This is an optimization exercise on Yosys and OpenROAD, whose aim is small area, not a production implementation.
The RTL was checked by simulation tests, not by an equivalence proof against the original design.
The series may have gaps, and a smaller design here may also do less where the tests do not look.
Power is estimated from default activity; no workload was simulated.

===== flow/config.mk =====
export PLATFORM = sky130hd
export DESIGN_NAME = gen_fifo_ctrl_mult_ch_top
export DESIGN_NICKNAME = gen_fifo_ctrl_mult_ch_top
export VERILOG_FILES = /design/flow/design.v
export SDC_FILE = /design/flow/constraint.sdc
export NUM_CORES = 4
export LEC_CHECK = 0
export CAP_MARGIN = 20
export CORE_MARGIN = 2
export CORE_UTILIZATION = 40
export SLEW_MARGIN = 20

===== flow/constraint.sdc =====
create_clock -name core_clock -period 10.0 [get_ports {clk}]
set_input_delay 2.0000 -clock core_clock [delete_from_list [all_inputs] [get_ports {clk}]]
set_output_delay 2.0000 -clock core_clock [all_outputs]
set_load 0.01 [all_outputs]

===== flow/design.v =====
module gen_arb_strict_top #(
    parameter WID = 4  
) (
    input  logic [WID-1:0] rqsts ,  
    output logic [WID-1:0] grnts    
);
    logic [WID-1:0] prev_g ;  
    genvar i;
    generate
        for (i = 0; i < WID; i = i + 1) begin: gen_arb_loop
            if (i==0) begin: gen_1st_stage_cond
                assign prev_g[i] = 1'b0     ;  
                assign grnts[i]  = rqsts[i] ;  
            end
            else begin: gen_rest_cond
                assign prev_g[i] = prev_g[i-1] | rqsts[i-1] ;  
                assign grnts[i]  = ~prev_g[i]  & rqsts[i]   ;  
            end
        end
    endgenerate
endmodule
module gen_arb_rr_updt_mask #(
    parameter WID = 16  
) (
    input wire [    0:0] clk   ,  
    input wire [    0:0] rst_n ,  
    input wire [WID-1:0] grnts ,  
    output reg [WID-1:0] mask     
);
wire [WID-1:0] mask_next ;  
genvar II;
generate
    for (II = 0; II < WID ; II = II + 1 ) begin
        if (II==0) begin
            assign mask_next[II] = 1'b0 ;  
        end
        else begin 
            assign mask_next[II] = mask_next[II-1] | grnts[II-1] ; 
        end
    end
endgenerate
always_ff @(posedge clk) begin
    if (!rst_n) begin
        mask <= {WID{1'b0}} ; 
    end
    else begin
        mask <= mask_next ; 
    end
end
endmodule
module gen_arb_rr_top #(
    parameter WID = 16  
) (
    input wire [    0:0] clk   ,  
    input wire [    0:0] rst_n ,  
    input wire [WID-1:0] rqsts ,  
    output reg [WID-1:0] grnts    
);
wire [WID-1:0] base_grnts   ;  
wire [WID-1:0] mask         ;  
wire [WID-1:0] masked_rqsts ;  
wire [WID-1:0] masked_grnts ;  
wire [    0:0] mask_grntd   ;  
assign masked_rqsts = mask & rqsts                           ;  
assign mask_grntd   = |(masked_grnts)                        ;  
assign grnts        = mask_grntd ? masked_grnts : base_grnts ;  
gen_arb_strict_top #(.WID(WID)) i0_arb_strict (
    .rqsts (rqsts       ), 
    .grnts (base_grnts  )
);
gen_arb_strict_top #(.WID(WID)) i1_arb_strict (
    .rqsts (masked_rqsts), 
    .grnts (masked_grnts)
);
gen_arb_rr_updt_mask #(.WID(WID)) i_arb_round_robin_update_mask (
    .clk   (clk  ),
    .rst_n (rst_n),
    .grnts (grnts),
    .mask  (mask )
); 
endmodule
module gen_cnt_top #(
    parameter  CNT_W = 4    
) (
    input  logic [      0:0] clk   ,  
    input  logic [      0:0] rst_n ,  
    input  logic [CNT_W-1:0] lim   ,  
    input  logic [      0:0] inc   ,  
    input  logic [      0:0] dec   ,  
    input  logic [      0:0] clr   ,  
    output logic [CNT_W-1:0] count    
);
logic             msk_inc     ;  
logic             msk_dec     ;  
logic             wrap_cond   ;  
logic [CNT_W-1:0] count_next  ;  
assign msk_inc = inc & ~dec ; 
assign msk_dec = dec & ~inc ; 
assign wrap_cond  = (count==lim) & msk_inc ;  
assign count_next = clr | wrap_cond ? CNT_W'(0) : msk_inc ? count + CNT_W'(1) : msk_dec ? count - CNT_W'(1) : count ; 
always_ff @( posedge clk) begin 
    if (!rst_n) begin
        count <= CNT_W'(0) ;  
    end
    else begin
        count <= count_next ;  
    end
end
endmodule
module gen_crd_mng_top #(
   parameter int CRD_INIT_AMOUNT  = 8 ,  
   parameter int MAX_CRD_GRNT_VAL = 1 ,  
   parameter int MAX_CRD_USED_VAL = 1 ,  
   parameter int CRD_RST_AMOUNT   = CRD_INIT_AMOUNT ,  
   localparam int CRD_CNT_W  = $clog2(CRD_INIT_AMOUNT)  + 1 ,  
   localparam int CRD_GRNT_W = $clog2(MAX_CRD_GRNT_VAL) + 1 ,  
   localparam int CRD_USED_W = $clog2(MAX_CRD_USED_VAL) + 1    
)(
   input  logic                  clk          ,  
   input  logic                  rst_n        ,  
   input  logic [CRD_GRNT_W-1:0] crd_grnt_val ,  
   input  logic                  crd_grnt_en  ,  
   input  logic [CRD_USED_W-1:0] crd_used_val ,  
   input  logic                  crd_used_en  ,  
   output logic [CRD_CNT_W -1:0] crd_cnt      ,  
   output logic                  crd_exist       
);
logic [CRD_CNT_W-1:0] crd_cnt_next     ; 
logic                 inc_y_dec_y_cond ; 
logic                 inc_y_dec_n_cond ; 
logic                 inc_n_dec_y_cond ; 
logic                 inc_n_dec_n_cond ; 
logic [CRD_CNT_W-1:0] inc_y_dec_y_val  ; 
logic [CRD_CNT_W-1:0] inc_y_dec_n_val  ; 
logic [CRD_CNT_W-1:0] inc_n_dec_y_val  ; 
logic [CRD_CNT_W-1:0] inc_n_dec_n_val  ; 
logic [CRD_CNT_W-1:0] crd_grnt_ext     ; 
logic [CRD_CNT_W-1:0] crd_used_ext     ; 
logic [CRD_CNT_W-1:0] crd_used_min     ; 
assign inc_y_dec_y_cond =  crd_grnt_en &  crd_used_en ; 
assign inc_y_dec_n_cond =  crd_grnt_en & ~crd_used_en ; 
assign inc_n_dec_y_cond = ~crd_grnt_en &  crd_used_en ; 
assign inc_n_dec_n_cond = ~crd_grnt_en & ~crd_used_en ; 
assign crd_grnt_ext    = crd_grnt_val                                                  ;  
assign crd_used_ext    = crd_used_val                                                  ;  
assign inc_y_dec_y_val = crd_cnt + crd_grnt_ext - crd_used_ext                         ; 
assign inc_y_dec_n_val = crd_cnt + crd_grnt_ext                                        ; 
assign inc_n_dec_y_val = crd_cnt                - crd_used_ext                         ; 
assign inc_n_dec_n_val = crd_cnt                                                       ; 
assign crd_cnt_next = {CRD_CNT_W{inc_y_dec_y_cond}} & inc_y_dec_y_val | 
                      {CRD_CNT_W{inc_y_dec_n_cond}} & inc_y_dec_n_val | 
                      {CRD_CNT_W{inc_n_dec_y_cond}} & inc_n_dec_y_val | 
                      {CRD_CNT_W{inc_n_dec_n_cond}} & inc_n_dec_n_val ; 
assign crd_used_min = MAX_CRD_USED_VAL ; 
assign crd_exist = crd_cnt >= crd_used_min ; 
always_ff @(posedge clk)  
   if (!rst_n)  
      crd_cnt <= CRD_RST_AMOUNT[CRD_CNT_W-1:0];
   else  
      crd_cnt <= crd_cnt_next ; 
endmodule
module gen_dec_top #(
   parameter  DAT_IN_W  =             2 ,  
   localparam DAT_OUT_W = 2 ** DAT_IN_W    
)(
   input  logic [DAT_IN_W -1:0] dat_in ,  
   input  logic                 en     ,  
   output logic [DAT_OUT_W-1:0] dat_out   
);
genvar BIT ; 
generate
   for (BIT=0; BIT<DAT_OUT_W; BIT++) begin: gen_dec_loop
      assign dat_out[BIT] = (dat_in==DAT_IN_W'(BIT)) & en ; 
   end
endgenerate
endmodule
module gen_enc_top #(
   parameter  DAT_IN_W  =               4 ,  
   localparam DAT_OUT_W = $clog2(DAT_IN_W)   
)(
   input  logic [DAT_IN_W -1:0] dat_in ,  
   output logic [DAT_OUT_W-1:0] dat_out   
);
always_comb begin
   dat_out = DAT_OUT_W'(0) ; 
   for (int i=0; i<DAT_IN_W; i++) begin
      dat_out = dat_in[i] ? DAT_OUT_W'(i) : dat_out ; 
   end
end
endmodule
module gen_pipe_top #(
   parameter           DEPTH       =    2 ,  
   parameter           DAT_W       =    4 ,  
   parameter bit [0:0] LOW_PWR_OPT = 1'b1    
) (
   input  logic [      0:0] clk     ,  
   input  logic [      0:0] rst_n   ,  
   input  logic [DAT_W-1:0] dat_in  ,  
   input  logic [      0:0] vld_in  ,  
   output logic [DAT_W-1:0] dat_out ,  
	output logic [      0:0] vld_out    
);
logic [DEPTH:0][DAT_W-1:0] pipe_dat ; 
logic [DEPTH:0]            pipe_vld ; 
genvar ST ; 
generate
   for (ST = 0; ST<DEPTH; ST++) begin : gen_pipe_loop
      if (ST==0) begin : gen_1st_stage_cond 
         always_ff @(posedge clk) begin
            if (!rst_n) begin
               pipe_dat[1] <= DAT_W'(0) ; 
               pipe_vld[1] <= 1'b0      ;
            end
            else if (pipe_vld[ST] | ~LOW_PWR_OPT) begin
               pipe_dat[1] <= dat_in ; 
               pipe_vld[1] <= vld_in ;
            end
         end
      end
      else begin : gen_2nd_stage_cond
         always_ff @(posedge clk) begin
            if (!rst_n) begin
               pipe_dat[ST+1] <= DAT_W'(0) ; 
               pipe_vld[ST+1] <= 1'b0      ;
            end
            else if (pipe_vld[ST] | ~LOW_PWR_OPT) begin
               pipe_dat[ST+1] <= pipe_dat[ST] ; 
               pipe_vld[ST+1] <= pipe_vld[ST] ;
            end
         end
      end
   end
endgenerate
assign dat_out = DEPTH==0 ? dat_in : pipe_dat[DEPTH] ; 
assign vld_out = DEPTH==0 ? vld_in : pipe_vld[DEPTH] ; 
endmodule
module gen_fifo_ctrl_cfg_size_top #(
    parameter  PTR_W =         4 ,  
    localparam CNT_W = PTR_W + 1    
) (
    input  logic [      0:0] clk        ,  
    input  logic [      0:0] rst_n      ,  
    input  logic [CNT_W-1:0] cfg_size   ,  
    input  logic [CNT_W-1:0] cfg_af_th  ,  
    input  logic [CNT_W-1:0] cfg_ae_th  ,  
    input  logic [      0:0] clr        ,  
    input  logic [      0:0] push       ,  
    input  logic [      0:0] pop        ,  
    output logic [PTR_W-1:0] rd_ptr     ,  
    output logic [PTR_W-1:0] wr_ptr     ,  
    output logic [CNT_W-1:0] sts_count  ,  
    output logic [      0:0] sts_full   ,  
    output logic [      0:0] sts_af     ,  
    output logic [      0:0] sts_ae     ,  
    output logic [      0:0] sts_empty  ,  
    output logic [      0:0] err_ovfl   ,  
    output logic [      0:0] err_udfl      
);
logic             rd_ptr_inc_cond ; 
logic             wr_ptr_inc_cond ; 
logic [PTR_W-1:0] ptr_lim         ; 
assign sts_full  = (sts_count == cfg_size)      ;  
assign sts_af    = (sts_count >= cfg_af_th)     ;  
assign sts_ae    = (sts_count <= cfg_ae_th)     ;  
assign sts_empty = (sts_count == CNT_W'(0))     ;  
assign err_ovfl  = push & sts_full              ;  
assign err_udfl  = pop & sts_empty              ;  
assign ptr_lim = cfg_size[PTR_W-1:0] - PTR_W'(1) ; 
assign rd_ptr_inc_cond = pop & ~sts_empty ;  
gen_cnt_top #(.CNT_W(PTR_W)) i_rd_ptr_cnt (
   .clk   (clk            ),  
   .rst_n (rst_n          ),  
   .lim   (ptr_lim        ),  
   .inc   (rd_ptr_inc_cond),  
   .dec   (1'b0           ),  
   .clr   (clr            ),  
   .count (rd_ptr         )   
);
assign wr_ptr_inc_cond = push & ~sts_full ;  
gen_cnt_top #(.CNT_W(PTR_W)) i_wr_ptr_cnt (
   .clk   (clk            ),  
   .rst_n (rst_n          ),  
   .lim   (ptr_lim        ),  
   .inc   (wr_ptr_inc_cond),  
   .dec   (1'b0           ),  
   .clr   (clr            ),  
   .count (wr_ptr         )   
);
gen_cnt_top #(.CNT_W(CNT_W)) i_count_cnt (
   .clk   (clk            ),  
   .rst_n (rst_n          ),  
   .lim   ({CNT_W{1'b1}}  ),  
   .inc   (wr_ptr_inc_cond),  
   .dec   (rd_ptr_inc_cond),  
   .clr   (clr            ),  
   .count (sts_count      )   
);
endmodule
module gen_fifo_ctrl_mult_ch_top #(
   parameter           CH_N         =    8 ,  
   parameter           ADD_W        =    8 ,  
   parameter           DAT_W        =   32 ,  
   parameter           RQST_CRDT_N  =    8 ,  
   parameter bit [0:0] RR_ARB_OPT   = 1'b1 ,  
   parameter           DLY_USER2MEM =    0 ,  
   parameter           DLY_MEM2USER =    1 ,  
   localparam RQST_CRDT_W = $clog2(RQST_CRDT_N) + 1 ,  
   localparam CH_W        = $clog2(CH_N)            ,  
   localparam CNT_W       = ADD_W + 1                  
)(
   input  logic                              clk               ,  
   input  logic                              rst_n             ,  
   input  logic [CH_N-1:0][ADD_W       -1:0] cfg_vec_dat_base  ,  
   input  logic [CH_N-1:0][CNT_W       -1:0] cfg_vec_dat_size  ,  
   input  logic [CH_N-1:0][CNT_W       -1:0] cfg_vec_dat_af_th ,  
   input  logic [CH_N-1:0][CNT_W       -1:0] cfg_vec_dat_ae_th ,  
   input  logic [CH_N-1:0][RQST_CRDT_W -1:0] cfg_vec_crd_af_th ,  
   input  logic [CH_N-1:0][RQST_CRDT_W -1:0] cfg_vec_crd_ae_th ,  
   input  logic                              clr_rqst          ,  
   input  logic           [CH_W        -1:0] clr_ch_num        ,  
   input  logic                              rd_rqst           ,  
   input  logic           [CH_W        -1:0] rd_ch_num         ,  
   input  logic                              usr_in_vld        ,  
   input  logic           [CH_W        -1:0] usr_in_ch_num     ,  
   input  logic           [DAT_W       -1:0] usr_in_dat        ,  
   output logic                              usr_out_vld       ,  
   output logic           [CH_W        -1:0] usr_out_ch_num    ,  
   output logic           [DAT_W       -1:0] usr_out_dat       ,  
   output logic [CH_N-1:0][CNT_W       -1:0] sts_vec_dat_count ,  
   output logic [CH_N-1:0]                   sts_vec_dat_full  ,  
   output logic [CH_N-1:0]                   sts_vec_dat_af    ,  
   output logic [CH_N-1:0]                   sts_vec_dat_ae    ,  
   output logic [CH_N-1:0]                   sts_vec_dat_empty ,  
   output logic [CH_N-1:0][RQST_CRDT_W -1:0] sts_vec_crd_count ,  
   output logic [CH_N-1:0]                   sts_vec_crd_full  ,  
   output logic [CH_N-1:0]                   sts_vec_crd_af    ,  
   output logic [CH_N-1:0]                   sts_vec_crd_ae    ,  
   output logic [CH_N-1:0]                   sts_vec_crd_empty ,  
   output logic [CH_N-1:0]                   err_vec_dat_ovfl  ,  
   output logic [CH_N-1:0]                   err_vec_dat_udfl  ,  
   output logic [CH_N-1:0]                   err_vec_rqst_ovfl ,  
   output logic [CH_N-1:0]                   err_vec_rqst_udfl ,  
   output logic                              err_clr_rqst_ovfl ,  
   output logic                              func_ch_clrd      ,  
   output logic                              mem_cs            ,  
   output logic                              mem_wen           ,  
   output logic           [ADD_W       -1:0] mem_add           ,  
   output logic           [DAT_W       -1:0] mem_dat_in        ,  
   input  logic           [DAT_W       -1:0] mem_dat_out          
);
typedef enum bit [1:0] {CLR_IDLE=2'b00, CLR_IN_PROG=2'b01, CLR_DONE=2'b10, CLR_RESERVED=2'b11} clr_sts_e ; 
logic                       usr_in_vld_masked     ; 
logic [CH_N-1:0]            clr_ch_oh             ; 
logic [CH_W-1:0]            push_rqst_ch_num      ;                                
logic                       push_rqst_vld         ;                                
logic [CH_N-1:0]            push_ch_oh            ; 
logic [CH_N-1:0][ADD_W-1:0] rd_ptr_vec            ; 
logic [CH_N-1:0][ADD_W-1:0] wr_ptr_vec            ; 
logic [CH_N-1:0][ADD_W-1:0] addr_vec              ; 
logic [CH_N-1:0]            rd_rqst_ch_oh         ;  
logic [CH_N-1:0]            crd_exists_ch         ;  
logic [CH_N-1:0]            pop_ch_oh             ;  
logic [CH_W-1:0]            pop_ch_num            ;  
logic [CH_W-1:0]            addr_mux_sel          ;  
clr_sts_e                   clr_sts_next          ; 
logic                       clr_ch_crd_exist      ;
logic [CH_W-1:0]            int_clr_ch_num_next   ;                             
logic [CH_N-1:0]            int_clr_ch_oh_next    ;                             
logic [CH_N-1:0]            arb_rd_rqsts_vec      ; 
logic [CH_N-1:0]            arb_rd_rqsts_clr_mask ; 
clr_sts_e                   clr_sts_curr          ; 
logic [CH_W-1:0]            int_clr_ch_num        ;                             
gen_dec_top #(
   .DAT_IN_W(CH_W         )   
) i0_gen_dec_top (
   .dat_in  (rd_ch_num    ),  
   .en      (rd_rqst      ),  
   .dat_out (rd_rqst_ch_oh)   
);
gen_dec_top #(
   .DAT_IN_W(CH_W             )   
) i1_gen_dec_top (
   .dat_in  (push_rqst_ch_num ),  
   .en      (push_rqst_vld    ),  
   .dat_out (push_ch_oh       )   
);
genvar CH_IDX ; 
generate
   for (CH_IDX=0; CH_IDX<CH_N; CH_IDX++) begin: gen_controls_loop
      gen_crd_mng_top #(
         .CRD_INIT_AMOUNT  (RQST_CRDT_N),  
         .MAX_CRD_GRNT_VAL (1          ),  
         .MAX_CRD_USED_VAL (1          ),  
         .CRD_RST_AMOUNT   (0          )   
      ) i_gen_crd_mng_top (
         .clk          (clk                       ),  
         .rst_n        (rst_n                     ),  
         .crd_grnt_val (1'b1                      ),  
         .crd_grnt_en  (rd_rqst_ch_oh    [CH_IDX] & ~sts_vec_crd_full[CH_IDX]),  
         .crd_used_val (1'b1                      ),  
         .crd_used_en  (pop_ch_oh        [CH_IDX] ),  
         .crd_cnt      (sts_vec_crd_count[CH_IDX] ),  
         .crd_exist    (crd_exists_ch    [CH_IDX] )   
      );
      assign sts_vec_crd_full [CH_IDX] = sts_vec_crd_count[CH_IDX]==RQST_CRDT_W'(RQST_CRDT_N) ;  
      assign sts_vec_crd_af   [CH_IDX] = sts_vec_crd_count[CH_IDX]>=cfg_vec_crd_af_th[CH_IDX] ;  
      assign sts_vec_crd_ae   [CH_IDX] = sts_vec_crd_count[CH_IDX]<=cfg_vec_crd_ae_th[CH_IDX] ;  
      assign sts_vec_crd_empty[CH_IDX] = sts_vec_crd_count[CH_IDX]==RQST_CRDT_W'(0)           ;  
      assign err_vec_rqst_ovfl[CH_IDX] = sts_vec_crd_full [CH_IDX]& rd_rqst_ch_oh[CH_IDX]     ;  
      assign err_vec_rqst_udfl[CH_IDX] = sts_vec_crd_empty[CH_IDX]& pop_ch_oh    [CH_IDX]     ;  
      gen_fifo_ctrl_cfg_size_top #(
         .PTR_W(ADD_W)   
      ) i_gen_fifo_ctrl_cfg_size_top (
         .clk       (clk                       ),  
         .rst_n     (rst_n                     ),  
         .cfg_size  (cfg_vec_dat_size [CH_IDX] ),  
         .cfg_af_th (cfg_vec_dat_af_th[CH_IDX] ),  
         .cfg_ae_th (cfg_vec_dat_ae_th[CH_IDX] ),  
         .clr       (clr_ch_oh        [CH_IDX] ),  
         .push      (push_ch_oh       [CH_IDX] ),  
         .pop       (pop_ch_oh        [CH_IDX] ),  
         .rd_ptr    (rd_ptr_vec       [CH_IDX] ),  
         .wr_ptr    (wr_ptr_vec       [CH_IDX] ),  
         .sts_count (sts_vec_dat_count[CH_IDX] ),  
         .sts_full  (sts_vec_dat_full [CH_IDX] ),  
         .sts_af    (sts_vec_dat_af   [CH_IDX] ),  
         .sts_ae    (sts_vec_dat_ae   [CH_IDX] ),  
         .sts_empty (sts_vec_dat_empty[CH_IDX] ),  
         .err_ovfl  (err_vec_dat_ovfl [CH_IDX] ),  
         .err_udfl  (err_vec_dat_udfl [CH_IDX] )   
      );
      assign addr_vec[CH_IDX] = push_ch_oh[CH_IDX] ? wr_ptr_vec[CH_IDX] : rd_ptr_vec[CH_IDX] ;  
   end
endgenerate 
assign arb_rd_rqsts_vec = arb_rd_rqsts_clr_mask & crd_exists_ch & {CH_N{~usr_in_vld_masked}} ;  
generate 
   if (RR_ARB_OPT) begin: gen_rr_arb_cond
      gen_arb_rr_top #(
         .WID(CH_N)   
      ) i_gen_arb_rr_top (
         .clk   (clk             ),  
         .rst_n (rst_n           ),  
         .rqsts (arb_rd_rqsts_vec),  
         .grnts (pop_ch_oh       )  
      );
   end
   else begin: gen_strict_arb_cond
      gen_arb_strict_top #(
         .WID(CH_N)   
      ) i_gen_arb_strict_top (
         .rqsts (arb_rd_rqsts_vec),  
         .grnts (pop_ch_oh       )   
      );
   end
endgenerate
gen_enc_top #(
   .DAT_IN_W(CH_N)   
) i_gen_enc_top (
   .dat_in  (pop_ch_oh ),  
   .dat_out (pop_ch_num)   
);
assign addr_mux_sel = usr_in_vld_masked ? usr_in_ch_num : pop_ch_num ; 
assign mem_add = addr_vec[addr_mux_sel] + cfg_vec_dat_base[addr_mux_sel] ;  
assign push_rqst_vld    = usr_in_vld_masked ; 
assign push_rqst_ch_num = usr_in_ch_num     ; 
gen_pipe_top #(
   .DEPTH      (DLY_USER2MEM + DLY_MEM2USER),  
   .DAT_W      (1 + CH_W                   ),  
   .LOW_PWR_OPT(1'b0                       )   
) i_gen_pipe_top (
   .clk     (clk                                                                     ),  
   .rst_n   (rst_n                                                                   ),  
   .dat_in  ({(|(pop_ch_oh)), pop_ch_num                                           }),  
   .vld_in  (1'b1                                                                    ),  
   .dat_out ({usr_out_vld   , usr_out_ch_num                                       }),  
   .vld_out (                                                                        )   
);
assign mem_cs      = 1'b1              ; 
assign mem_dat_in  = usr_in_dat        ; 
assign mem_wen     = usr_in_vld_masked & ~sts_vec_dat_full[usr_in_ch_num] ;  
assign usr_out_dat = mem_dat_out       ;
assign int_clr_ch_num_next = clr_rqst & clr_sts_curr==CLR_IDLE ? clr_ch_num : int_clr_ch_num ; 
assign clr_ch_crd_exist = crd_exists_ch[int_clr_ch_num_next] ; 
always_ff @(posedge clk) begin
   if (!rst_n) begin
      clr_sts_curr   <= CLR_IDLE  ; 
      int_clr_ch_num <= CH_W'(0)  ; 
   end
   else begin
      clr_sts_curr   <= clr_sts_next        ; 
      int_clr_ch_num <= int_clr_ch_num_next ; 
   end
end
always_comb begin   
   case (clr_sts_curr)
      CLR_IDLE   : begin
         if (clr_rqst & ~clr_ch_crd_exist)
            clr_sts_next = CLR_DONE ; 
         else if (clr_rqst) 
            clr_sts_next = CLR_IN_PROG ; 
         else 
            clr_sts_next = CLR_IDLE ; 
      end
      CLR_IN_PROG: begin 
         if (~clr_ch_crd_exist)
            clr_sts_next = CLR_DONE ; 
         else
            clr_sts_next = CLR_IN_PROG ; 
      end
      CLR_DONE   : clr_sts_next = CLR_IDLE ; 
      default    : clr_sts_next = CLR_IDLE ;  
   endcase
end
gen_dec_top #(
   .DAT_IN_W(CH_W       )   
) i2_gen_dec_top (
   .dat_in  (int_clr_ch_num_next ),  
   .en      (1'b1                ),  
   .dat_out (int_clr_ch_oh_next  )   
);
assign arb_rd_rqsts_clr_mask = clr_sts_curr==CLR_IN_PROG ? int_clr_ch_oh_next : {CH_N{1'b1}} ; 
assign err_clr_rqst_ovfl = clr_rqst & clr_sts_curr!=CLR_IDLE ; 
assign func_ch_clrd = clr_sts_curr==CLR_DONE ; 
assign clr_ch_oh = int_clr_ch_oh_next & {CH_N{clr_sts_curr==CLR_DONE}} ; 
assign usr_in_vld_masked = usr_in_vld & (int_clr_ch_num_next!=usr_in_ch_num | clr_sts_curr==CLR_IDLE) ; 
endmodule

===== flow/run.sh =====
#!/bin/bash
# synth_recipe.tcl (not shown) runs the flow's synth.tcl, then flattens the netlist and writes it again
# the make line also repeats each setting of config.mk as NAME=value (left out here)
make -C /OpenROAD-flow-scripts/flow DESIGN_CONFIG=/design/flow/config.mk WORK_HOME=/design/flow/orfs CLKGATE_MAP_FILE= SYNTH_SCRIPT=/design/flow/synth_recipe.tcl finish

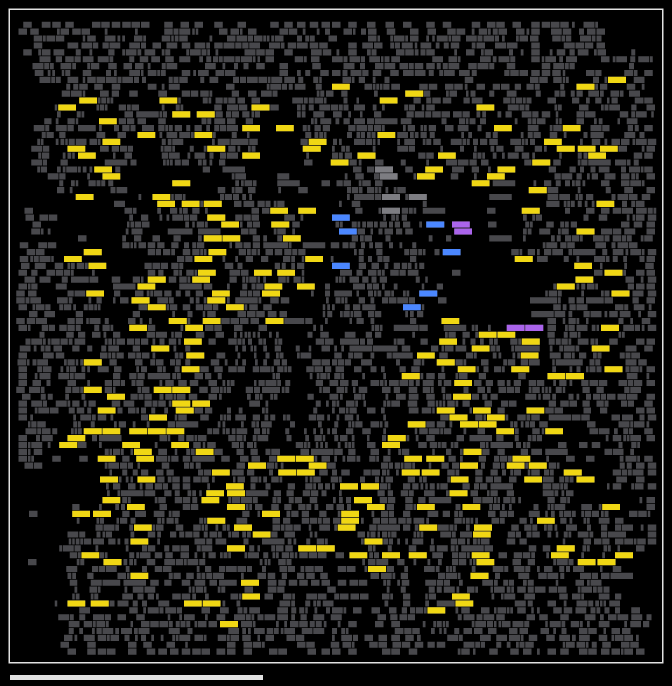
(run_1/by_instance.png)
Scale bar: 100 µm. Other sequential cells in the stronger grey, the rest of the logic in the fainter grey.
| colour | scope | placed flops |
|---|---|---|
| yellow | gen_controls_loop | 232 |
| purple | i_gen_pipe_top | 4 |
| blue | gen_rr_arb_cond | 7 |
not coloured: 5

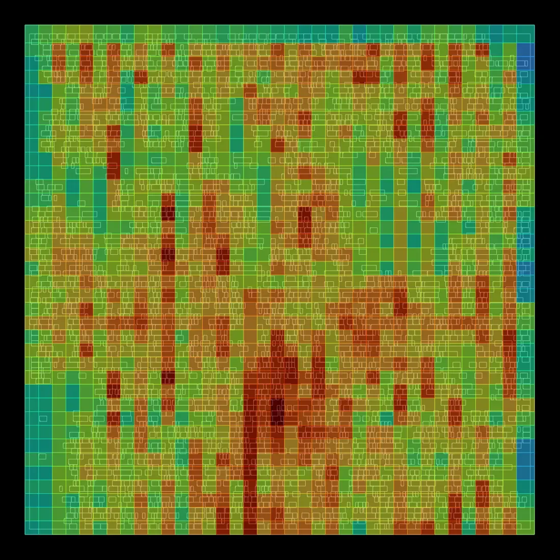
(run_1/congestion.png)
fin util: 51.7%
M2 GR Usage: 42.3%
gr usage total: 25.3%
GRT Max-Usage Layer: met2

==> run notes, run 1 <==
startpoint types=input port; Adder-Cell Fraction of Synth Area=around 17%; Total Wirelength=slightly below 90,000 µm; worst vdd ir=~0.00034 V; Peak Freq=around 100 MHz; HPWL after detailed placement=between 70,000 and 80,000 µm; most common cell after layout, fill and taps aside=clkdlybuf4s50_1; Max Root-Sink Buffers=3; Leak=approximately 14 nW; crit-path max cell delay=about 0.63 ns; fill count=between 6,000 and 7,000; Fin. Hold Viols=0; GPL Wtd Cong=around 0.94; # resized after CTS=0; largest family of logic cells by synthesized area=simple AND/OR/NAND/NOR gates; Remaining Overflow, GRT=0; DRC viols=0; Post-DRT Antenna Nets=0; synthesized area=roughly 26,000 µm²; RSZ-0062 raised after global routing=false; setup tns final=0 ns; Vias per Instance=slightly above 5; H-tree depth=2; Async SR Flop Fraction=0%; Cell variety after synth=85; Clock Latency Late Sink=~0.54 ns; Crit path arrival time=around 7.6 ns; initial antenna violation count=11; CP max stage cell=or4_4; CP max FO=14; Storage cell area=4960 µm²; Pwr per Cell Area=270 nW/µm²; WL per Instance=18.9 µm; Root Driver=clkbuf_16; critical path class=input port to output pin; CTS clock-pin slew for the worst setup and hold paths=0.06 ns; simple-gate share of the synthesized area=about 22%; Synth Flop Type=dfxtp_1; crit-path most repeated cell=a21oi_1; largest net degree at the start of global routing=between 50 and 60; Area after DPL=~32,000 µm²; Top Ports=about 700; Yosys reg bits=248; minimum clock period=between 9 and 10 ns; Synth Area in XOR/XNOR=approximately 16%; # hold bufs at CTS=0; status=finished clean; met1 WL=approximately 38,000 µm; height of the die=approximately 260 µm; top cell type by total area after synthesis=dfxtp_1; final instance area=32,700 µm²; Crit path max-delay family=simple AND/OR/NAND/NOR gates; Starting Density=40.6%; # rows=92; Max-Cap Viols=0; HP Class=register to register; crit-path cells=clkdlybuf4s50_1 -> or3b_1 -> mux2i_4 -> xnor2_1 -> o21a_4 -> or4_4 -> nand2b_4 -> a211oi_4 -> and3_2 -> a32oi_1 -> nand3_1 -> ha_1 -> a21o_1 -> a21oi_1 -> o21bai_1 -> a21oi_1 -> o21bai_1 -> a21oi_1 -> xnor2_1 -> clkdlybuf4s50_1; crit end category=output pin; Rel. slew slack=26.7%; reg2reg setup slack=3.74 ns; share of cells above drive strength 1=~4%; Die Width=around 260 µm; top cells by area, synth=dfxtp_1 (19%), ha_1 (16%), xnor2_1 (8.2%), xor2_1 (7.5%), nor2_1 (5.6%); core area=63,300 µm²; Highest Signal Layer=met5; I/O Buffers=572; Clock Skew=approximately 0.012 ns; 1st-pass router iterations=5; Multi-input gate area=between 15,000 and 20,000 µm²; # Post-CTS Setup Buffers=0; vias in the first global route=roughly 23,000; Layout area overhead=27.3%; met2 WL post-DR=~40,000 µm; die area=roughly 66,000 µm²; area share of the largest cell type after synthesis=between 10% and 20%; crit share post-route=a little over nine tenths; Post-Syn Area per Cell=roughly 7.8 µm²; number of synthesis warnings=8; mux contribution to synthesized area=around 4.4%; Setup violations, final=0; Buf/Inv on CP=2; most frequent cells in the layout=clkdlybuf4s50_1 (572), nor2_1 (385), ha_1 (335); Pwr Total=a little under 9 mW; Worst-Margin Slew=roughly 1.1 ns; via count=around 24,000; Worst Path Required=around 8 ns; DRT iter0 DRCs=about 1,300; WL met3=approximately 6600 µm; CTS tree=yes; Synth Instances=about 3,300; first-pass GRT wire length=~130,000 µm; Post-synth EDFFs=0; post-synthesis compound-gate area fraction=between 10% and 20%; Net count, final=4,489; CTS Buf Count=35; Seq/Total Area, Yosys=19.3%; Slew Viols, Final=0
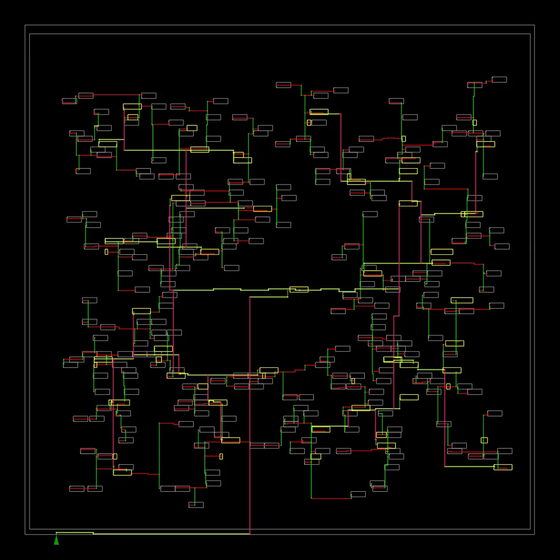
(run_1/clocks.png)
Clock group: 1.25 mW
CLK BUF: 49
Clock Sinks: 248
flip-flop and latch count: 248

==> run 1: cell type report <==
cell class              count  area share [%]
flip-flops and latches    248            15.2
clock inverters            11           0.340
repair buffers            603            18.2
multi-input cells        2550            56.6
inverters                 285            3.27
clock buffers              49            3.15
well taps                 846            3.24
diodes                      3          0.0230
==> run 1: synthesized netlist by cell type, drive strengths merged, types with 34 or more instances <==
cell type / count
nor2: 391
ha: 335
inv: 284
dfxtp: 248
xnor2: 242
xor2: 221
a21oi: 202
nand2: 200
buf: 147
nand3: 108
mux2i: 96
o21ai: 93
nand4: 83
nand2b: 70
nor2b: 62
clkbuf: 53
nor3: 49
a21o: 44
and3: 35
nor4: 34
==> run 1: kinds of logic (layout without fill, tap and decap cells) <==
kind of cell	after synthesis	count (layout)
and+or+nand+nor	1142	1142
AOI/OAI and AO/OA	493	493
buffers and inverters	485	948
xor gates and xnor gates	463	463
adders and majority gates	344	344
DFF	248	248
muxes	107	107
other	1	4
==> run 1: routing by layer <==
layer  vias up  track usage [%]
met5         -                0
met4        14             6.89
met3       131             6.72
met2       641             42.3
met1     10900             32.1
li1      12000                -
==> run 1: metrics by stage <==
| step | hold WS, ns | setup slack (ns) | std cells |
|---|---|---|---|
| 6_report | 0.503 | 0.436 | 4595 |
| 5_1_grt | 0.520 | 0.000245 | 4593 |
| 4_1_cts | 0.496 | 0.325 | 4592 |
| 3_5_place_dp | 0.489 | 0.352 | 4532 |
| 3_3_place_gp | 0.475 | 0.400 | 4532 |
| 2_1_floorplan | 0.458 | 2.04 | 3283 |
==> run 1: final timing paths <==
path	to	start	cells past startpoint
worst max-delay path	mem_add[7]	clr_rqst	20
worst min-delay path	register	register	2
worst max register to register	register	gen_controls_loop[7].i_gen_crd_mng_top.crd_cnt[1]	22
worst min register to register	register	register	2
==> run 1: tightest hold or removal path: stages (launching register included) <==
cell and delay, ns:
dfxtp_1 0.32, o21ai_0 0.07, a21oi_1 0.06
==> run 1: report_power, final <==
group | switching, mW | internal [mW]
Sequential | 0.418 | 1.15
Clock | 0.484 | 0.768
Combinational | 3.19 | 2.83
Total | 4.09 | 4.75
--- run 2 (changed files replaced; the others as in run 1) ---
==> flow/design.v <==
module gen_arb_strict_top #(
    parameter WID = 4  
) (
    input  logic [WID-1:0] rqsts ,  
    output logic [WID-1:0] grnts    
);
    logic [WID-1:0] prev_g ;  
    genvar i;
    generate
        for (i = 0; i < WID; i = i + 1) begin: gen_arb_loop
            if (i==0) begin: gen_1st_stage_cond
                assign prev_g[i] = 1'b0     ;  
                assign grnts[i]  = rqsts[i] ;  
            end
            else begin: gen_rest_cond
                assign prev_g[i] = prev_g[i-1] | rqsts[i-1] ;  
                assign grnts[i]  = ~prev_g[i]  & rqsts[i]   ;  
            end
        end
    endgenerate
endmodule
module gen_arb_rr_updt_mask #(
    parameter WID = 16  
) (
    input wire [    0:0] clk   ,  
    input wire [    0:0] rst_n ,  
    input wire [WID-1:0] grnts ,  
    output reg [WID-1:0] mask     
);
wire [WID-1:0] mask_next ;  
genvar II;
generate
    for (II = 0; II < WID ; II = II + 1 ) begin
        if (II==0) begin
            assign mask_next[II] = 1'b0 ;  
        end
        else begin 
            assign mask_next[II] = mask_next[II-1] | grnts[II-1] ; 
        end
    end
endgenerate
always_ff @(posedge clk) begin
    if (!rst_n) begin
        mask <= {WID{1'b0}} ; 
    end
    else begin
        mask <= mask_next ; 
    end
end
endmodule
module gen_arb_rr_top #(
    parameter WID = 16  
) (
    input wire [    0:0] clk   ,  
    input wire [    0:0] rst_n ,  
    input wire [WID-1:0] rqsts ,  
    output reg [WID-1:0] grnts    
);
wire [WID-1:0] base_grnts   ;  
wire [WID-1:0] mask         ;  
wire [WID-1:0] masked_rqsts ;  
wire [WID-1:0] masked_grnts ;  
wire [    0:0] mask_grntd   ;  
assign masked_rqsts = mask & rqsts                           ;  
assign mask_grntd   = |(masked_grnts)                        ;  
assign grnts        = mask_grntd ? masked_grnts : base_grnts ;  
gen_arb_strict_top #(.WID(WID)) i0_arb_strict (
    .rqsts (rqsts       ), 
    .grnts (base_grnts  )
);
gen_arb_strict_top #(.WID(WID)) i1_arb_strict (
    .rqsts (masked_rqsts), 
    .grnts (masked_grnts)
);
gen_arb_rr_updt_mask #(.WID(WID)) i_arb_round_robin_update_mask (
    .clk   (clk  ),
    .rst_n (rst_n),
    .grnts (grnts),
    .mask  (mask )
); 
endmodule
module gen_cnt_top #(
    parameter  CNT_W = 4    
) (
    input  logic [      0:0] clk   ,  
    input  logic [      0:0] rst_n ,  
    input  logic [CNT_W-1:0] lim   ,  
    input  logic [      0:0] inc   ,  
    input  logic [      0:0] dec   ,  
    input  logic [      0:0] clr   ,  
    output logic [CNT_W-1:0] count    
);
logic             msk_inc     ;  
logic             msk_dec     ;  
logic             wrap_cond   ;  
logic [CNT_W-1:0] count_next  ;  
assign msk_inc = inc & ~dec ; 
assign msk_dec = dec & ~inc ; 
assign wrap_cond  = (count==lim) & msk_inc ;  
assign count_next = clr | wrap_cond ? CNT_W'(0) : msk_inc ? count + CNT_W'(1) : msk_dec ? count - CNT_W'(1) : count ; 
always_ff @( posedge clk) begin 
    if (!rst_n) begin
        count <= CNT_W'(0) ;  
    end
    else begin
        count <= count_next ;  
    end
end
endmodule
module gen_crd_mng_top #(
   parameter int CRD_INIT_AMOUNT  = 8 ,  
   parameter int MAX_CRD_GRNT_VAL = 1 ,  
   parameter int MAX_CRD_USED_VAL = 1 ,  
   parameter int CRD_RST_AMOUNT   = CRD_INIT_AMOUNT ,  
   localparam int CRD_CNT_W  = $clog2(CRD_INIT_AMOUNT)  + 1 ,  
   localparam int CRD_GRNT_W = $clog2(MAX_CRD_GRNT_VAL) + 1 ,  
   localparam int CRD_USED_W = $clog2(MAX_CRD_USED_VAL) + 1    
)(
   input  logic                  clk          ,  
   input  logic                  rst_n        ,  
   input  logic [CRD_GRNT_W-1:0] crd_grnt_val ,  
   input  logic                  crd_grnt_en  ,  
   input  logic [CRD_USED_W-1:0] crd_used_val ,  
   input  logic                  crd_used_en  ,  
   output logic [CRD_CNT_W -1:0] crd_cnt      ,  
   output logic                  crd_exist       
);
logic [CRD_CNT_W-1:0] crd_cnt_next     ; 
logic                 inc_y_dec_y_cond ; 
logic                 inc_y_dec_n_cond ; 
logic                 inc_n_dec_y_cond ; 
logic                 inc_n_dec_n_cond ; 
logic [CRD_CNT_W-1:0] inc_y_dec_y_val  ; 
logic [CRD_CNT_W-1:0] inc_y_dec_n_val  ; 
logic [CRD_CNT_W-1:0] inc_n_dec_y_val  ; 
logic [CRD_CNT_W-1:0] inc_n_dec_n_val  ; 
logic [CRD_CNT_W-1:0] crd_grnt_ext     ; 
logic [CRD_CNT_W-1:0] crd_used_ext     ; 
logic [CRD_CNT_W-1:0] crd_used_min     ; 
assign inc_y_dec_y_cond =  crd_grnt_en &  crd_used_en ; 
assign inc_y_dec_n_cond =  crd_grnt_en & ~crd_used_en ; 
assign inc_n_dec_y_cond = ~crd_grnt_en &  crd_used_en ; 
assign inc_n_dec_n_cond = ~crd_grnt_en & ~crd_used_en ; 
assign crd_grnt_ext    = crd_grnt_val                                                  ;  
assign crd_used_ext    = crd_used_val                                                  ;  
assign inc_y_dec_y_val = crd_cnt + crd_grnt_ext - crd_used_ext                         ; 
assign inc_y_dec_n_val = crd_cnt + crd_grnt_ext                                        ; 
assign inc_n_dec_y_val = crd_cnt                - crd_used_ext                         ; 
assign inc_n_dec_n_val = crd_cnt                                                       ; 
assign crd_cnt_next = {CRD_CNT_W{inc_y_dec_y_cond}} & inc_y_dec_y_val | 
                      {CRD_CNT_W{inc_y_dec_n_cond}} & inc_y_dec_n_val | 
                      {CRD_CNT_W{inc_n_dec_y_cond}} & inc_n_dec_y_val | 
                      {CRD_CNT_W{inc_n_dec_n_cond}} & inc_n_dec_n_val ; 
assign crd_used_min = MAX_CRD_USED_VAL ; 
assign crd_exist = crd_cnt >= crd_used_min ; 
always_ff @(posedge clk)  
   if (!rst_n)  
      crd_cnt <= CRD_RST_AMOUNT[CRD_CNT_W-1:0];
   else  
      crd_cnt <= crd_cnt_next ; 
endmodule
module gen_dec_top #(
   parameter  DAT_IN_W  =             2 ,  
   localparam DAT_OUT_W = 2 ** DAT_IN_W    
)(
   input  logic [DAT_IN_W -1:0] dat_in ,  
   input  logic                 en     ,  
   output logic [DAT_OUT_W-1:0] dat_out   
);
genvar BIT ; 
generate
   for (BIT=0; BIT<DAT_OUT_W; BIT++) begin: gen_dec_loop
      assign dat_out[BIT] = (dat_in==DAT_IN_W'(BIT)) & en ; 
   end
endgenerate
endmodule
module gen_enc_top #(
   parameter  DAT_IN_W  =               4 ,  
   localparam DAT_OUT_W = $clog2(DAT_IN_W)   
)(
   input  logic [DAT_IN_W -1:0] dat_in ,  
   output logic [DAT_OUT_W-1:0] dat_out   
);
always_comb begin
   dat_out = DAT_OUT_W'(0) ; 
   for (int i=0; i<DAT_IN_W; i++) begin
      dat_out = dat_in[i] ? DAT_OUT_W'(i) : dat_out ; 
   end
end
endmodule
module gen_pipe_top #(
   parameter           DEPTH       =    2 ,  
   parameter           DAT_W       =    4 ,  
   parameter bit [0:0] LOW_PWR_OPT = 1'b1    
) (
   input  logic [      0:0] clk     ,  
   input  logic [      0:0] rst_n   ,  
   input  logic [DAT_W-1:0] dat_in  ,  
   input  logic [      0:0] vld_in  ,  
   output logic [DAT_W-1:0] dat_out ,  
	output logic [      0:0] vld_out    
);
logic [DEPTH:0][DAT_W-1:0] pipe_dat ; 
logic [DEPTH:0]            pipe_vld ; 
genvar ST ; 
generate
   for (ST = 0; ST<DEPTH; ST++) begin : gen_pipe_loop
      if (ST==0) begin : gen_1st_stage_cond 
         always_ff @(posedge clk) begin
            if (!rst_n) begin
               pipe_dat[1] <= DAT_W'(0) ; 
               pipe_vld[1] <= 1'b0      ;
            end
            else if (pipe_vld[ST] | ~LOW_PWR_OPT) begin
               pipe_dat[1] <= dat_in ; 
               pipe_vld[1] <= vld_in ;
            end
         end
      end
      else begin : gen_2nd_stage_cond
         always_ff @(posedge clk) begin
            if (!rst_n) begin
               pipe_dat[ST+1] <= DAT_W'(0) ; 
               pipe_vld[ST+1] <= 1'b0      ;
            end
            else if (pipe_vld[ST] | ~LOW_PWR_OPT) begin
               pipe_dat[ST+1] <= pipe_dat[ST] ; 
               pipe_vld[ST+1] <= pipe_vld[ST] ;
            end
         end
      end
   end
endgenerate
assign dat_out = DEPTH==0 ? dat_in : pipe_dat[DEPTH] ; 
assign vld_out = DEPTH==0 ? vld_in : pipe_vld[DEPTH] ; 
endmodule
module gen_fifo_ctrl_cfg_size_top #(
    parameter  PTR_W =         4 ,  
    localparam CNT_W = PTR_W + 1    
) (
    input  logic [      0:0] clk        ,  
    input  logic [      0:0] rst_n      ,  
    input  logic [CNT_W-1:0] cfg_size   ,  
    input  logic [CNT_W-1:0] cfg_af_th  ,  
    input  logic [CNT_W-1:0] cfg_ae_th  ,  
    input  logic [      0:0] clr        ,  
    input  logic [      0:0] push       ,  
    input  logic [      0:0] pop        ,  
    output logic [PTR_W-1:0] rd_ptr     ,  
    output logic [PTR_W-1:0] wr_ptr     ,  
    output logic [CNT_W-1:0] sts_count  ,  
    output logic [      0:0] sts_full   ,  
    output logic [      0:0] sts_af     ,  
    output logic [      0:0] sts_ae     ,  
    output logic [      0:0] sts_empty  ,  
    output logic [      0:0] err_ovfl   ,  
    output logic [      0:0] err_udfl      
);
logic             rd_ptr_inc_cond ; 
logic             wr_ptr_inc_cond ; 
logic [PTR_W-1:0] ptr_lim         ; 
assign sts_full  = (sts_count == cfg_size)      ;  
assign sts_af    = (sts_count >= cfg_af_th)     ;  
assign sts_ae    = (sts_count <= cfg_ae_th)     ;  
assign sts_empty = (sts_count == CNT_W'(0))     ;  
assign err_ovfl  = push & sts_full              ;  
assign err_udfl  = pop & sts_empty              ;  
assign ptr_lim = cfg_size[PTR_W-1:0] - PTR_W'(1) ; 
assign rd_ptr_inc_cond = pop & ~sts_empty ;  
gen_cnt_top #(.CNT_W(PTR_W)) i_rd_ptr_cnt (
   .clk   (clk            ),  
   .rst_n (rst_n          ),  
   .lim   (ptr_lim        ),  
   .inc   (rd_ptr_inc_cond),  
   .dec   (1'b0           ),  
   .clr   (clr            ),  
   .count (rd_ptr         )   
);
assign wr_ptr_inc_cond = push & ~sts_full ;  
gen_cnt_top #(.CNT_W(PTR_W)) i_wr_ptr_cnt (
   .clk   (clk            ),  
   .rst_n (rst_n          ),  
   .lim   (ptr_lim        ),  
   .inc   (wr_ptr_inc_cond),  
   .dec   (1'b0           ),  
   .clr   (clr            ),  
   .count (wr_ptr         )   
);
gen_cnt_top #(.CNT_W(CNT_W)) i_count_cnt (
   .clk   (clk            ),  
   .rst_n (rst_n          ),  
   .lim   ({CNT_W{1'b1}}  ),  
   .inc   (wr_ptr_inc_cond),  
   .dec   (rd_ptr_inc_cond),  
   .clr   (clr            ),  
   .count (sts_count      )   
);
endmodule
module gen_fifo_ctrl_mult_ch_top #(
   parameter           CH_N         =    8 ,  
   parameter           ADD_W        =    8 ,  
   parameter           DAT_W        =   32 ,  
   parameter           RQST_CRDT_N  =    8 ,  
   parameter bit [0:0] RR_ARB_OPT   = 1'b1 ,  
   parameter           DLY_USER2MEM =    0 ,  
   parameter           DLY_MEM2USER =    1 ,  
   localparam RQST_CRDT_W = $clog2(RQST_CRDT_N) + 1 ,  
   localparam CH_W        = $clog2(CH_N)            ,  
   localparam CNT_W       = ADD_W + 1                  
)(
   input  logic                              clk               ,  
   input  logic                              rst_n             ,  
   input  logic [CH_N-1:0][ADD_W       -1:0] cfg_vec_dat_base  ,  
   input  logic [CH_N-1:0][CNT_W       -1:0] cfg_vec_dat_size  ,  
   input  logic [CH_N-1:0][CNT_W       -1:0] cfg_vec_dat_af_th ,  
   input  logic [CH_N-1:0][CNT_W       -1:0] cfg_vec_dat_ae_th ,  
   input  logic [CH_N-1:0][RQST_CRDT_W -1:0] cfg_vec_crd_af_th ,  
   input  logic [CH_N-1:0][RQST_CRDT_W -1:0] cfg_vec_crd_ae_th ,  
   input  logic                              clr_rqst          ,  
   input  logic           [CH_W        -1:0] clr_ch_num        ,  
   input  logic                              rd_rqst           ,  
   input  logic           [CH_W        -1:0] rd_ch_num         ,  
   input  logic                              usr_in_vld        ,  
   input  logic           [CH_W        -1:0] usr_in_ch_num     ,  
   input  logic           [DAT_W       -1:0] usr_in_dat        ,  
   output logic                              usr_out_vld       ,  
   output logic           [CH_W        -1:0] usr_out_ch_num    ,  
   output logic           [DAT_W       -1:0] usr_out_dat       ,  
   output logic [CH_N-1:0][CNT_W       -1:0] sts_vec_dat_count ,  
   output logic [CH_N-1:0]                   sts_vec_dat_full  ,  
   output logic [CH_N-1:0]                   sts_vec_dat_af    ,  
   output logic [CH_N-1:0]                   sts_vec_dat_ae    ,  
   output logic [CH_N-1:0]                   sts_vec_dat_empty ,  
   output logic [CH_N-1:0][RQST_CRDT_W -1:0] sts_vec_crd_count ,  
   output logic [CH_N-1:0]                   sts_vec_crd_full  ,  
   output logic [CH_N-1:0]                   sts_vec_crd_af    ,  
   output logic [CH_N-1:0]                   sts_vec_crd_ae    ,  
   output logic [CH_N-1:0]                   sts_vec_crd_empty ,  
   output logic [CH_N-1:0]                   err_vec_dat_ovfl  ,  
   output logic [CH_N-1:0]                   err_vec_dat_udfl  ,  
   output logic [CH_N-1:0]                   err_vec_rqst_ovfl ,  
   output logic [CH_N-1:0]                   err_vec_rqst_udfl ,  
   output logic                              err_clr_rqst_ovfl ,  
   output logic                              func_ch_clrd      ,  
   output logic                              mem_cs            ,  
   output logic                              mem_wen           ,  
   output logic           [ADD_W       -1:0] mem_add           ,  
   output logic           [DAT_W       -1:0] mem_dat_in        ,  
   input  logic           [DAT_W       -1:0] mem_dat_out          
);
localparam [1:0] CLR_IDLE = 2'b00, CLR_IN_PROG = 2'b01, CLR_DONE = 2'b10 ;
function automatic logic f_ge9 (input logic [CNT_W-1:0] a, input logic [CNT_W-1:0] b) ;  
   logic r ;
   r = 1'b1 ;
   for (int i=0; i<CNT_W; i++) r = (a[i] & ~b[i]) | (a[i] & r) | (~b[i] & r) ;
   f_ge9 = r ;
endfunction
function automatic logic f_ge4 (input logic [RQST_CRDT_W-1:0] a, input logic [RQST_CRDT_W-1:0] b) ;  
   logic r ;
   r = 1'b1 ;
   for (int i=0; i<RQST_CRDT_W; i++) r = (a[i] & ~b[i]) | (a[i] & r) | (~b[i] & r) ;
   f_ge4 = r ;
endfunction
function automatic logic [RQST_CRDT_W-1:0] f_updn4 (input logic [RQST_CRDT_W-1:0] a, input logic up, input logic dn) ;
   logic [RQST_CRDT_W-1:0] r ;
   logic cu, cd ;
   cu = up ; cd = dn ;
   for (int i=0; i<RQST_CRDT_W; i++) begin
      r[i] = a[i] ^ (cu | cd) ;
      cu = cu & a[i] ;
      cd = cd & ~a[i] ;
   end
   f_updn4 = r ;
endfunction
logic [CH_N-1:0][CNT_W-1:0]       cnt_q   ;
logic [CH_N-1:0][ADD_W-1:0]       rd_q    ;
logic [CH_N-1:0][RQST_CRDT_W-1:0] crd_q   ;
logic                             ovld_q  ;
logic [CH_W-1:0]                  och_q   ;
logic [1:0]                       cst_q   ;
logic [CH_W-1:0]                  cch_q   ;
logic            cst_idle, cst_prog, cst_done ;
logic [CH_W-1:0] icn ;
logic [CH_N-1:0] crd_ex ;
logic            cce ;
logic [1:0]      cst_n ;
logic            uvm ;
assign cst_idle = cst_q == CLR_IDLE    ;
assign cst_prog = cst_q == CLR_IN_PROG ;
assign cst_done = cst_q == CLR_DONE    ;
assign icn      = (clr_rqst & cst_idle) ? clr_ch_num : cch_q ;
assign cce      = crd_ex[icn] ;
always_comb begin
   case (cst_q)
      CLR_IDLE    : cst_n = clr_rqst ? (cce ? CLR_IN_PROG : CLR_DONE) : CLR_IDLE ;
      CLR_IN_PROG : cst_n = cce ? CLR_IN_PROG : CLR_DONE ;
      default     : cst_n = CLR_IDLE ;
   endcase
end
assign uvm = usr_in_vld & (cst_idle | (cch_q != usr_in_ch_num)) ;
logic [CH_N-1:0] rq, rq_m, rr_mask ;
logic            gv, gv_m ;
logic [CH_W-1:0] g_idx, g_idx_m, pop_ch ;
always_comb begin
   for (int i=0; i<CH_N; i++) begin
      rq[i]      = crd_ex[i] & ~uvm & (~cst_prog | (cch_q == CH_W'(i))) ;
      rr_mask[i] = ovld_q & (i > och_q) ;
   end
   rq_m = rq & rr_mask ;
   gv = 1'b0 ; g_idx = '0 ;
   for (int i=CH_N-1; i>=0; i--) if (rq[i]) begin gv = 1'b1 ; g_idx = CH_W'(i) ; end
   gv_m = 1'b0 ; g_idx_m = '0 ;
   for (int i=CH_N-1; i>=0; i--) if (rq_m[i]) begin gv_m = 1'b1 ; g_idx_m = CH_W'(i) ; end
   pop_ch = gv_m ? g_idx_m : g_idx ;
end
logic [CH_N-1:0] dat_full, dat_empty ;
logic [CH_W-1:0] sel ;
logic [ADD_W-1:0] rd_s, base_s, wr_s, ptr_s ;
logic [CNT_W-1:0] cnt_s, size_s, sum_s, rd_inc, cnt_n ;
logic [CNT_W:0]   dif_s ;
logic [ADD_W-1:0] rd_n ;
logic             full_s, empty_s, push_ev, pop_ev ;
assign sel     = uvm ? usr_in_ch_num : pop_ch ;
assign rd_s    = rd_q[sel] ;
assign cnt_s   = cnt_q[sel] ;
assign size_s  = cfg_vec_dat_size[sel] ;
assign base_s  = cfg_vec_dat_base[sel] ;
assign full_s  = dat_full[usr_in_ch_num] ;
assign empty_s = dat_empty[pop_ch] ;
assign sum_s   = {1'b0, rd_s} + cnt_s ;
assign dif_s   = {1'b0, sum_s} - {1'b0, size_s} ;
assign wr_s    = dif_s[CNT_W] ? sum_s[ADD_W-1:0] : dif_s[ADD_W-1:0] ;
assign ptr_s   = uvm ? wr_s : rd_s ;
assign mem_add = ptr_s + base_s ;
assign rd_inc  = {1'b0, rd_s} + 1'b1 ;
assign rd_n    = (rd_inc == size_s) ? '0 : rd_inc[ADD_W-1:0] ;
assign cnt_n   = uvm ? cnt_s + 1'b1 : cnt_s - 1'b1 ;
assign push_ev = uvm & ~full_s ;
assign pop_ev  = gv & ~empty_s ;
genvar CH ;
generate
   for (CH=0; CH<CH_N; CH++) begin: gen_ch
      logic is_sel, clr_ch, ld_cnt, ld_rd, crd_inc, crd_dec, pop_c, push_c, rdq_c ;
      assign is_sel  = sel == CH_W'(CH) ;
      assign clr_ch  = cst_done & (cch_q == CH_W'(CH)) ;
      assign ld_cnt  = is_sel & (push_ev | pop_ev) ;
      assign ld_rd   = is_sel & pop_ev ;
      assign pop_c   = gv & (pop_ch == CH_W'(CH)) ;
      assign push_c  = uvm & (usr_in_ch_num == CH_W'(CH)) ;
      assign rdq_c   = rd_rqst & (rd_ch_num == CH_W'(CH)) ;
      always_ff @(posedge clk) begin
         if (!rst_n | clr_ch) begin
            cnt_q[CH] <= '0 ;
            rd_q [CH] <= '0 ;
         end
         else begin
            if (ld_cnt) cnt_q[CH] <= cnt_n ;
            if (ld_rd ) rd_q [CH] <= rd_n ;
         end
      end
      assign crd_inc = rdq_c & ~sts_vec_crd_full[CH] ;
      assign crd_dec = pop_c ;
      always_ff @(posedge clk) begin
         if (!rst_n)
            crd_q[CH] <= '0 ;
         else
            crd_q[CH] <= f_updn4(crd_q[CH], crd_inc & ~crd_dec, crd_dec & ~crd_inc) ;
      end
      assign crd_ex[CH]            = |crd_q[CH] ;
      assign sts_vec_crd_count[CH] = crd_q[CH] ;
      assign sts_vec_crd_full [CH] = crd_q[CH][RQST_CRDT_W-1] ;  
      assign sts_vec_crd_af   [CH] = f_ge4(crd_q[CH], cfg_vec_crd_af_th[CH]) ;
      assign sts_vec_crd_ae   [CH] = f_ge4(cfg_vec_crd_ae_th[CH], crd_q[CH]) ;
      assign sts_vec_crd_empty[CH] = ~crd_ex[CH] ;
      assign err_vec_rqst_ovfl[CH] = rdq_c & sts_vec_crd_full[CH] ;
      assign err_vec_rqst_udfl[CH] = 1'b0 ;  
      assign sts_vec_dat_count[CH] = cnt_q[CH] ;
      assign dat_full [CH]         = cnt_q[CH] == cfg_vec_dat_size[CH] ;
      assign dat_empty[CH]         = cnt_q[CH] == '0 ;
      assign sts_vec_dat_full [CH] = dat_full[CH] ;
      assign sts_vec_dat_empty[CH] = dat_empty[CH] ;
      assign sts_vec_dat_af   [CH] = f_ge9(cnt_q[CH], cfg_vec_dat_af_th[CH]) ;
      assign sts_vec_dat_ae   [CH] = f_ge9(cfg_vec_dat_ae_th[CH], cnt_q[CH]) ;
      assign err_vec_dat_ovfl [CH] = push_c & dat_full[CH] ;
      assign err_vec_dat_udfl [CH] = pop_c & dat_empty[CH] ;
   end
endgenerate
always_ff @(posedge clk) begin
   if (!rst_n) begin
      cst_q  <= CLR_IDLE ;
      cch_q  <= '0 ;
      ovld_q <= 1'b0 ;
      och_q  <= '0 ;
   end
   else begin
      cst_q  <= cst_n ;
      cch_q  <= icn ;
      ovld_q <= gv ;
      och_q  <= pop_ch ;
   end
end
assign usr_out_vld       = ovld_q ;
assign usr_out_ch_num    = och_q ;
assign usr_out_dat       = mem_dat_out ;
assign mem_cs            = 1'b1 ;
assign mem_dat_in        = usr_in_dat ;
assign mem_wen           = push_ev ;
assign err_clr_rqst_ovfl = clr_rqst & ~cst_idle ;
assign func_ch_clrd      = cst_done ;
endmodule
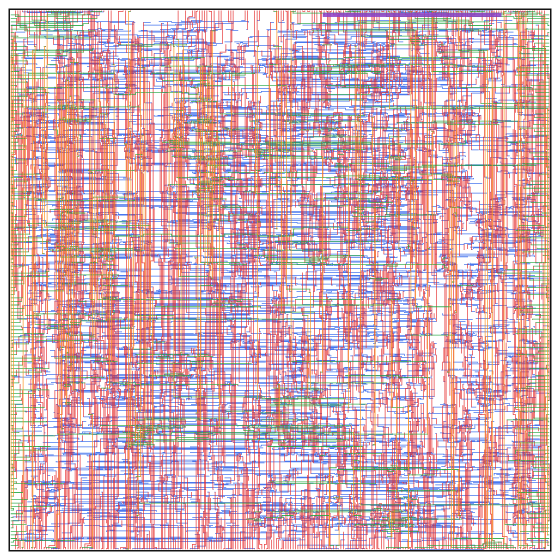
(run_2/wires.png)
| colour | layer | wire length |
|---|---|---|
| orange | metal 4 | 9,350 µm |
| blue | metal 1 | 34.1 mm |
| red | metal 2 | 42.8 mm |
| green | metal 3 | 8,240 µm |
| purple | metal 5 | 67.2 µm |

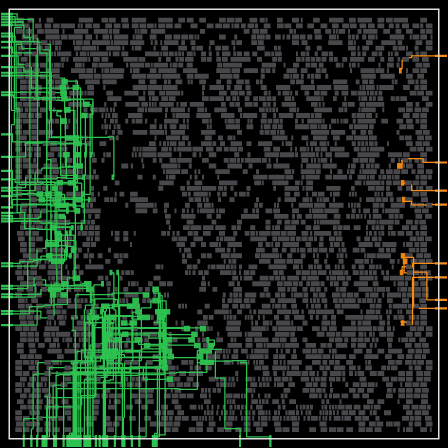
(run_2/io_fan.png)
| colour | port | bits | direction | edge | end cells | buffers | wire |
|---|---|---|---|---|---|---|---|
| green | cfg_vec_dat_size | 72 | input | 36 left, 36 bottom | 130 | 72 | 6,270 µm |
| orange | err_vec_rqst_ovfl | 8 | output | right | 8 | 8 | 199 µm |

==> run 2 against run 1 <==
Now fails the layout checks on setup timing. Non-clock buffer count up 175. Worst hold slack improved by 0.0044 ns. Critical path depth increased by 18. Sequential share of layout area shrank 0.61 points. Combinational power rose by 56%. Clock power fell by 41%. Wire length up 8.8%. Clock skew increased by 0.0083 ns. Critical path type unchanged. Largest power group unchanged.
==> run notes, run 2 <==
Int Power=5.48 mW (was 4.75 mW); Pwr Total=11.4 mW (was 8.84 mW); WL per Instance=28.9 µm (was 18.9 µm); CP max stage cell=fa_2 (was or4_4); height of the die=208 µm (was 257 µm); crit-path max cell delay=0.61 ns (was 0.63 ns); Net count, final=3,197 (was 4,489); GPL Wtd Cong=1.05 (was 0.941); met1 usage=46.6% (was 32.1%); SO Viols=setup timing; CTS tree=yes (unchanged); setup tns final=-1.18 ns (was 0 ns); first-pass GRT wire length=133,000 µm (about the same); crit share post-route=105% (was 95.6%); vias in the first global route=18,900 (was 22,600); fin util=59.6% (was 51.7%); 1st-pass router iterations=6 (was 5); I/O Buffers=564 (was 572); core area=40,800 µm² (was 63,300 µm²); Slew Viols, Final=0 (unchanged); # rows=74 (was 92); status=failed layout checks (was finished clean); Yosys reg bits=177 (was 248); DRC viols=0 (unchanged); Rel. slew slack=21.4% (was 26.7%); hold slack=0.507 ns (was 0.503 ns); top cell type by total area after synthesis=dfxtp_1 (unchanged); Starting Density=40.6% (about the same); Die Width=208 µm (was 257 µm); area share of the largest cell type after synthesis=21.4% (was 19.3%); most frequent cells in the layout=clkdlybuf4s50_1 (552), nand2_1 (235), buf_4 (195) (was clkdlybuf4s50_1 (572), nor2_1 (385), ha_1 (335)); Adder-Cell Fraction of Synth Area=13.8% (was 17.0%); post-synthesis compound-gate area fraction=16.6% (was 12.3%); Max Root-Sink Buffers=2 (was 3); synthesized area=16,600 µm² (was 25,700 µm²); number of synthesis warnings=1 (was 8); Seq/Total Area, Yosys=21.4% (was 19.3%); die area=43,100 µm² (was 66,300 µm²); CTS Buf Count=17 (was 35); M2 GR Usage=68.9% (was 42.3%); Leak=9.23 nW (was 14.5 nW); Synth Instances=2,135 (was 3,283); Logic pwr share=82.9% (was 68.1%); Fin. Hold Viols=0 (unchanged); NetSw=5.88 mW (was 4.09 mW); Peak Freq=95.0 MHz (was 105 MHz); pre-CTS WS=-1.61 ns (was 0.352 ns); share of cells above drive strength 1=13.0% (was 4.06%); setup ws final=-0.522 ns (was 0.436 ns); Crit path arrival time=8.52 ns (was 7.56 ns); Synth top cells by count=nand2_1 (236), dfxtp_1 (177), nor2_1 (176) (was nor2_1 (386), ha_1 (335), inv_1 (283)); RSZ-0062 raised after global routing=true (was false); simple-gate share of the synthesized area=22.6% (was 22.1%); largest family of logic cells by synthesized area=simple AND/OR/NAND/NOR gates (unchanged); worst vdd ir=0.000361 V (was 0.000344 V); Post-synth EDFFs=0 (unchanged); CTS clock-pin slew for the worst setup and hold paths=0.08 ns (was 0.06 ns); count leader, synth=nand2_1 (was nor2_1); Pwr per Cell Area=467 nW/µm² (was 270 nW/µm²); startpoint types=input port (unchanged); Async SR Flop Fraction=0% (unchanged); Post-Syn Area per Cell=7.76 µm² (was 7.83 µm²); Top Ports=702 (unchanged); Setup violations, final=4 (was 0); Layout area overhead=46.7% (was 27.3%); Remaining Overflow, GRT=0 (unchanged); Worst-Margin Slew=1.17 ns (was 1.09 ns); Reg power frac=10.6% (was 17.7%); Root Driver=clkbuf_16 (unchanged); via count=19,200 (was 23,700); Synth Area in XOR/XNOR=7.65% (was 15.8%); gr usage total=42.1% (was 25.3%); most common cell after layout, fill and taps aside=clkdlybuf4s50_1 (unchanged); HPWL after detailed placement=79,300 µm (was 70,900 µm); met3 GRT Util=9.92% (was 6.72%); Cell variety after synth=93 (was 85); top cells by area, synth=dfxtp_1 (21%), maj3_1 (9.7%), xnor2_1 (5.7%), mux2i_1 (5.6%), buf_4 (5.3%) (was dfxtp_1 (19%), ha_1 (16%), xnor2_1 (8.2%), xor2_1 (7.5%), nor2_1 (5.6%)); DRT iter0 DRCs=1,881 (was 1,318)
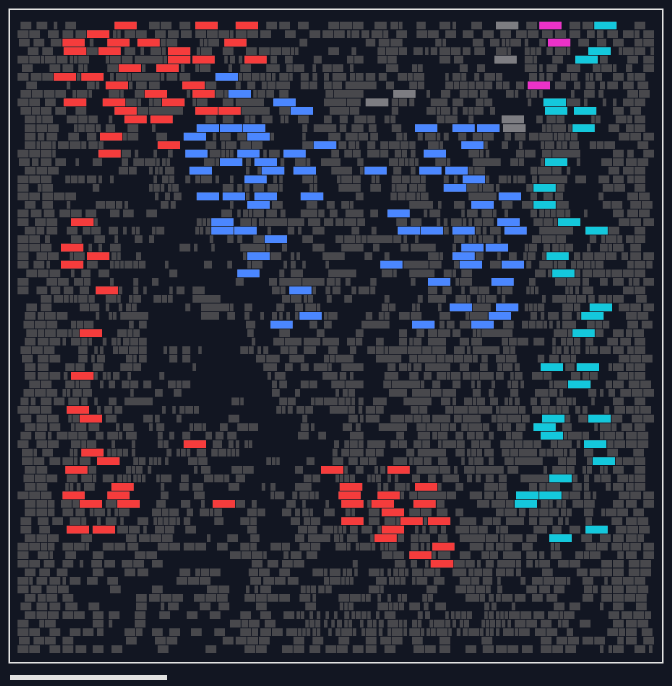
(run_2/flops_by_reg.png)
Scale bar: 50 µm. Other sequential cells in the stronger grey, the rest of the logic in the fainter grey.
| colour | name in the netlist | placed flops |
|---|---|---|
| red | cnt_q | 72 |
| blue | rd_q | 64 |
| cyan | crd_q | 32 |
| magenta | cch_q | 3 |

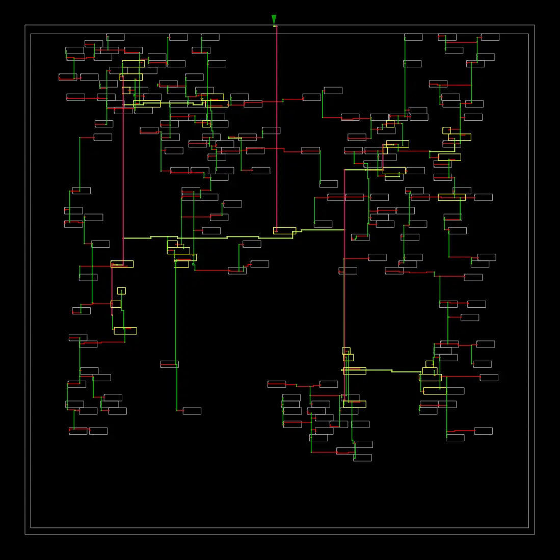
(run_2/clocks.png)
Clock Skew: 0.0201 ns
Clock Latency Late Sink: 0.47 ns
Clock Sinks: 177
CLK BUF: 17

-- run 2: cell type report --
| class | instances | area, µm² |
|---|---|---|
| multi-input cells | 1612 | 11600 |
| diodes | 2 | 5.00 |
| repair buffers | 778 | 7350 |
| clock inverters | 15 | 193 |
| inverters | 137 | 529 |
| flip-flops and latches | 177 | 3540 |
| clock buffers | 17 | 425 |
| fillers | 3713 | 16500 |
| well taps | 532 | 666 |
-- run 2: stage by stage --
step | std cells | instance area [µm²]
floorplan | 2142 | 16800
global placement | 3213 | 23200
detailed placement | 3213 | 23200
CTS | 3262 | 24100
global route | 3269 | 24300
finish | 3270 | 24300
-- run 2: worst paths after layout --
kind,endpoint,slack (ns),from,cells past startpoint
max,mem_add[7],-0.52,usr_in_ch_num[2],38
min,rd_q[19],0.51,rd_q[19],1
max reg2reg,cnt_q[35],3.82,cch_q[2],22
min reg2reg,rd_q[19],0.51,rd_q[19],1
-- run 2: power by group through the flow --
stage / sequential, mW / clock (mW) / combinational, mW
2_1_floorplan: 1.12 / 0 / 4.61
3_3_place_gp: 1.20 / 0 / 8.65
3_5_place_dp: 1.20 / 0 / 8.72
4_1_cts: 1.19 / 0.735 / 8.96
5_1_grt: 1.21 / 0.759 / 9.95
6_report: 1.20 / 0.735 / 9.42
-- run 2: kinds of logic (layout without fill, tap and decap cells) --
group	after synthesis	after routing
AOI/OAI and AO/OA	373	373
muxes	106	106
other	2	11
DFF	177	177
xor gates and xnor gates	141	141
and+or+nand+nor	771	771
buffers and inverters	353	947
adders and majority gates	212	212
-- run 2: critical path: cells and delay by family --
| family | cells | cell delay [ns] |
|---|---|---|
| buf+inv | 6 | 0.64 |
| simple gates | 5 | 0.52 |
| fa+ha+maj | 4 | 1.25 |
| mux | 1 | 0.21 |
| xor+xnor | 3 | 0.44 |
| compound gates | 19 | 3.43 |
-- run 2: metal layers --
| layer | wire, µm | share of wire, % | vias up |
|---|---|---|---|
| li1 | - | - | 8579 |
| met1 | 34100 | 36 | 9103 |
| met2 | 42800 | 45 | 1196 |
| met3 | 8240 | 8.7 | 280 |
| met4 | 9350 | 9.9 | 2 |
| met5 | 67 | 0.071 | - |
-- run 2: timing repair --
item,in CTS,in global routing
pin swaps,41,41
endpoints found under the setup margin,8,8
buffers inserted,19,9
gates cloned,0,0
resized for setup,73,44
==> run 2 -> run 3 <==
--- a/flow/design.v
+++ b/flow/design.v
@@ -398,65 +398,90 @@
    endcase
 end
 assign uvm = usr_in_vld & (cst_idle | (cch_q != usr_in_ch_num)) ;
-logic [CH_N-1:0] rq, rq_m, rr_mask ;
-logic            gv, gv_m ;
-logic [CH_W-1:0] g_idx, g_idx_m, pop_ch ;
+logic [CH_N-1:0] rq, rq_m, rr_mask, g_base, g_msk, gnt_oh, pg_oh, pg_sel ;
+logic            gv, gv_m, pb, pm ;
+logic [CH_W-1:0] pop_ch ;
 always_comb begin
    for (int i=0; i<CH_N; i++) begin
-      rq[i]      = crd_ex[i] & ~uvm & (~cst_prog | (cch_q == CH_W'(i))) ;
+      rq[i]      = crd_ex[i] & (~cst_prog | (cch_q == CH_W'(i))) ;  
       rr_mask[i] = ovld_q & (i > och_q) ;
    end
    rq_m = rq & rr_mask ;
-   gv = 1'b0 ; g_idx = '0 ;
-   for (int i=CH_N-1; i>=0; i--) if (rq[i]) begin gv = 1'b1 ; g_idx = CH_W'(i) ; end
-   gv_m = 1'b0 ; g_idx_m = '0 ;
-   for (int i=CH_N-1; i>=0; i--) if (rq_m[i]) begin gv_m = 1'b1 ; g_idx_m = CH_W'(i) ; end
-   pop_ch = gv_m ? g_idx_m : g_idx ;
+   pb = 1'b0 ; pm = 1'b0 ;
+   for (int i=0; i<CH_N; i++) begin
+      g_base[i] = rq[i]   & ~pb ; pb = pb | rq[i]   ;
+      g_msk [i] = rq_m[i] & ~pm ; pm = pm | rq_m[i] ;
+   end
+   gv_m   = pm ;
+   pg_oh  = gv_m ? g_msk : g_base ;        
+   pg_sel = pg_oh ;
+   pg_sel[0] = pg_oh[0] | ~pb ;            
+   gv     = pb & ~uvm ;
+   gnt_oh = pg_oh & {CH_N{~uvm}} ;
+   pop_ch = '0 ;
+   for (int i=0; i<CH_N; i++) pop_ch = pop_ch | ({CH_W{gnt_oh[i]}} & CH_W'(i)) ;
 end
-logic [CH_N-1:0] dat_full, dat_empty ;
-logic [CH_W-1:0] sel ;
-logic [ADD_W-1:0] rd_s, base_s, wr_s, ptr_s ;
-logic [CNT_W-1:0] cnt_s, size_s, sum_s, rd_inc, cnt_n ;
-logic [CNT_W:0]   dif_s ;
+logic [CH_N-1:0] dat_full, dat_empty, sel_oh, usr_oh ;
+logic [ADD_W-1:0] rd_s, base_s ;
+logic [CNT_W-1:0] cnt_s, size_s, rd_inc, cnt_n, afth_s, aeth_s ;
+logic             full_n, af_n, ae_n ;
 logic [ADD_W-1:0] rd_n ;
 logic             full_s, empty_s, push_ev, pop_ev ;
-assign sel     = uvm ? usr_in_ch_num : pop_ch ;
-assign rd_s    = rd_q[sel] ;
-assign cnt_s   = cnt_q[sel] ;
-assign size_s  = cfg_vec_dat_size[sel] ;
-assign base_s  = cfg_vec_dat_base[sel] ;
-assign full_s  = dat_full[usr_in_ch_num] ;
-assign empty_s = dat_empty[pop_ch] ;
-assign sum_s   = {1'b0, rd_s} + cnt_s ;
-assign dif_s   = {1'b0, sum_s} - {1'b0, size_s} ;
-assign wr_s    = dif_s[CNT_W] ? sum_s[ADD_W-1:0] : dif_s[ADD_W-1:0] ;
-assign ptr_s   = uvm ? wr_s : rd_s ;
-assign mem_add = ptr_s + base_s ;
+always_comb begin
+   for (int i=0; i<CH_N; i++) begin
+      usr_oh[i] = usr_in_ch_num == CH_W'(i) ;
+      sel_oh[i] = uvm ? usr_oh[i] : pg_sel[i] ;
+   end
+   rd_s = '0 ; cnt_s = '0 ; size_s = '0 ; base_s = '0 ; afth_s = '0 ; aeth_s = '0 ; full_s = 1'b0 ; empty_s = 1'b0 ;
+   for (int i=0; i<CH_N; i++) begin
+      rd_s    = rd_s    | ({ADD_W{sel_oh[i]}} & rd_q[i]) ;
+      cnt_s   = cnt_s   | ({CNT_W{sel_oh[i]}} & cnt_q[i]) ;
+      size_s  = size_s  | ({CNT_W{sel_oh[i]}} & cfg_vec_dat_size[i]) ;
+      base_s  = base_s  | ({ADD_W{sel_oh[i]}} & cfg_vec_dat_base[i]) ;
+      afth_s  = afth_s  | ({CNT_W{sel_oh[i]}} & cfg_vec_dat_af_th[i]) ;
+      aeth_s  = aeth_s  | ({CNT_W{sel_oh[i]}} & cfg_vec_dat_ae_th[i]) ;
+      full_s  = full_s  | (usr_oh[i] & dat_full[i]) ;
+      empty_s = empty_s | (gnt_oh[i] & dat_empty[i]) ;
+   end
+end
+logic [ADD_W-1:0] wa0, wa1, ra ;
+logic [CNT_W:0]   wrap_sum ;
+logic             wrap ;
+assign wa0      = base_s + rd_s + cnt_s[ADD_W-1:0] ;
+assign wa1      = base_s + rd_s + cnt_s[ADD_W-1:0] + ~size_s[ADD_W-1:0] + 1'b1 ;
+assign wrap_sum = {2'b0, rd_s} + {1'b0, cnt_s} + {1'b0, ~size_s} + 1'b1 ;
+assign wrap     = wrap_sum[CNT_W] ;  
+assign ra       = base_s + rd_s ;
+assign mem_add  = ~uvm ? ra : wrap ? wa1 : wa0 ;
 assign rd_inc  = {1'b0, rd_s} + 1'b1 ;
 assign rd_n    = (rd_inc == size_s) ? '0 : rd_inc[ADD_W-1:0] ;
 assign cnt_n   = uvm ? cnt_s + 1'b1 : cnt_s - 1'b1 ;
+assign full_n  = cnt_n == size_s ;
+assign af_n    = f_ge9(cnt_n, afth_s) ;
+assign ae_n    = f_ge9(aeth_s, cnt_n) ;
 assign push_ev = uvm & ~full_s ;
 assign pop_ev  = gv & ~empty_s ;
 genvar CH ;
 generate
    for (CH=0; CH<CH_N; CH++) begin: gen_ch
-      logic is_sel, clr_ch, ld_cnt, ld_rd, crd_inc, crd_dec, pop_c, push_c, rdq_c ;
-      assign is_sel  = sel == CH_W'(CH) ;
-      assign clr_ch  = cst_done & (cch_q == CH_W'(CH)) ;
-      assign ld_cnt  = is_sel & (push_ev | pop_ev) ;
-      assign ld_rd   = is_sel & pop_ev ;
-      assign pop_c   = gv & (pop_ch == CH_W'(CH)) ;
-      assign push_c  = uvm & (usr_in_ch_num == CH_W'(CH)) ;
-      assign rdq_c   = rd_rqst & (rd_ch_num == CH_W'(CH)) ;
+      logic clr_ch, keep, ld_cnt, ld_rd, keep_cnt, keep_rd, crd_inc, crd_dec, pop_c, push_c, rdq_c ;
+      assign clr_ch   = cst_done & (cch_q == CH_W'(CH)) ;
+      assign keep     = rst_n & ~clr_ch ;
+      assign ld_cnt   = keep &  (sel_oh[CH] & (push_ev | pop_ev)) ;
+      assign keep_cnt = keep & ~(sel_oh[CH] & (push_ev | pop_ev)) ;
+      assign ld_rd    = keep &  (sel_oh[CH] & pop_ev) ;
+      assign keep_rd  = keep & ~(sel_oh[CH] & pop_ev) ;
+      assign pop_c    = gnt_oh[CH] ;
+      assign push_c   = uvm & usr_oh[CH] ;
+      assign rdq_c    = rd_rqst & (rd_ch_num == CH_W'(CH)) ;
+      logic full_q, af_q, ae_q, af_0 ;
+      assign af_0 = ~|cfg_vec_dat_af_th[CH] ;  
       always_ff @(posedge clk) begin
-         if (!rst_n | clr_ch) begin
-            cnt_q[CH] <= '0 ;
-            rd_q [CH] <= '0 ;
-         end
-         else begin
-            if (ld_cnt) cnt_q[CH] <= cnt_n ;
-            if (ld_rd ) rd_q [CH] <= rd_n ;
-         end
+         cnt_q[CH] <= ({CNT_W{ld_cnt}} & cnt_n) | ({CNT_W{keep_cnt}} & cnt_q[CH]) ;
+         rd_q [CH] <= ({ADD_W{ld_rd }} & rd_n ) | ({ADD_W{keep_rd }} & rd_q [CH]) ;
+         full_q    <= (ld_cnt & full_n) | (keep_cnt & full_q) ;
+         af_q      <= (ld_cnt & af_n  ) | (keep_cnt & af_q  ) | (~keep & af_0) ;
+         ae_q      <= (ld_cnt & ae_n  ) | (keep_cnt & ae_q  ) | ~keep ;
       end
       assign crd_inc = rdq_c & ~sts_vec_crd_full[CH] ;
       assign crd_dec = pop_c ;
@@ -475,12 +500,12 @@
       assign err_vec_rqst_ovfl[CH] = rdq_c & sts_vec_crd_full[CH] ;
       assign err_vec_rqst_udfl[CH] = 1'b0 ;  
       assign sts_vec_dat_count[CH] = cnt_q[CH] ;
-      assign dat_full [CH]         = cnt_q[CH] == cfg_vec_dat_size[CH] ;
+      assign dat_full [CH]         = full_q ;
       assign dat_empty[CH]         = cnt_q[CH] == '0 ;
       assign sts_vec_dat_full [CH] = dat_full[CH] ;
       assign sts_vec_dat_empty[CH] = dat_empty[CH] ;
-      assign sts_vec_dat_af   [CH] = f_ge9(cnt_q[CH], cfg_vec_dat_af_th[CH]) ;
-      assign sts_vec_dat_ae   [CH] = f_ge9(cfg_vec_dat_ae_th[CH], cnt_q[CH]) ;
+      assign sts_vec_dat_af   [CH] = af_q ;
+      assign sts_vec_dat_ae   [CH] = ae_q ;
       assign err_vec_dat_ovfl [CH] = push_c & dat_full[CH] ;
       assign err_vec_dat_udfl [CH] = pop_c & dat_empty[CH] ;
    end
==> flow/flow/run.sh (new file) <==
#!/bin/bash
# Standard ORFS flow (standard.sh), with the I/O port buffers made
# from the smallest buffer cell instead of the default choice.
set -euo pipefail
export BUFFER_PORTS_ARGS="-buffer_cell sky130_fd_sc_hd__buf_1"
bash standard.sh > standard_flow.log 2>&1
==> flow/standard.sh (new file) <==
#!/bin/bash
# synth_recipe.tcl (not shown) runs the flow's synth.tcl, then flattens the netlist and writes it again
# the make line also repeats each setting of config.mk as NAME=value (left out here)
make -C /OpenROAD-flow-scripts/flow DESIGN_CONFIG=/design/flow/config.mk WORK_HOME=/design/flow/orfs CLKGATE_MAP_FILE= SYNTH_SCRIPT=/design/flow/synth_recipe.tcl "${@:-finish}"
--- a/flow/config.mk
+++ b/flow/config.mk
@@ -7,5 +7,5 @@
 export LEC_CHECK = 0
 export CAP_MARGIN = 20
 export CORE_MARGIN = 2
-export CORE_UTILIZATION = 40
+export CORE_UTILIZATION = 25
 export SLEW_MARGIN = 20
removed: flow/run.sh
==> run 3 against run 2 <==
Now clean on timing, DRC and antenna. Cell area fell by 21%. Area after synthesis fell by 5.8%. Non-clock buffer count fell by 108. Clock skew rose by 0.0062 ns. Wire length fell by 4.4%. Synthesized cell count fell by 3.7%. First-iteration DRC count rose by 25%. Maximum frequency rose by 8.5%. Global-route usage fell by 16 points. Worst hold slack got worse by 0.053 ns. Die area rose by 50%. Critical path type unchanged.
==> run notes, run 3 <==
critical path class=input port to output pin (unchanged); share of cells above drive strength 1=8.73% (was 13.0%); minimum clock period=9.70 ns (was 10.52 ns); CP max FO=11 (was 5); most frequent cells in the layout=buf_1 (557), nand2_1 (269), nor2_1 (242) (was clkdlybuf4s50_1 (552), nand2_1 (235), buf_4 (195)); Total Wirelength=90,400 µm (was 94,500 µm); DRC viols=0 (unchanged); crit share post-route=97.0% (was 105%); status=finished clean (was failed layout checks); Peak Freq=103 MHz (was 95.0 MHz); die area=64,500 µm² (was 43,100 µm²); Worst Path Required=8.00 ns (about the same); I/O Buffers=564 (unchanged); area share of the largest cell type after synthesis=25.8% (was 21.4%); count leader, synth=nand2_1 (unchanged); crit-path max cell delay=0.58 ns (was 0.61 ns); Hold Startpoint=rd_q[49] (was rd_q[19]); reg2reg setup slack=2.58 ns (was 3.82 ns); Worst-Margin Slew=1.06 ns (was 1.17 ns); Remaining Overflow, GRT=0 (unchanged); HP Class=register to register (unchanged); Max-Cap Viols=0 (unchanged); # hold bufs at CTS=0 (unchanged); H-tree depth=1 (was 4); Synth Flop Type=dfxtp_1 (unchanged); CTS tree=yes (unchanged); simple-gate share of the synthesized area=25.8% (was 22.6%); height of the die=254 µm (was 208 µm); Seq/Total Area, Yosys=25.8% (was 21.4%); Net count, final=2,989 (was 3,197); Yosys reg bits=201 (was 177); top cell type by total area after synthesis=dfxtp_1 (unchanged); Post-DRT Antenna Nets=0 (unchanged); final instance area=19,300 µm² (was 24,300 µm²); synthesized area=15,600 µm² (was 16,600 µm²); initial antenna violation count=6 (was 2); first-pass GRT wire length=122,000 µm (was 133,000 µm); crit end category=output pin (unchanged); Adder-Cell Fraction of Synth Area=8.44% (was 13.8%); fill count=6,773 (was 3,713); Post-Syn Area per Cell=7.60 µm² (was 7.76 µm²); Clock Latency Late Sink=0.56 ns (was 0.47 ns); Largest Register=cnt_q (unchanged); Leak=6.70 nW (was 9.23 nW); Buf/Inv on CP=6 (unchanged); Async SR Flop Fraction=0% (unchanged); Starting Density=25.3% (was 40.6%); Critical R2R Capture=gen_ch[7].ae_q (was cnt_q[35]); Setup violations, final=0 (was 4); Clock Skew=0.0263 ns (was 0.0201 ns); Die Width=254 µm (was 208 µm); largest family of logic cells by synthesized area=simple AND/OR/NAND/NOR gates (unchanged); CP max stage cell=o41a_1 (was fa_2); # rows=91 (was 74); setup tns final=0 ns (was -1.18 ns); biggest regs=cnt_q (72), rd_q (64), crd_q (32) (unchanged); core area=61,700 µm² (was 40,800 µm²); Max Root-Sink Buffers=3 (was 2); via count=18,400 (was 19,200); HPWL after detailed placement=73,300 µm (was 79,300 µm); Crit path max-delay family=compound AO/OA/AOI/OAI gates (unchanged); Root Driver=clkbuf_16 (unchanged); Top Ports=702 (unchanged); Pwr per Cell Area=447 nW/µm² (was 467 nW/µm²); Vias per Instance=5.49 (was 5.86); max FFs per register=72 (unchanged); GPL Wtd Cong=0.944 (was 1.05); Crit path arrival time=7.70 ns (was 8.52 ns); Critical R2R Launch=crd_q[28] (was cch_q[2]); Post-synth EDFFs=0 (unchanged); Synth Instances=2,056 (was 2,135); Area after DPL=18,300 µm² (was 23,200 µm²); 1st-pass router iterations=7 (was 6); Synth Area in XOR/XNOR=4.41% (was 7.65%); most common cell after layout, fill and taps aside=buf_1 (was clkdlybuf4s50_1); Rel. slew slack=29.2% (was 21.4%); crit-path most repeated cell=a21o_1 (unchanged); CTS clock-pin slew for the worst setup and hold paths=0.06 ns (was 0.08 ns); Hold Crit Endpoint=rd_q[49] (was rd_q[19]); Slew Viols, Final=0 (unchanged); vias in the first global route=16,500 (was 18,900); path depth of the worst reg2reg path=25 (was 22); Pwr Total=8.61 mW (was 11.4 mW); Fin. Hold Viols=0 (unchanged); top cells by area, synth=dfxtp_1 (26%), nand2_1 (6.5%), a222oi_1 (6.1%), buf_4 (5.9%), nor2_1 (5.8%) (was dfxtp_1 (21%), maj3_1 (9.7%), xnor2_1 (5.7%), mux2i_1 (5.6%), buf_4 (5.3%)); mux contribution to synthesized area=1.31% (was 6.77%); Synth top cells by count=nand2_1 (269), nor2_1 (243), dfxtp_1 (201) (was nand2_1 (236), dfxtp_1 (177), nor2_1 (176)); post-synthesis compound-gate area fraction=22.7% (was 16.6%); Layout area overhead=23.2% (was 46.7%); worst vdd ir=0.000216 V (was 0.000361 V); largest net degree at the start of global routing=65 (unchanged); WHS Path Cells=2 (was 1); number of synthesis warnings=1 (unchanged); DRT iter0 DRCs=2,355 (was 1,881); startpoint types=input port (unchanged); Cell variety after synth=87 (was 93)
==> run 3: logic make-up (layout without fill, tap and decap cells) <==
| family | Yosys count | after routing |
|---|---|---|
| compound gates | 482 | 482 |
| xor+xnor | 76 | 76 |
| fa+ha+maj | 107 | 107 |
| buf+inv | 331 | 787 |
| flops | 201 | 201 |
| mux | 18 | 18 |
| other cells | 2 | 13 |
| simple gates | 839 | 839 |
==> run 3: worst max path at each step <==
stage,start,depth (start not counted),slack [ns],endpoint
2_1_floorplan,usr_in_ch_num[2],27,0.06,mem_add[7]
3_3_place_gp,usr_in_ch_num[1],28,0.1,mem_add[7]
3_5_place_dp,usr_in_ch_num[1],25,-0.02,mem_add[7]
4_1_cts,usr_in_ch_num[0],25,0.007,mem_add[7]
5_1_grt,usr_in_ch_num[1],25,-0.01,mem_add[7]
6_report,usr_in_ch_num[1],27,0.30,mem_add[7]
==> run 3: layout make-up <==
type                            count  area, µm²  area share [%]
Multi-Input combinational cell   1531      10100            52.3
Sequential cell                   201       4020            20.9
Timing Repair Buffer              670       3030            15.7
Tap cell                          837       1050            5.44
Clock buffer                       33        664            3.45
Inverter                           73        274            1.42
Clock inverter                     11        139           0.721
Antenna cell                        4       10.0          0.0520
==> run 3: metal layers <==
| metal | track usage, % | vias up | routed length, µm |
|---|---|---|---|
| li1 | - | 8273 | - |
| met1 | 32.4 | 8751 | 34400 |
| met4 | 10.1 | 8 | 3630 |
| met3 | 7.33 | 181 | 10600 |
| met5 | 1.08 | - | 132 |
| met2 | 43.7 | 1230 | 41600 |
==> run 3: metrics by stage <==
stage	setup WS (ns)	std cells	util [%]	hold WS (ns)
after CTS	0.00730	3349	30.9	0.453
after global placement	0.0967	3305	29.6	0.442
final	0.301	3360	31.2	0.454
after global routing	-0.0109	3359	31.2	0.474
after floorplan	0.0574	2063	-	0.431
after detailed placement	-0.0238	3305	29.6	0.444
==> run 3: timing repair <==
| action | CTS | global route |
|---|---|---|
| endpoints found under the setup margin | 1 | 5 |
| gates resized for setup | 1 | 23 |
| pin swaps | 3 | 11 |
| setup buffers | 0 | 7 |
==> run 3: where the power goes <==
| group | switching, mW | internal (mW) | total, mW |
|---|---|---|---|
| clock | 0.378 | 0.521 | 0.900 |
| combinational | 4.13 | 2.35 | 6.49 |
| sequential | 0.260 | 0.969 | 1.23 |
| total | 4.77 | 3.84 | 8.61 |
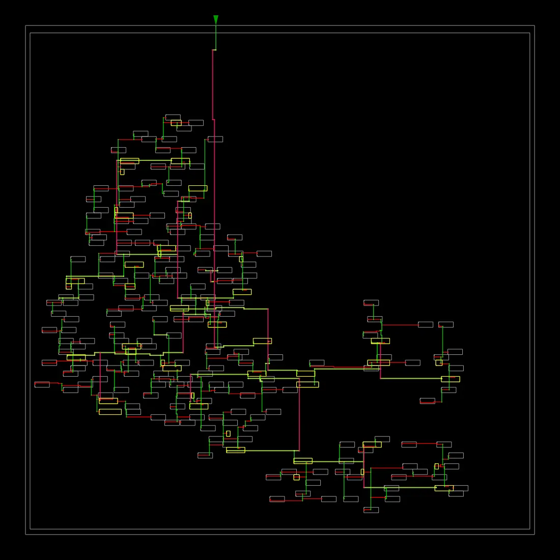
(run_3/clocks.png)
Clock Sinks: 201
CTS Buf Count: 24

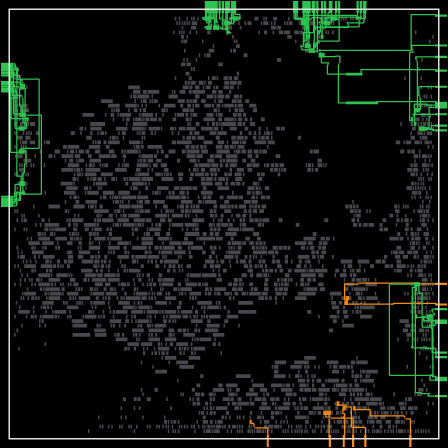
(run_3/io_fan.png)
| colour | port | bits | direction | edge | end cells | buffers | wire |
|---|---|---|---|---|---|---|---|
| orange | err_vec_rqst_ovfl | 8 | output | 6 bottom, 2 right | 8 | 8 | 282 µm |
| green | cfg_vec_dat_size | 72 | input | 37 top, 19 right, 16 left | 36 | 72 | 2,130 µm |

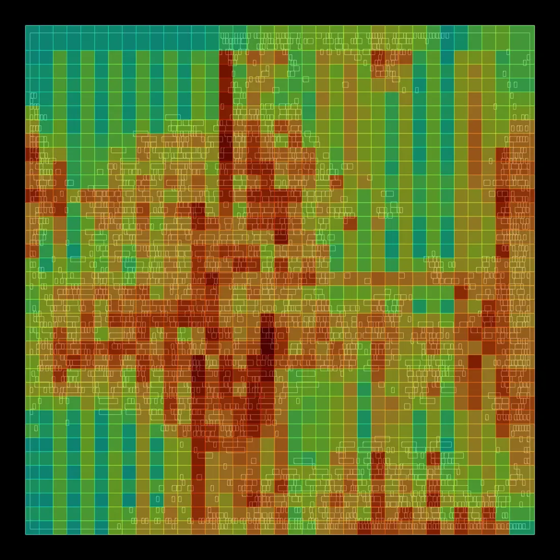
(run_3/congestion.png)
gr usage total: 26.4%
fin util: 31.2%
WL per Instance: 26.9 µm
met1 usage: 32.4%
met3 GRT Util: 7.33%

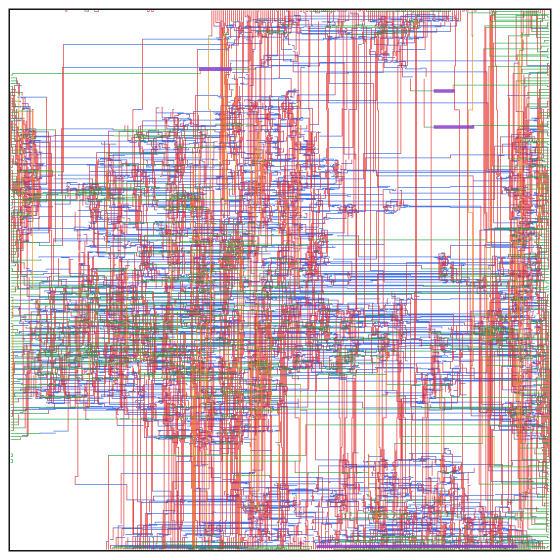
(run_3/wires.png)
| colour | layer | wire length |
|---|---|---|
| red | metal 2 | 41.6 mm |
| orange | metal 4 | 3,630 µm |
| green | metal 3 | 10,600 µm |
| purple | metal 5 | 133 µm |
| blue | metal 1 | 34.4 mm |

==> run 3 -> run 4 <==
--- a/flow/config.mk
+++ b/flow/config.mk
@@ -7,5 +7,6 @@
 export LEC_CHECK = 0
 export CAP_MARGIN = 20
 export CORE_MARGIN = 2
-export CORE_UTILIZATION = 25
+export CORE_UTILIZATION = 40
+export CTS_BUF_LIST = sky130_fd_sc_hd__clkbuf_4
 export SLEW_MARGIN = 20
==> run 4 against run 3 <==
Wire length up 2.7%. Combinational power down 1%. Sequential power about the same. Worst hold slack better by 0.0067 ns. Critical endpoint unchanged. Highest routed layer unchanged.
==> run notes, run 4 <==
Layout area overhead=18.7% (was 23.2%); # Post-CTS Setup Buffers=0 (unchanged); simple-gate share of the synthesized area=25.8% (unchanged); via count=19,200 (was 18,400); DRC viols=0 (unchanged); Synth Area in XOR/XNOR=4.41% (unchanged); Setup violations, final=0 (unchanged); Synth top cells by count=nand2_1 (269), nor2_1 (243), dfxtp_1 (201) (unchanged); Cell variety after synth=87 (unchanged); Net Sw Frac=57.2% (was 55.4%); setup tns final=0 ns (unchanged); WHS Path Cells=2 (unchanged); minimum clock period=9.73 ns (was 9.70 ns); Vias per Instance=6.21 (was 5.49); Crit path max-delay family=compound AO/OA/AOI/OAI gates (unchanged); DRT iter0 DRCs=2,931 (was 2,355); initial antenna violation count=8 (was 6); Peak Freq=103 MHz (about the same); CP max FO=9 (was 11); Worst-Margin Slew=1.22 ns (was 1.06 ns); Buf/Inv on CP=3 (was 6); synthesized area=15,600 µm² (unchanged); CTS tree=yes (unchanged); Clk network pwr share=9.0% (was 10.4%); pre-CTS WS=0.268 ns (was -0.0238 ns); crit-path max cell delay=0.76 ns (was 0.58 ns); die area=40,600 µm² (was 64,500 µm²); biggest regs=cnt_q (72), rd_q (64), crd_q (32) (unchanged); Reg power frac=14.5% (was 14.3%); Hold Crit Endpoint=rd_q[49] (unchanged); Largest Register=cnt_q (unchanged); Logic pwr share=76.6% (was 75.3%); Critical R2R Launch=crd_q[7] (was crd_q[28]); Total Wirelength=92,800 µm (was 90,400 µm); Slew Viols, Final=0 (unchanged); WL per Instance=30.0 µm (was 26.9 µm); CP max stage cell=nor4_2 (was o41a_1); Max-Cap Viols=0 (unchanged); status=finished clean (unchanged); most common cell after layout, fill and taps aside=buf_1 (unchanged); crit end category=output pin (unchanged); Pwr Total=8.37 mW (was 8.61 mW); Clock Latency Late Sink=0.74 ns (was 0.56 ns); Area after DPL=17,800 µm² (was 18,300 µm²); final instance area=18,500 µm² (was 19,300 µm²); setup ws final=0.275 ns (was 0.301 ns); top cells by area, synth=dfxtp_1 (26%), nand2_1 (6.5%), a222oi_1 (6.1%), buf_4 (5.9%), nor2_1 (5.8%) (unchanged); final non-filler cell total=3,092 (was 3,360); vias in the first global route=17,600 (was 16,500); path depth of the worst reg2reg path=27 (was 25); CTS clock-pin slew for the worst setup and hold paths=0.07 ns (was 0.06 ns); Post-Syn Area per Cell=7.60 µm² (unchanged); hold slack=0.461 ns (was 0.454 ns); crit share post-route=97.3% (was 97.0%); Placed Cells=2,994 (was 3,305); NetSw=4.79 mW (was 4.77 mW); GPL Wtd Cong=1.08 (was 0.944); Hold Startpoint=rd_q[49] (unchanged); fill count=4,032 (was 6,773); Adder-Cell Fraction of Synth Area=8.44% (unchanged); Die Width=202 µm (was 254 µm); reg2reg setup slack=2.38 ns (was 2.58 ns); number of synthesis warnings=1 (unchanged); Critical R2R Capture=gen_ch[3].af_q (was gen_ch[7].ae_q); Max Root-Sink Buffers=3 (unchanged); Clock Sinks=201 (unchanged); RSZ-0062 raised after global routing=false; most frequent cells in the layout=buf_1 (564), nand2_1 (269), nor2_1 (242) (was buf_1 (557), nand2_1 (269), nor2_1 (242)); Seq/Total Area, Yosys=25.8% (unchanged); top cell type by total area after synthesis=dfxtp_1 (unchanged); Rel. slew slack=17.6% (was 29.2%); H-tree depth=2 (was 1); Top Ports=702 (unchanged); worst vdd ir=0.000276 V (was 0.000216 V); Fin. Hold Viols=0 (unchanged); crit-path most repeated cell=a21o_1 (unchanged); Post-DRT Antenna Nets=0 (unchanged); Synth Instances=2,056 (unchanged); HP Class=register to register (unchanged); largest net degree at the start of global routing=65 (unchanged); I/O Buffers=564 (unchanged); Post-synth EDFFs=0 (unchanged); count leader, synth=nand2_1 (unchanged); critical path class=register to output pin (was input port to output pin); post-synthesis compound-gate area fraction=22.7% (unchanged); Int Power=3.59 mW (was 3.84 mW); 1st-pass router iterations=11 (was 7); Yosys reg bits=201 (unchanged); Remaining Overflow, GRT=0 (unchanged); # hold bufs at CTS=0 (unchanged); # rows=72 (was 91); Clock Skew=0.0343 ns (was 0.0263 ns); mux contribution to synthesized area=1.31% (unchanged); CTS Buf Count=53 (was 24); Pwr per Cell Area=452 nW/µm² (was 447 nW/µm²); HPWL after detailed placement=76,900 µm (was 73,300 µm); Crit path arrival time=7.73 ns (was 7.70 ns); Async SR Flop Fraction=0% (unchanged); startpoint types=register (was input port); area share of the largest cell type after synthesis=25.8% (unchanged); largest family of logic cells by synthesized area=simple AND/OR/NAND/NOR gates (unchanged); Starting Density=40.5% (was 25.3%); Root Driver=clkbuf_4 (was clkbuf_16); height of the die=202 µm (was 254 µm); max FFs per register=72 (unchanged); core area=38,600 µm² (was 61,700 µm²); Worst Path Required=8.00 ns (about the same); Leak=6.65 nW (was 6.70 nW); Net count, final=3,019 (was 2,989); share of cells above drive strength 1=9.54% (was 8.73%); Synth Flop Type=dfxtp_1 (unchanged); first-pass GRT wire length=128,000 µm (was 122,000 µm)
-- run 4: worst min-delay path, stage by stage, from the launching register on --
cell and delay, ns:
dfxtp_1 0.32, nand2_1 0.05, a21oi_1 0.05
-- run 4: power by group through the flow --
stage               sequential (mW)  clock [mW]  combinational [mW]
floorplan                      1.17           0                3.82
global placement               1.21           0                6.11
detailed placement             1.21           0                6.17
CTS                            1.20       0.751                6.21
global route                   1.22       0.795                6.78
finish                         1.21       0.752                6.41
-- run 4: timing repair --
item | 4_1_cts | 5_1_grt
resized for setup | 0 | 5
hold endpoints to repair | 0 | 0
endpoints found under the setup margin | 0 | 3
-- run 4: cell families (layout without fill, tap and decap cells) --
group | count (synthesis) | in the layout
AOI/OAI and AO/OA | 482 | 482
xor gates and xnor gates | 76 | 76
adders and majority gates | 107 | 107
buffers and inverters | 331 | 836
DFF | 201 | 201
muxes | 18 | 18
other | 2 | 15
and+or+nand+nor | 839 | 839
-- run 4: layout make-up --
cell class | instances | area [µm²] | area share [%]
multi-input cells | 1531 | 9960 | 53.7
repair buffers | 671 | 2950 | 15.9
diodes | 6 | 15.0 | 0.0810
clock buffers | 78 | 586 | 3.16
clock inverters | 14 | 88.8 | 0.479
well taps | 518 | 648 | 3.49
inverters | 73 | 274 | 1.48
flip-flops and latches | 201 | 4030 | 21.7
-- run 4: worst max-delay path by stage --
stage	start	endpoint	slack, ns	depth (start not counted)
final	crd_q[7]	mem_add[7]	0.27	25
after floorplan	usr_in_ch_num[2]	mem_add[7]	0.06	27
after global placement	usr_in_vld	mem_add[7]	0.35	24
after global routing	usr_in_ch_num[1]	mem_add[7]	0.009	26
after detailed placement	usr_in_vld	mem_add[7]	0.27	24
after CTS	usr_in_ch_num[1]	mem_add[7]	0.26	25
-- run 4: routing by layer --
layer	vias to the layer above	wire (µm)	GRT usage, %
li1	8364	-	-
met1	9235	35300	54.4
met2	1402	38500	62.8
met3	191	15700	23.8
met4	4	3290	14.9
met5	-	176	2.98
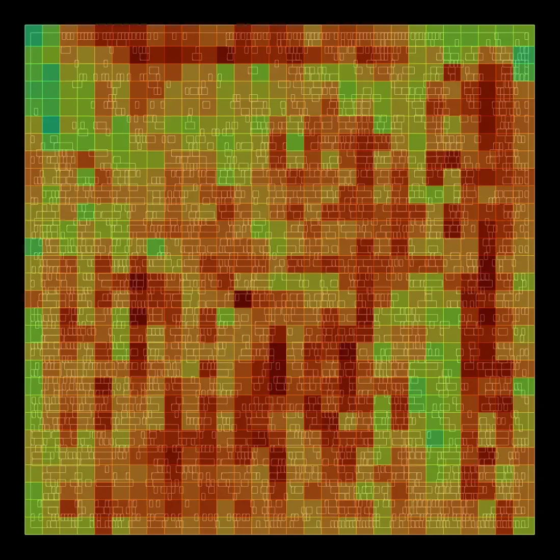
(run_4/congestion.png)
met1 usage: 54.4%
fin util: 48.1%
met3 GRT Util: 23.8%
gr usage total: 43.5%

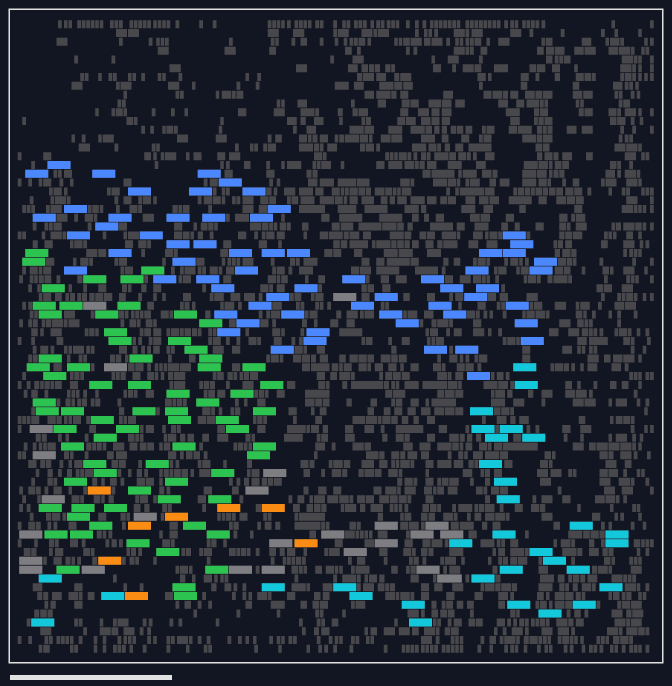
(run_4/flops_by_reg.png)
Scale bar: 50 µm. Other sequential cells in the stronger grey, the rest of the logic in the fainter grey.
| colour | name in the netlist | placed flops |
|---|---|---|
| green | cnt_q | 72 |
| blue | rd_q | 64 |
| cyan | crd_q | 32 |
| orange | gen_ch.full_q | 8 |
not coloured: 25

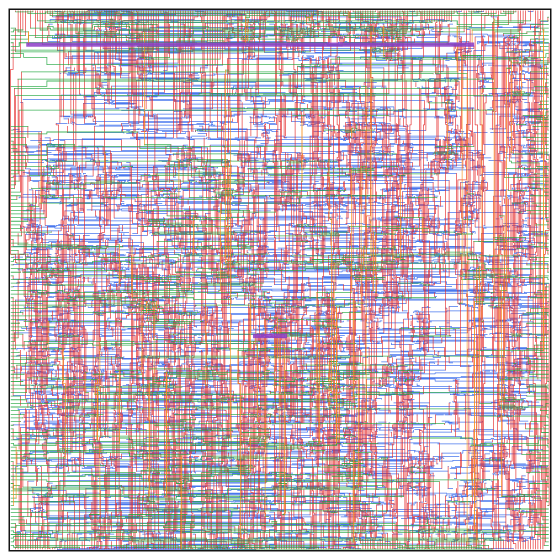
(run_4/wires.png)
| colour | layer | wire length |
|---|---|---|
| blue | metal 1 | 35.3 mm |
| green | metal 3 | 15,700 µm |
| orange | metal 4 | 3,290 µm |
| purple | metal 5 | 177 µm |
| red | metal 2 | 38.5 mm |

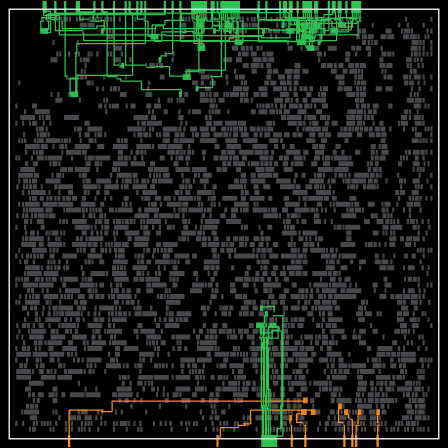
(run_4/io_fan.png)
| colour | port | bits | direction | edge | end cells | buffers | wire |
|---|---|---|---|---|---|---|---|
| orange | err_vec_rqst_ovfl | 8 | output | bottom | 8 | 8 | 261 µm |
| green | cfg_vec_dat_size | 72 | input | 64 top, 8 bottom | 36 | 72 | 2,670 µm |

==> run_4/clk_routes.png <==
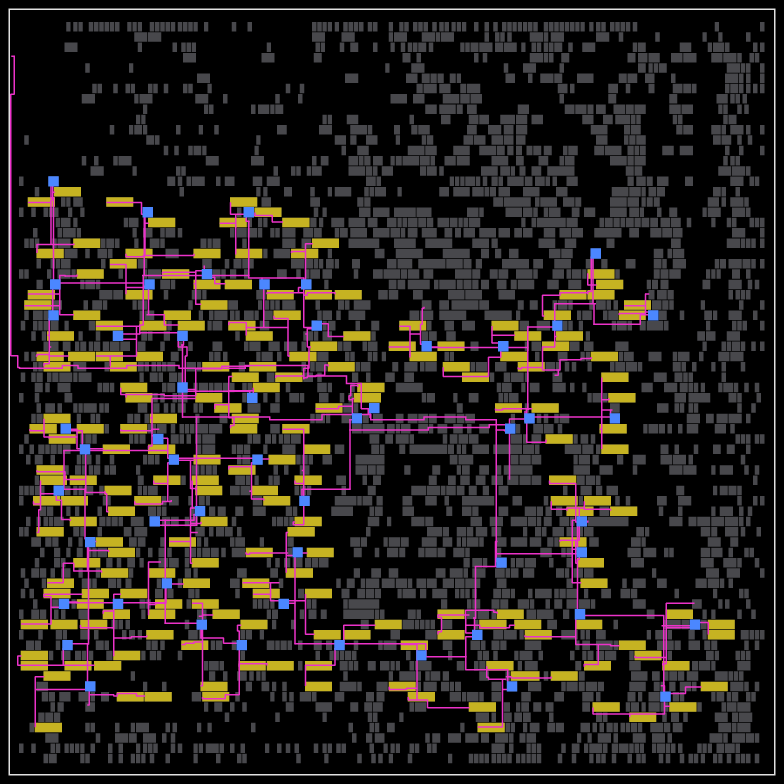

==> run 4 -> run 5 <==
==> flow/flow/run.sh (replaced) <==
#!/bin/bash
# Standard ORFS flow (standard.sh) with:
#  - I/O port buffers made from the smallest buffer cell,
#  - clock tree built from larger sink clusters and without dummy loads.
set -euo pipefail
export BUFFER_PORTS_ARGS="-buffer_cell sky130_fd_sc_hd__buf_1"
export CTS_ARGS="-sink_clustering_enable -repair_clock_nets -buf_list sky130_fd_sc_hd__clkbuf_8 -sink_clustering_size 14 -sink_clustering_max_diameter 60 -dont_use_dummy_load"
bash standard.sh > standard_flow.log 2>&1
--- a/flow/config.mk
+++ b/flow/config.mk
@@ -5,8 +5,7 @@
 export SDC_FILE = /design/flow/constraint.sdc
 export NUM_CORES = 4
 export LEC_CHECK = 0
-export CAP_MARGIN = 20
+export CAP_MARGIN = 5
 export CORE_MARGIN = 2
 export CORE_UTILIZATION = 40
-export CTS_BUF_LIST = sky130_fd_sc_hd__clkbuf_4
-export SLEW_MARGIN = 20
+export SLEW_MARGIN = 5
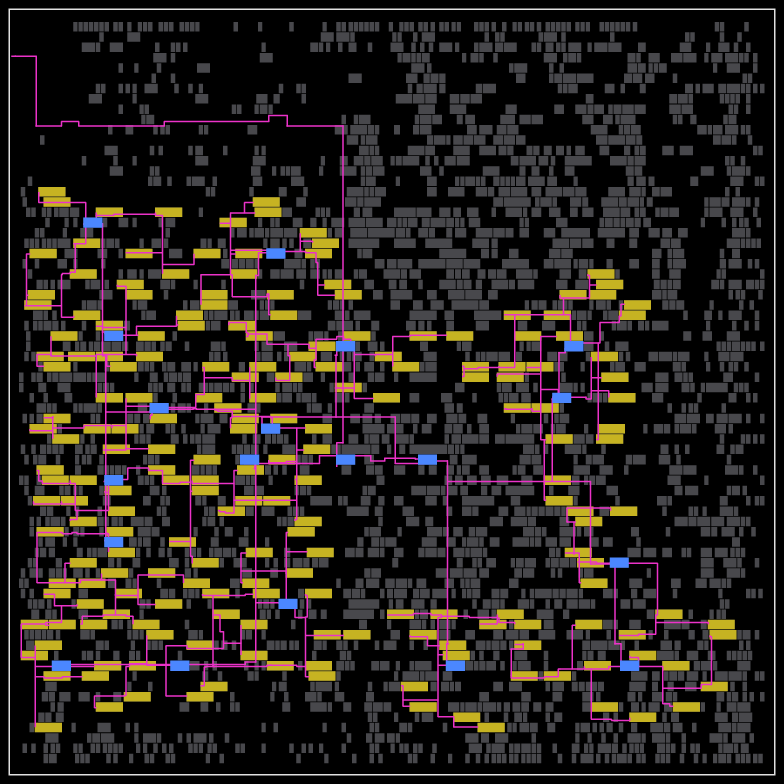
(run_5/clk_routes.png)
[blue] clock drivers | count: 19
[magenta] clock wires | length: 2,760 µm
[yellow] flip-flops | count: 201
routed clock nets: 20

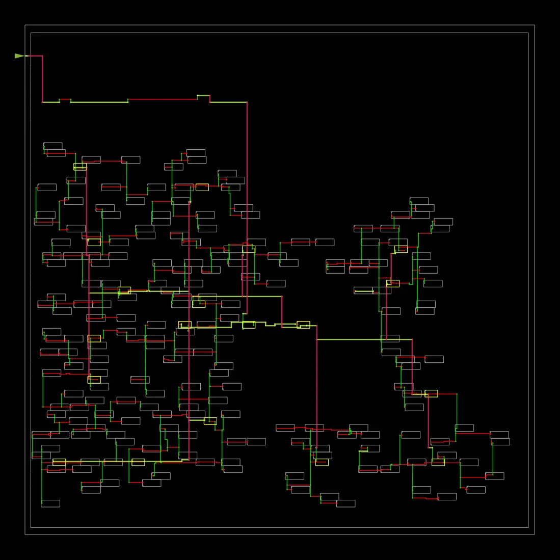
(run_5/clocks.png)
Clock Skew: 0.0578 ns
CLK BUF: 19

==> run 5 against run 4 <==
Still clean on timing, DRC and antenna. Utilization is 1.0 points lower. First-iteration DRC count is 8.1% lower. Synthesized cell count unchanged. Clock-buffer cell count shrank 59. Global-route usage down 0.29 points. Cell count is 2.3% lower. Sequential power about the same. Combinational power hardly changed. Cell area shrank 2.1%. Clock skew up 0.023 ns. Highest routed layer unchanged.
==> run notes, run 5 <==
most frequent cells in the layout=buf_1 (563), nand2_1 (269), nor2_1 (242) (was buf_1 (564), nand2_1 (269), nor2_1 (242)); max FFs per register=72 (unchanged); startpoint types=input port (was register); pre-CTS WS=0.242 ns (was 0.268 ns); H-tree depth=1 (was 2); Max Root-Sink Buffers=3 (unchanged); Async SR Flop Fraction=0% (unchanged); share of cells above drive strength 1=7.37% (was 9.54%); height of the die=202 µm (unchanged); top cells by area, synth=dfxtp_1 (26%), nand2_1 (6.5%), a222oi_1 (6.1%), buf_4 (5.9%), nor2_1 (5.8%) (unchanged); crit-path most repeated cell=xnor2_1 (was a21o_1); Vias per Instance=6.25 (was 6.21); Seq/Total Area, Yosys=25.8% (unchanged); CTS tree=yes (unchanged); Highest Signal Layer=met5 (unchanged); crit share post-route=97.5% (was 97.3%); met2 WL post-DR=38,000 µm (was 38,500 µm); Rel. slew slack=14.2% (was 17.6%); most common cell after layout, fill and taps aside=buf_1 (unchanged); area share of the largest cell type after synthesis=25.8% (unchanged); RSZ-0062 raised after global routing=false (unchanged); Cell variety after synth=87 (unchanged); met1 WL=35,300 µm (about the same); Layout area overhead=16.2% (was 18.7%); top cell type by total area after synthesis=dfxtp_1 (unchanged); Yosys reg bits=201 (unchanged); CP max FO=21 (was 9); Synth Flop Type=dfxtp_1 (unchanged); die area=40,600 µm² (unchanged); Slew Viols, Final=0 (unchanged); Fin. Hold Viols=0 (unchanged); fill count=4,075 (was 4,032); Synth top cells by count=nand2_1 (269), nor2_1 (243), dfxtp_1 (201) (unchanged); Worst-Margin Slew=1.28 ns (was 1.22 ns); via count=18,900 (was 19,200); status=finished clean (unchanged); Synth Instances=2,056 (unchanged); Die Width=202 µm (unchanged); initial antenna violation count=8 (unchanged); minimum clock period=9.75 ns (was 9.73 ns); # rows=72 (unchanged); Clock Sinks=201 (unchanged); DRT iter0 DRCs=2,693 (was 2,931); Remaining Overflow, GRT=0 (unchanged); DRC viols=0 (unchanged); CP max stage cell=a222oi_1 (was nor4_2); count leader, synth=nand2_1 (unchanged); crit end category=output pin (unchanged); Leak=6.40 nW (was 6.65 nW); Post-synth EDFFs=0 (unchanged); Root Driver=clkbuf_8 (was clkbuf_4); Largest Register=cnt_q (unchanged); Worst Path Required=8.00 ns (about the same); synthesized area=15,600 µm² (unchanged); HPWL after detailed placement=76,900 µm (about the same); critical path class=input port to output pin (was register to output pin); CTS Buf Count=19 (was 53); # hold bufs at CTS=0 (unchanged); Top Ports=702 (unchanged); Clock Latency Late Sink=0.56 ns (was 0.74 ns); Pwr per Cell Area=445 nW/µm² (was 452 nW/µm²); gr usage total=43.3% (was 43.5%); WL met3=15,400 µm (was 15,700 µm); Max-Cap Viols=0 (unchanged); WL per Instance=30.6 µm (was 30.0 µm); largest net degree at the start of global routing=65 (unchanged); Net count, final=2,987 (was 3,019); Peak Freq=103 MHz (about the same); crit-path max cell delay=0.57 ns (was 0.76 ns); GPL Wtd Cong=1.08 (unchanged); 1st-pass router iterations=11 (unchanged); vias in the first global route=17,300 (was 17,600); biggest regs=cnt_q (72), rd_q (64), crd_q (32) (unchanged)
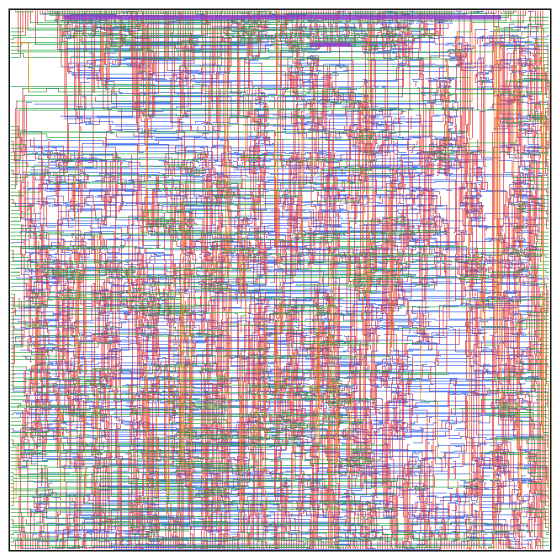
(run_5/wires.png)
| colour | layer | wire length |
|---|---|---|
| green | metal 3 | 15,400 µm |
| red | metal 2 | 38.0 mm |
| purple | metal 5 | 176 µm |
| orange | metal 4 | 3,750 µm |
| blue | metal 1 | 35.3 mm |

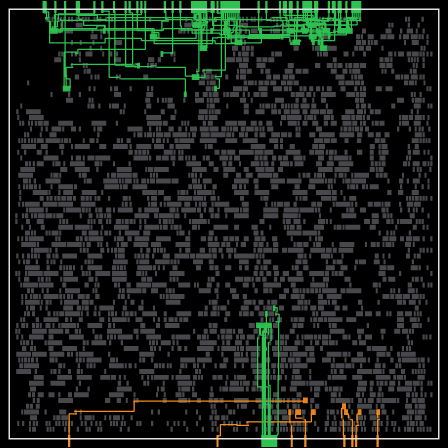
(run_5/io_fan.png)
| colour | port | bits | direction | edge | end cells | buffers | wire |
|---|---|---|---|---|---|---|---|
| orange | err_vec_rqst_ovfl | 8 | output | bottom | 8 | 8 | 258 µm |
| green | cfg_vec_dat_size | 72 | input | 64 top, 8 bottom | 36 | 72 | 2,670 µm |

[run 5: cell counts after synthesis]
No cell type changed its count.
[run 5: metrics by stage]
stage	instance area (µm²)	total power, mW	hold WS (ns)	utilization [%]	cells
floorplan	15700	4.99	0.431	-	2063
global placement	17800	7.32	0.449	46.2	2993
detailed placement	17800	7.38	0.448	46.2	2993
CTS	18100	7.86	0.461	46.9	3012
global route	18200	8.52	0.489	47.1	3020
finish	18200	8.07	0.464	47.1	3021
[run 5: cell families after synthesis]
family | synth area share (%)
xor gates and xnor gates | 4.41
DFF | 25.8
buffers and inverters | 11.5
other | 0.0481
and+or+nand+nor | 25.8
adders and majority gates | 8.44
AOI/OAI and AO/OA | 22.7
muxes | 1.31
[run 5: layout make-up]
| type | instances | area (µm²) | share of cell area [%] |
|---|---|---|---|
| multi-input cells | 1531 | 9970 | 54.9 |
| flip-flops and latches | 201 | 4020 | 22.2 |
| repair buffers | 673 | 2960 | 16.3 |
| well taps | 518 | 648 | 3.57 |
| inverters | 73 | 274 | 1.51 |
| clock buffers | 19 | 262 | 1.44 |
| diodes | 6 | 15.0 | 0.0827 |
[run 5: report_power, final]
part / total, mW / internal (mW) / switching, mW
logic: 6.41 / 2.23 / 4.17
registers: 1.21 / 0.967 / 0.239
clock network: 0.460 / 0.171 / 0.289
[run 5: what timing repair did]
action / 4_1_cts / 5_1_grt
gates resized for setup: 0 / 7
setup endpoints to repair: 0 / 3
buffers inserted: 0 / 3
[run 5: final timing paths]
kind	startpoint	to	slack, ns	cells after the start
min	rd_q[1]	rd_q[1]	0.46	2
min reg2reg	rd_q[1]	rd_q[1]	0.46	2
max reg2reg	crd_q[7]	gen_ch[7].af_q	2.45	26
max	usr_in_ch_num[0]	mem_add[7]	0.25	25
[run 5: routing by layer]
layer	vias to the layer above	track usage, %
met4	4	15.5
met2	1377	62.0
li1	8256	-
met1	9050	54.0
met5	-	2.86
met3	196	23.8
[run 5: worst max-delay path, delay by kind of cell]
family / cells / cell delay, ns
AND/OR/NAND/NOR: 4 / 0.80
AO/OA/AOI/OAI: 7 / 2.06
XOR/XNOR: 5 / 0.87
buffers and inverters: 6 / 0.95
adder cells (fa/ha/maj): 3 / 1.04
==> run 5 -> run 6 <==
==> flow/flow/run.sh (replaced) <==
#!/bin/bash
# Standard ORFS flow (standard.sh) with:
#  - synthesis as standard (same ORFS synth.tcl and synth_recipe.tcl, so the
#    same registers and names), except that ABC maps with flow/abc_relaxed.script:
#    an area-oriented script (fraig, scorr, dc2, dch, &nf -R 1000, then ORFS.s
#    buffering and sizing steps),
#  - I/O port buffers made from the smallest buffer cell,
#  - clock tree built from larger sink clusters and without dummy loads.
# Each step's full log is kept by ORFS under orfs/logs/; make's output goes to
# standard_flow.log in this folder.
set -euo pipefail
W=$PWD
mkdir -p "$W/mysyn"
# synth.tcl sourcing the modified preamble
sed "s|source \$::env(SCRIPTS_DIR)/synth_preamble.tcl|source $W/mysyn/synth_preamble.tcl|" \
  "$FLOW_HOME/scripts/synth.tcl" > "$W/mysyn/synth.tcl"
# preamble choosing the relaxed ABC script
sed "s|set abc_script \$::env(SCRIPTS_DIR)/abc_speed.script|set abc_script $W/flow/abc_relaxed.script|" \
  "$FLOW_HOME/scripts/synth_preamble.tcl" > "$W/mysyn/synth_preamble.tcl"
grep -q "abc_relaxed.script" "$W/mysyn/synth_preamble.tcl"
grep -q "mysyn/synth_preamble.tcl" "$W/mysyn/synth.tcl"
# The standard flow's synthesis script, sourcing the modified synth.tcl
sed "s|source \$::env(SCRIPTS_DIR)/synth.tcl|source $W/mysyn/synth.tcl|" \
  "$W/synth_recipe.tcl" > "$W/mysyn/synth_recipe.tcl"
grep -q "mysyn/synth.tcl" "$W/mysyn/synth_recipe.tcl"
# standard.sh with that synthesis script
sed "s|SYNTH_SCRIPT=[^ ]*|SYNTH_SCRIPT=$W/mysyn/synth_recipe.tcl|" "$W/standard.sh" > "$W/mysyn/standard.sh"
grep -q "mysyn/synth_recipe.tcl" "$W/mysyn/standard.sh"
export BUFFER_PORTS_ARGS="-buffer_cell sky130_fd_sc_hd__buf_1"
export CTS_ARGS="-sink_clustering_enable -repair_clock_nets -buf_list sky130_fd_sc_hd__clkbuf_8 -sink_clustering_size 14 -sink_clustering_max_diameter 60 -dont_use_dummy_load"
bash "$W/mysyn/standard.sh" > standard_flow.log 2>&1
==> flow/flow/abc_relaxed.script (new file) <==
strash
&get -n
&fraig -x
&put
scorr
dc2
strash
&get -n
&dch -f
&nf -R 1000
&put
buffer -c
topo
stime -c
upsize -c
dnsize -c
==> run 6 against run 5 <==
The run now fails in I/O pin placement (3_2_place_iop). Area after synthesis shrank 10%. Synthesized cell count shrank 13%.
==> run notes, run 6 <==
status=did not finish (was finished clean); Last stage=I/O pin placement (3_2_place_iop); stop err=[ERROR PPL-0024] Number of IO pins (702) exceeds maximum number of available positions (686). Increase the die perimeter from 763.98um to 954.72um.; Synth Flop Type=dfxtp_1 (unchanged); count leader, synth=nand2_1 (unchanged); height of the die=191 µm (was 202 µm); synthesized area=14,000 µm² (was 15,600 µm²); top cell type by total area after synthesis=dfxtp_1 (unchanged); Post-Syn Area per Cell=7.85 µm² (was 7.60 µm²); Post-synth EDFFs=0 (unchanged); number of synthesis warnings=1 (unchanged); # rows=68 (was 72); Cell variety after synth=69 (was 87); Synth top cells by count=nand2_1 (242), dfxtp_1 (201), o21ai_0 (169) (was nand2_1 (269), nor2_1 (243), dfxtp_1 (201)); Yosys reg bits=201 (unchanged); Die Width=191 µm (was 202 µm); Synth Instances=1,782 (was 2,056); Starting Density=40.6% (was 40.5%); Async SR Flop Fraction=0% (unchanged); Seq/Total Area, Yosys=28.8% (was 25.8%); top cells by area, synth=dfxtp_1 (29%), a222oi_1 (7.1%), buf_4 (6.8%), nand2_1 (6.5%), o21ai_0 (6.0%) (was dfxtp_1 (26%), nand2_1 (6.5%), a222oi_1 (6.1%), buf_4 (5.9%), nor2_1 (5.8%)); area share of the largest cell type after synthesis=28.8% (was 25.8%)
run 6: logic make-up after synthesis:
logic type	after synthesis	synth area share, %
compound gates	551	26.4
simple gates	575	20.2
fa+ha+maj	92	8.37
xor+xnor	56	3.56
other cells	2	0.0537
buf+inv	296	11.8
flops	201	28.8
mux	9	0.841
==> run 6 -> run 7 <==
--- a/flow/flow/run.sh
+++ b/flow/flow/run.sh
@@ -2,8 +2,7 @@
 # Standard ORFS flow (standard.sh) with:
 #  - synthesis as standard (same ORFS synth.tcl and synth_recipe.tcl, so the
 #    same registers and names), except that ABC maps with flow/abc_relaxed.script:
-#    an area-oriented script (fraig, scorr, dc2, dch, &nf -R 1000, then ORFS.s
-#    buffering and sizing steps),
+#    ORFS's abc_speed.script with a delay relaxation on &nf (-R 1000) for area,
 #  - I/O port buffers made from the smallest buffer cell,
 #  - clock tree built from larger sink clusters and without dummy loads.
 # Each step's full log is kept by ORFS under orfs/logs/; make's output goes to
==> flow/flow/abc_relaxed.script (replaced) <==
&get -n
&st
&dch
&nf -R 1000
&st
&syn2
&if -g -K 6
&synch2
&nf -R 1000
&st
&syn2
&if -g -K 6
&synch2
&nf -R 1000
&st
&syn2
&if -g -K 6
&synch2
&nf -R 1000
&st
&syn2
&if -g -K 6
&synch2
&nf -R 1000
&st
&syn2
&if -g -K 6
&synch2
&nf -R 1000
&put
buffer -c
topo
stime -c
upsize -c
dnsize -c
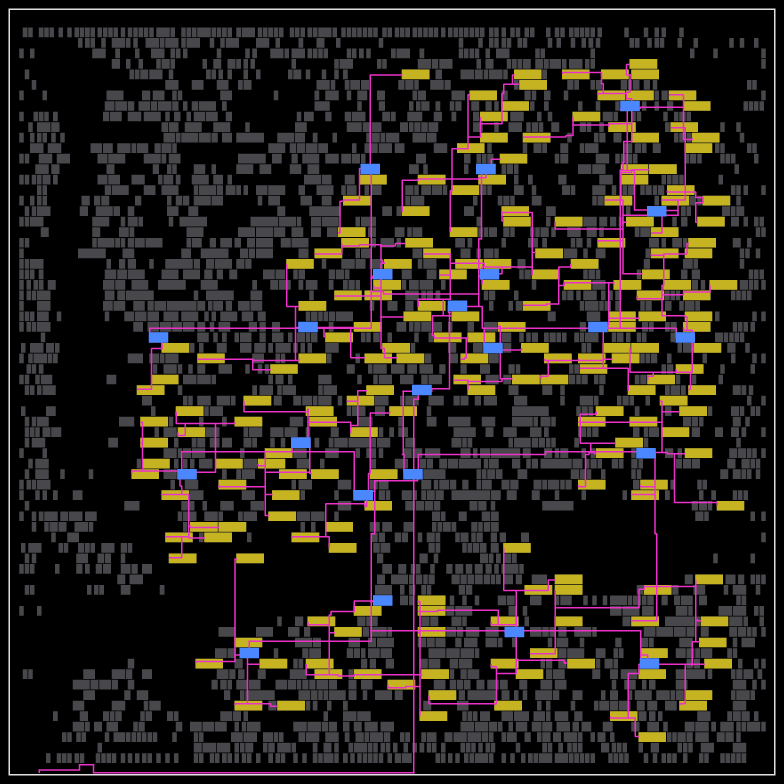
(run_7/clk_routes.png)
[magenta] clock wires | length: 2,840 µm
[yellow] flip-flops | count: 201
[blue] clock drivers | count: 22
routed clock nets: 23

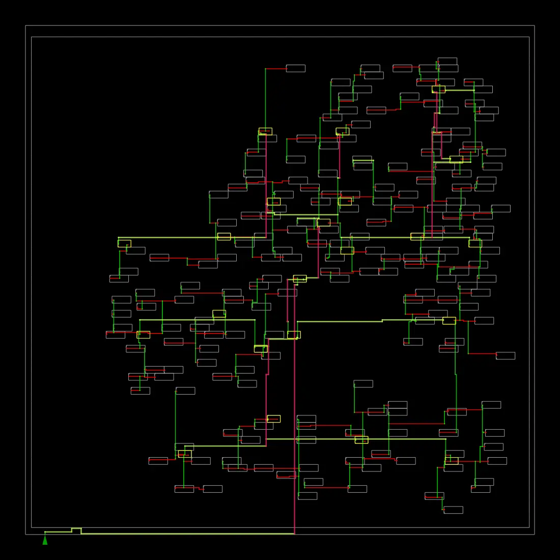
(run_7/clocks.png)
CTS Buf Count: 22
Clock group: 0.489 mW
Clock Skew: 0.0708 ns
Clock Latency Late Sink: 0.57 ns
CLK BUF: 22

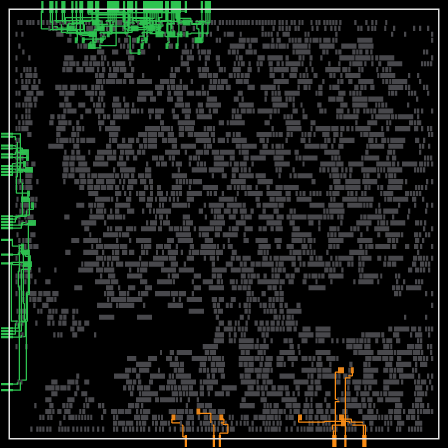
(run_7/io_fan.png)
| colour | port | bits | direction | edge | end cells | buffers | wire |
|---|---|---|---|---|---|---|---|
| orange | err_vec_rqst_ovfl | 8 | output | bottom | 8 | 8 | 177 µm |
| green | cfg_vec_dat_size | 72 | input | 48 top, 24 left | 36 | 72 | 1,600 µm |

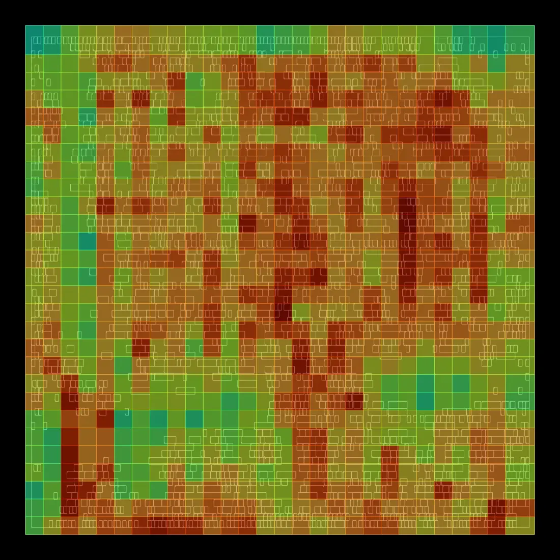
(run_7/congestion.png)
gr usage total: 36.4%
fin util: 47.2%
M2 GR Usage: 56.3%
WL per Instance: 26.3 µm
met1 usage: 46.3%

==> run 7 against run 6 <==
The run now finishes clean. Area after synthesis rose by 7.1%. Synthesized cell count rose by 8.2%.
==> run notes, run 7 <==
status=finished clean (was did not finish); HPWL after detailed placement=60,600 µm; HP Class=register to register; Top Ports=approximately 700; Yosys reg bits=201 (unchanged); height of the die=198 µm (was 191 µm); Synth top cells by count=nand2_1 (283), dfxtp_1 (201), nor2_1 (169) (was nand2_1 (242), dfxtp_1 (201), o21ai_0 (169)); DRT iter0 DRCs=approximately 2,100; Async SR Flop Fraction=0% (unchanged); path depth of the worst reg2reg path=26; Leak=between 6 and 7 nW; Synth Instances=1,928 (was 1,782); Reg power frac=15.9%; initial antenna violation count=5; Layout area overhead=15.9%; Pwr Total=8.11 mW; Largest Register=cnt_q; Post-Syn Area per Cell=7.77 µm² (was 7.85 µm²); Starting Density=40.7% (was 40.6%); Cell variety after synth=70 (was 69); simple-gate share of the synthesized area=25.1% (was 20.2%); H-tree depth=1; 1st-pass router iterations=9; pre-CTS WS=approximately 0.28 ns; critical path class=input port to output pin; Crit path arrival time=~7.6 ns; Int Power=between 3 and 4 mW; CTS clock-pin slew for the worst setup and hold paths=about 0.070 ns; Vias per Instance=a little under 6; Seq/Total Area, Yosys=26.9% (was 28.8%); Pwr per Cell Area=467 nW/µm²; Fin. Hold Viols=0; worst vdd ir=0.000248 V; most common cell after layout, fill and taps aside=buf_1; Setup violations, final=0; number of synthesis warnings=1 (unchanged); startpoint types=input port; Logic pwr share=78.0%; post-synthesis compound-gate area fraction=18.6% (was 26.4%); max FFs per register=approximately 70; CP endpoint=mem_add[7]; CP max stage cell=fa_2; synthesized area=15,000 µm² (was 14,000 µm²); Post-DRT Antenna Nets=0; Adder-Cell Fraction of Synth Area=9.53% (was 8.37%); crit-path most repeated cell=a21o_1; Crit path max-delay family=compound AO/OA/AOI/OAI gates; I/O Buffers=around 560; largest net degree at the start of global routing=50; # rows=70 (was 68); Worst Path Required=~8.0 ns; Critical R2R Capture=gen_ch[5].ae_q; Post-synth EDFFs=0 (unchanged); DRC viols=0; WP depth=25; Slew Viols, Final=0; vias in the first global route=between 15,000 and 20,000; NetSw=about 4.6 mW; via count=between 15,000 and 20,000; Crit. Startpoint=usr_in_ch_num[0]; mux contribution to synthesized area=4.31% (was 0.841%); most frequent cells in the layout=buf_1 (564), nand2_1 (282), dfxtp_1 (201); crit share post-route=a little over nine tenths; Buf/Inv on CP=4; core area=~37,000 µm²; Max-Cap Viols=0; Synth Flop Type=dfxtp_1 (unchanged); Max Root-Sink Buffers=3; Clk network pwr share=approximately 6.0%; setup ws final=roughly 0.37 ns; Die Width=198 µm (was 191 µm); Clock Sinks=~200; CP max FO=12; Root Driver=clkbuf_8; top cell type by total area after synthesis=dfxtp_1 (unchanged); top cells by area, synth=dfxtp_1 (27%), nand2_1 (7.1%), buf_4 (6.1%), a222oi_1 (6.0%), ha_1 (4.6%) (was dfxtp_1 (29%), a222oi_1 (7.1%), buf_4 (6.8%), nand2_1 (6.5%), o21ai_0 (6.0%)); Rel. slew slack=22.6%; crit-path max cell delay=roughly 0.64 ns; area share of the largest cell type after synthesis=26.9% (was 28.8%); minimum clock period=roughly 9.6 ns; die area=39,000 µm²; CTS tree=yes; count leader, synth=nand2_1 (unchanged); Worst-Margin Slew=1.15 ns; reg2reg setup slack=about 1.9 ns; Peak Freq=104 MHz; Remaining Overflow, GRT=0; Net Sw Frac=a little under three fifths; GPL Wtd Cong=between 0.9 and 1; crit end category=output pin; Net count, final=2,853; Total Wirelength=74,500 µm; Synth Area in XOR/XNOR=4.62% (was 3.56%); Critical R2R Launch=crd_q[4]; largest family of logic cells by synthesized area=simple AND/OR/NAND/NOR gates (was compound AO/OA/AOI/OAI gates); share of cells above drive strength 1=6.64%; biggest regs=cnt_q (72), rd_q (64), crd_q (32); first-pass GRT wire length=between 100,000 and 150,000 µm
## run 7: cell types whose count changed after synthesis, sizes merged, moves of 31 or more
cell	delta
nor2	+110
nand4	+38
mux2i	+55
a22oi	-37
clkbuf	+31
o21ai	-139
nand3	-51
## run 7: stage by stage
step           hold WS (ns)  util [%]  area (µm²)  std cells   TNS, ns
6_report              0.491      47.2       17400       2832         0
3_5_place_dp          0.473      46.2       17000       2803         0
2_1_floorplan         0.450         -       15000       1935         0
3_3_place_gp          0.469      46.2       17000       2803         0
5_1_grt               0.524      47.2       17400       2832  -0.00932
4_1_cts               0.492      47.0       17300       2825         0
## run 7: worst min path at each step
stage	end	startpoint	slack, ns	cells after the start
floorplan	gen_ch[6].full_q	gen_ch[6].full_q	0.45	2
global placement	rd_q[50]	rd_q[50]	0.47	2
detailed placement	rd_q[18]	rd_q[18]	0.47	2
CTS	rd_q[26]	rd_q[26]	0.49	2
global route	rd_q[26]	rd_q[26]	0.52	2
finish	rd_q[26]	rd_q[26]	0.49	2
## run 7: logic make-up after synthesis
| group | count (synthesis) |
|---|---|
| other cells | 2 |
| buf+inv | 307 |
| fa+ha+maj | 117 |
| flops | 201 |
| compound gates | 394 |
| mux | 62 |
| simple gates | 766 |
| xor+xnor | 79 |
## run 7: timing repair
item / 4_1_cts / 5_1_grt
buffers inserted: 0 / 6
hold buffers: 0 / 0
gates resized for setup: 0 / 7
setup endpoints to repair: 0 / 6
## run 7: power groups by stage
| stage | clock network [mW] | logic [mW] | registers (mW) |
|---|---|---|---|
| after floorplan | 0 | 4.13 | 1.23 |
| final | 0.489 | 6.33 | 1.29 |
| after detailed placement | 0 | 6.16 | 1.30 |
| after CTS | 0.493 | 6.19 | 1.28 |
| after global routing | 0.525 | 6.82 | 1.31 |
| after global placement | 0 | 6.13 | 1.30 |
## run 7: layout make-up
class | instances | area [µm²]
fillers | 3831 | 19400
multi-input cells | 1427 | 9450
flip-flops and latches | 201 | 4020
repair buffers | 645 | 2750
well taps | 468 | 586
clock buffers | 22 | 303
inverters | 68 | 258
diodes | 1 | 2.50
## run 7: routing by layer
layer	part of all wire (%)	global-route usage (%)	vias up
li1	-	-	7634
met1	38	46.3	7968
met2	44	56.3	1100
met3	15	15.5	147
met4	2.9	9.72	6
met5	0.043	0	-

-- re-timing with driven ports --
The results above use ideal ports. As a check the final layouts listed here were re-extracted and re-timed, cells and wires unchanged.
Step 1 (the two cells are an assumption about what drives the block):
set clk [get_ports {clk}]
set_driving_cell -lib_cell sky130_fd_sc_hd__clkbuf_16 $clk
set_driving_cell -lib_cell sky130_fd_sc_hd__buf_2 [delete_from_list [all_inputs] $clk]
Step 2 moves the port delays by t, midway between the first and last clock arrival at a register: inputs arrive t later, outputs are due t later. That takes back most of the time a late clock gives input paths.
Slacks: ideal ports / drivers / drivers and shift; pairs: ideal ports / drivers.
run	shift t [ns]	setup slack, ns	worst setup path at the end	worst register clock-pin slew, ns	cell pins on the clock port's net
run 1	0.591	0.436 / 0.374 / 0.374	input to output	0.06 / 0.06	1
run 2	0.496	-0.522 / -0.553 / -0.553	input to output	0.09 / 0.09	1
run 3	0.601	0.301 / 0.279 / 0.279	input to output	0.06 / 0.06	1
run 4	0.769	0.275 / 0.201 / 0.201	input to output	0.08 / 0.08	1
run 5	0.589	0.249 / 0.167 / 0.167	input to output	0.11 / 0.11	1
run 7	0.594	0.375 / 0.355 / 0.355	input to output	0.10 / 0.10	1
For run 5, which loses most, drivers alone change the setup slack by -0.082 ns; drivers and shift together by -0.082 ns.
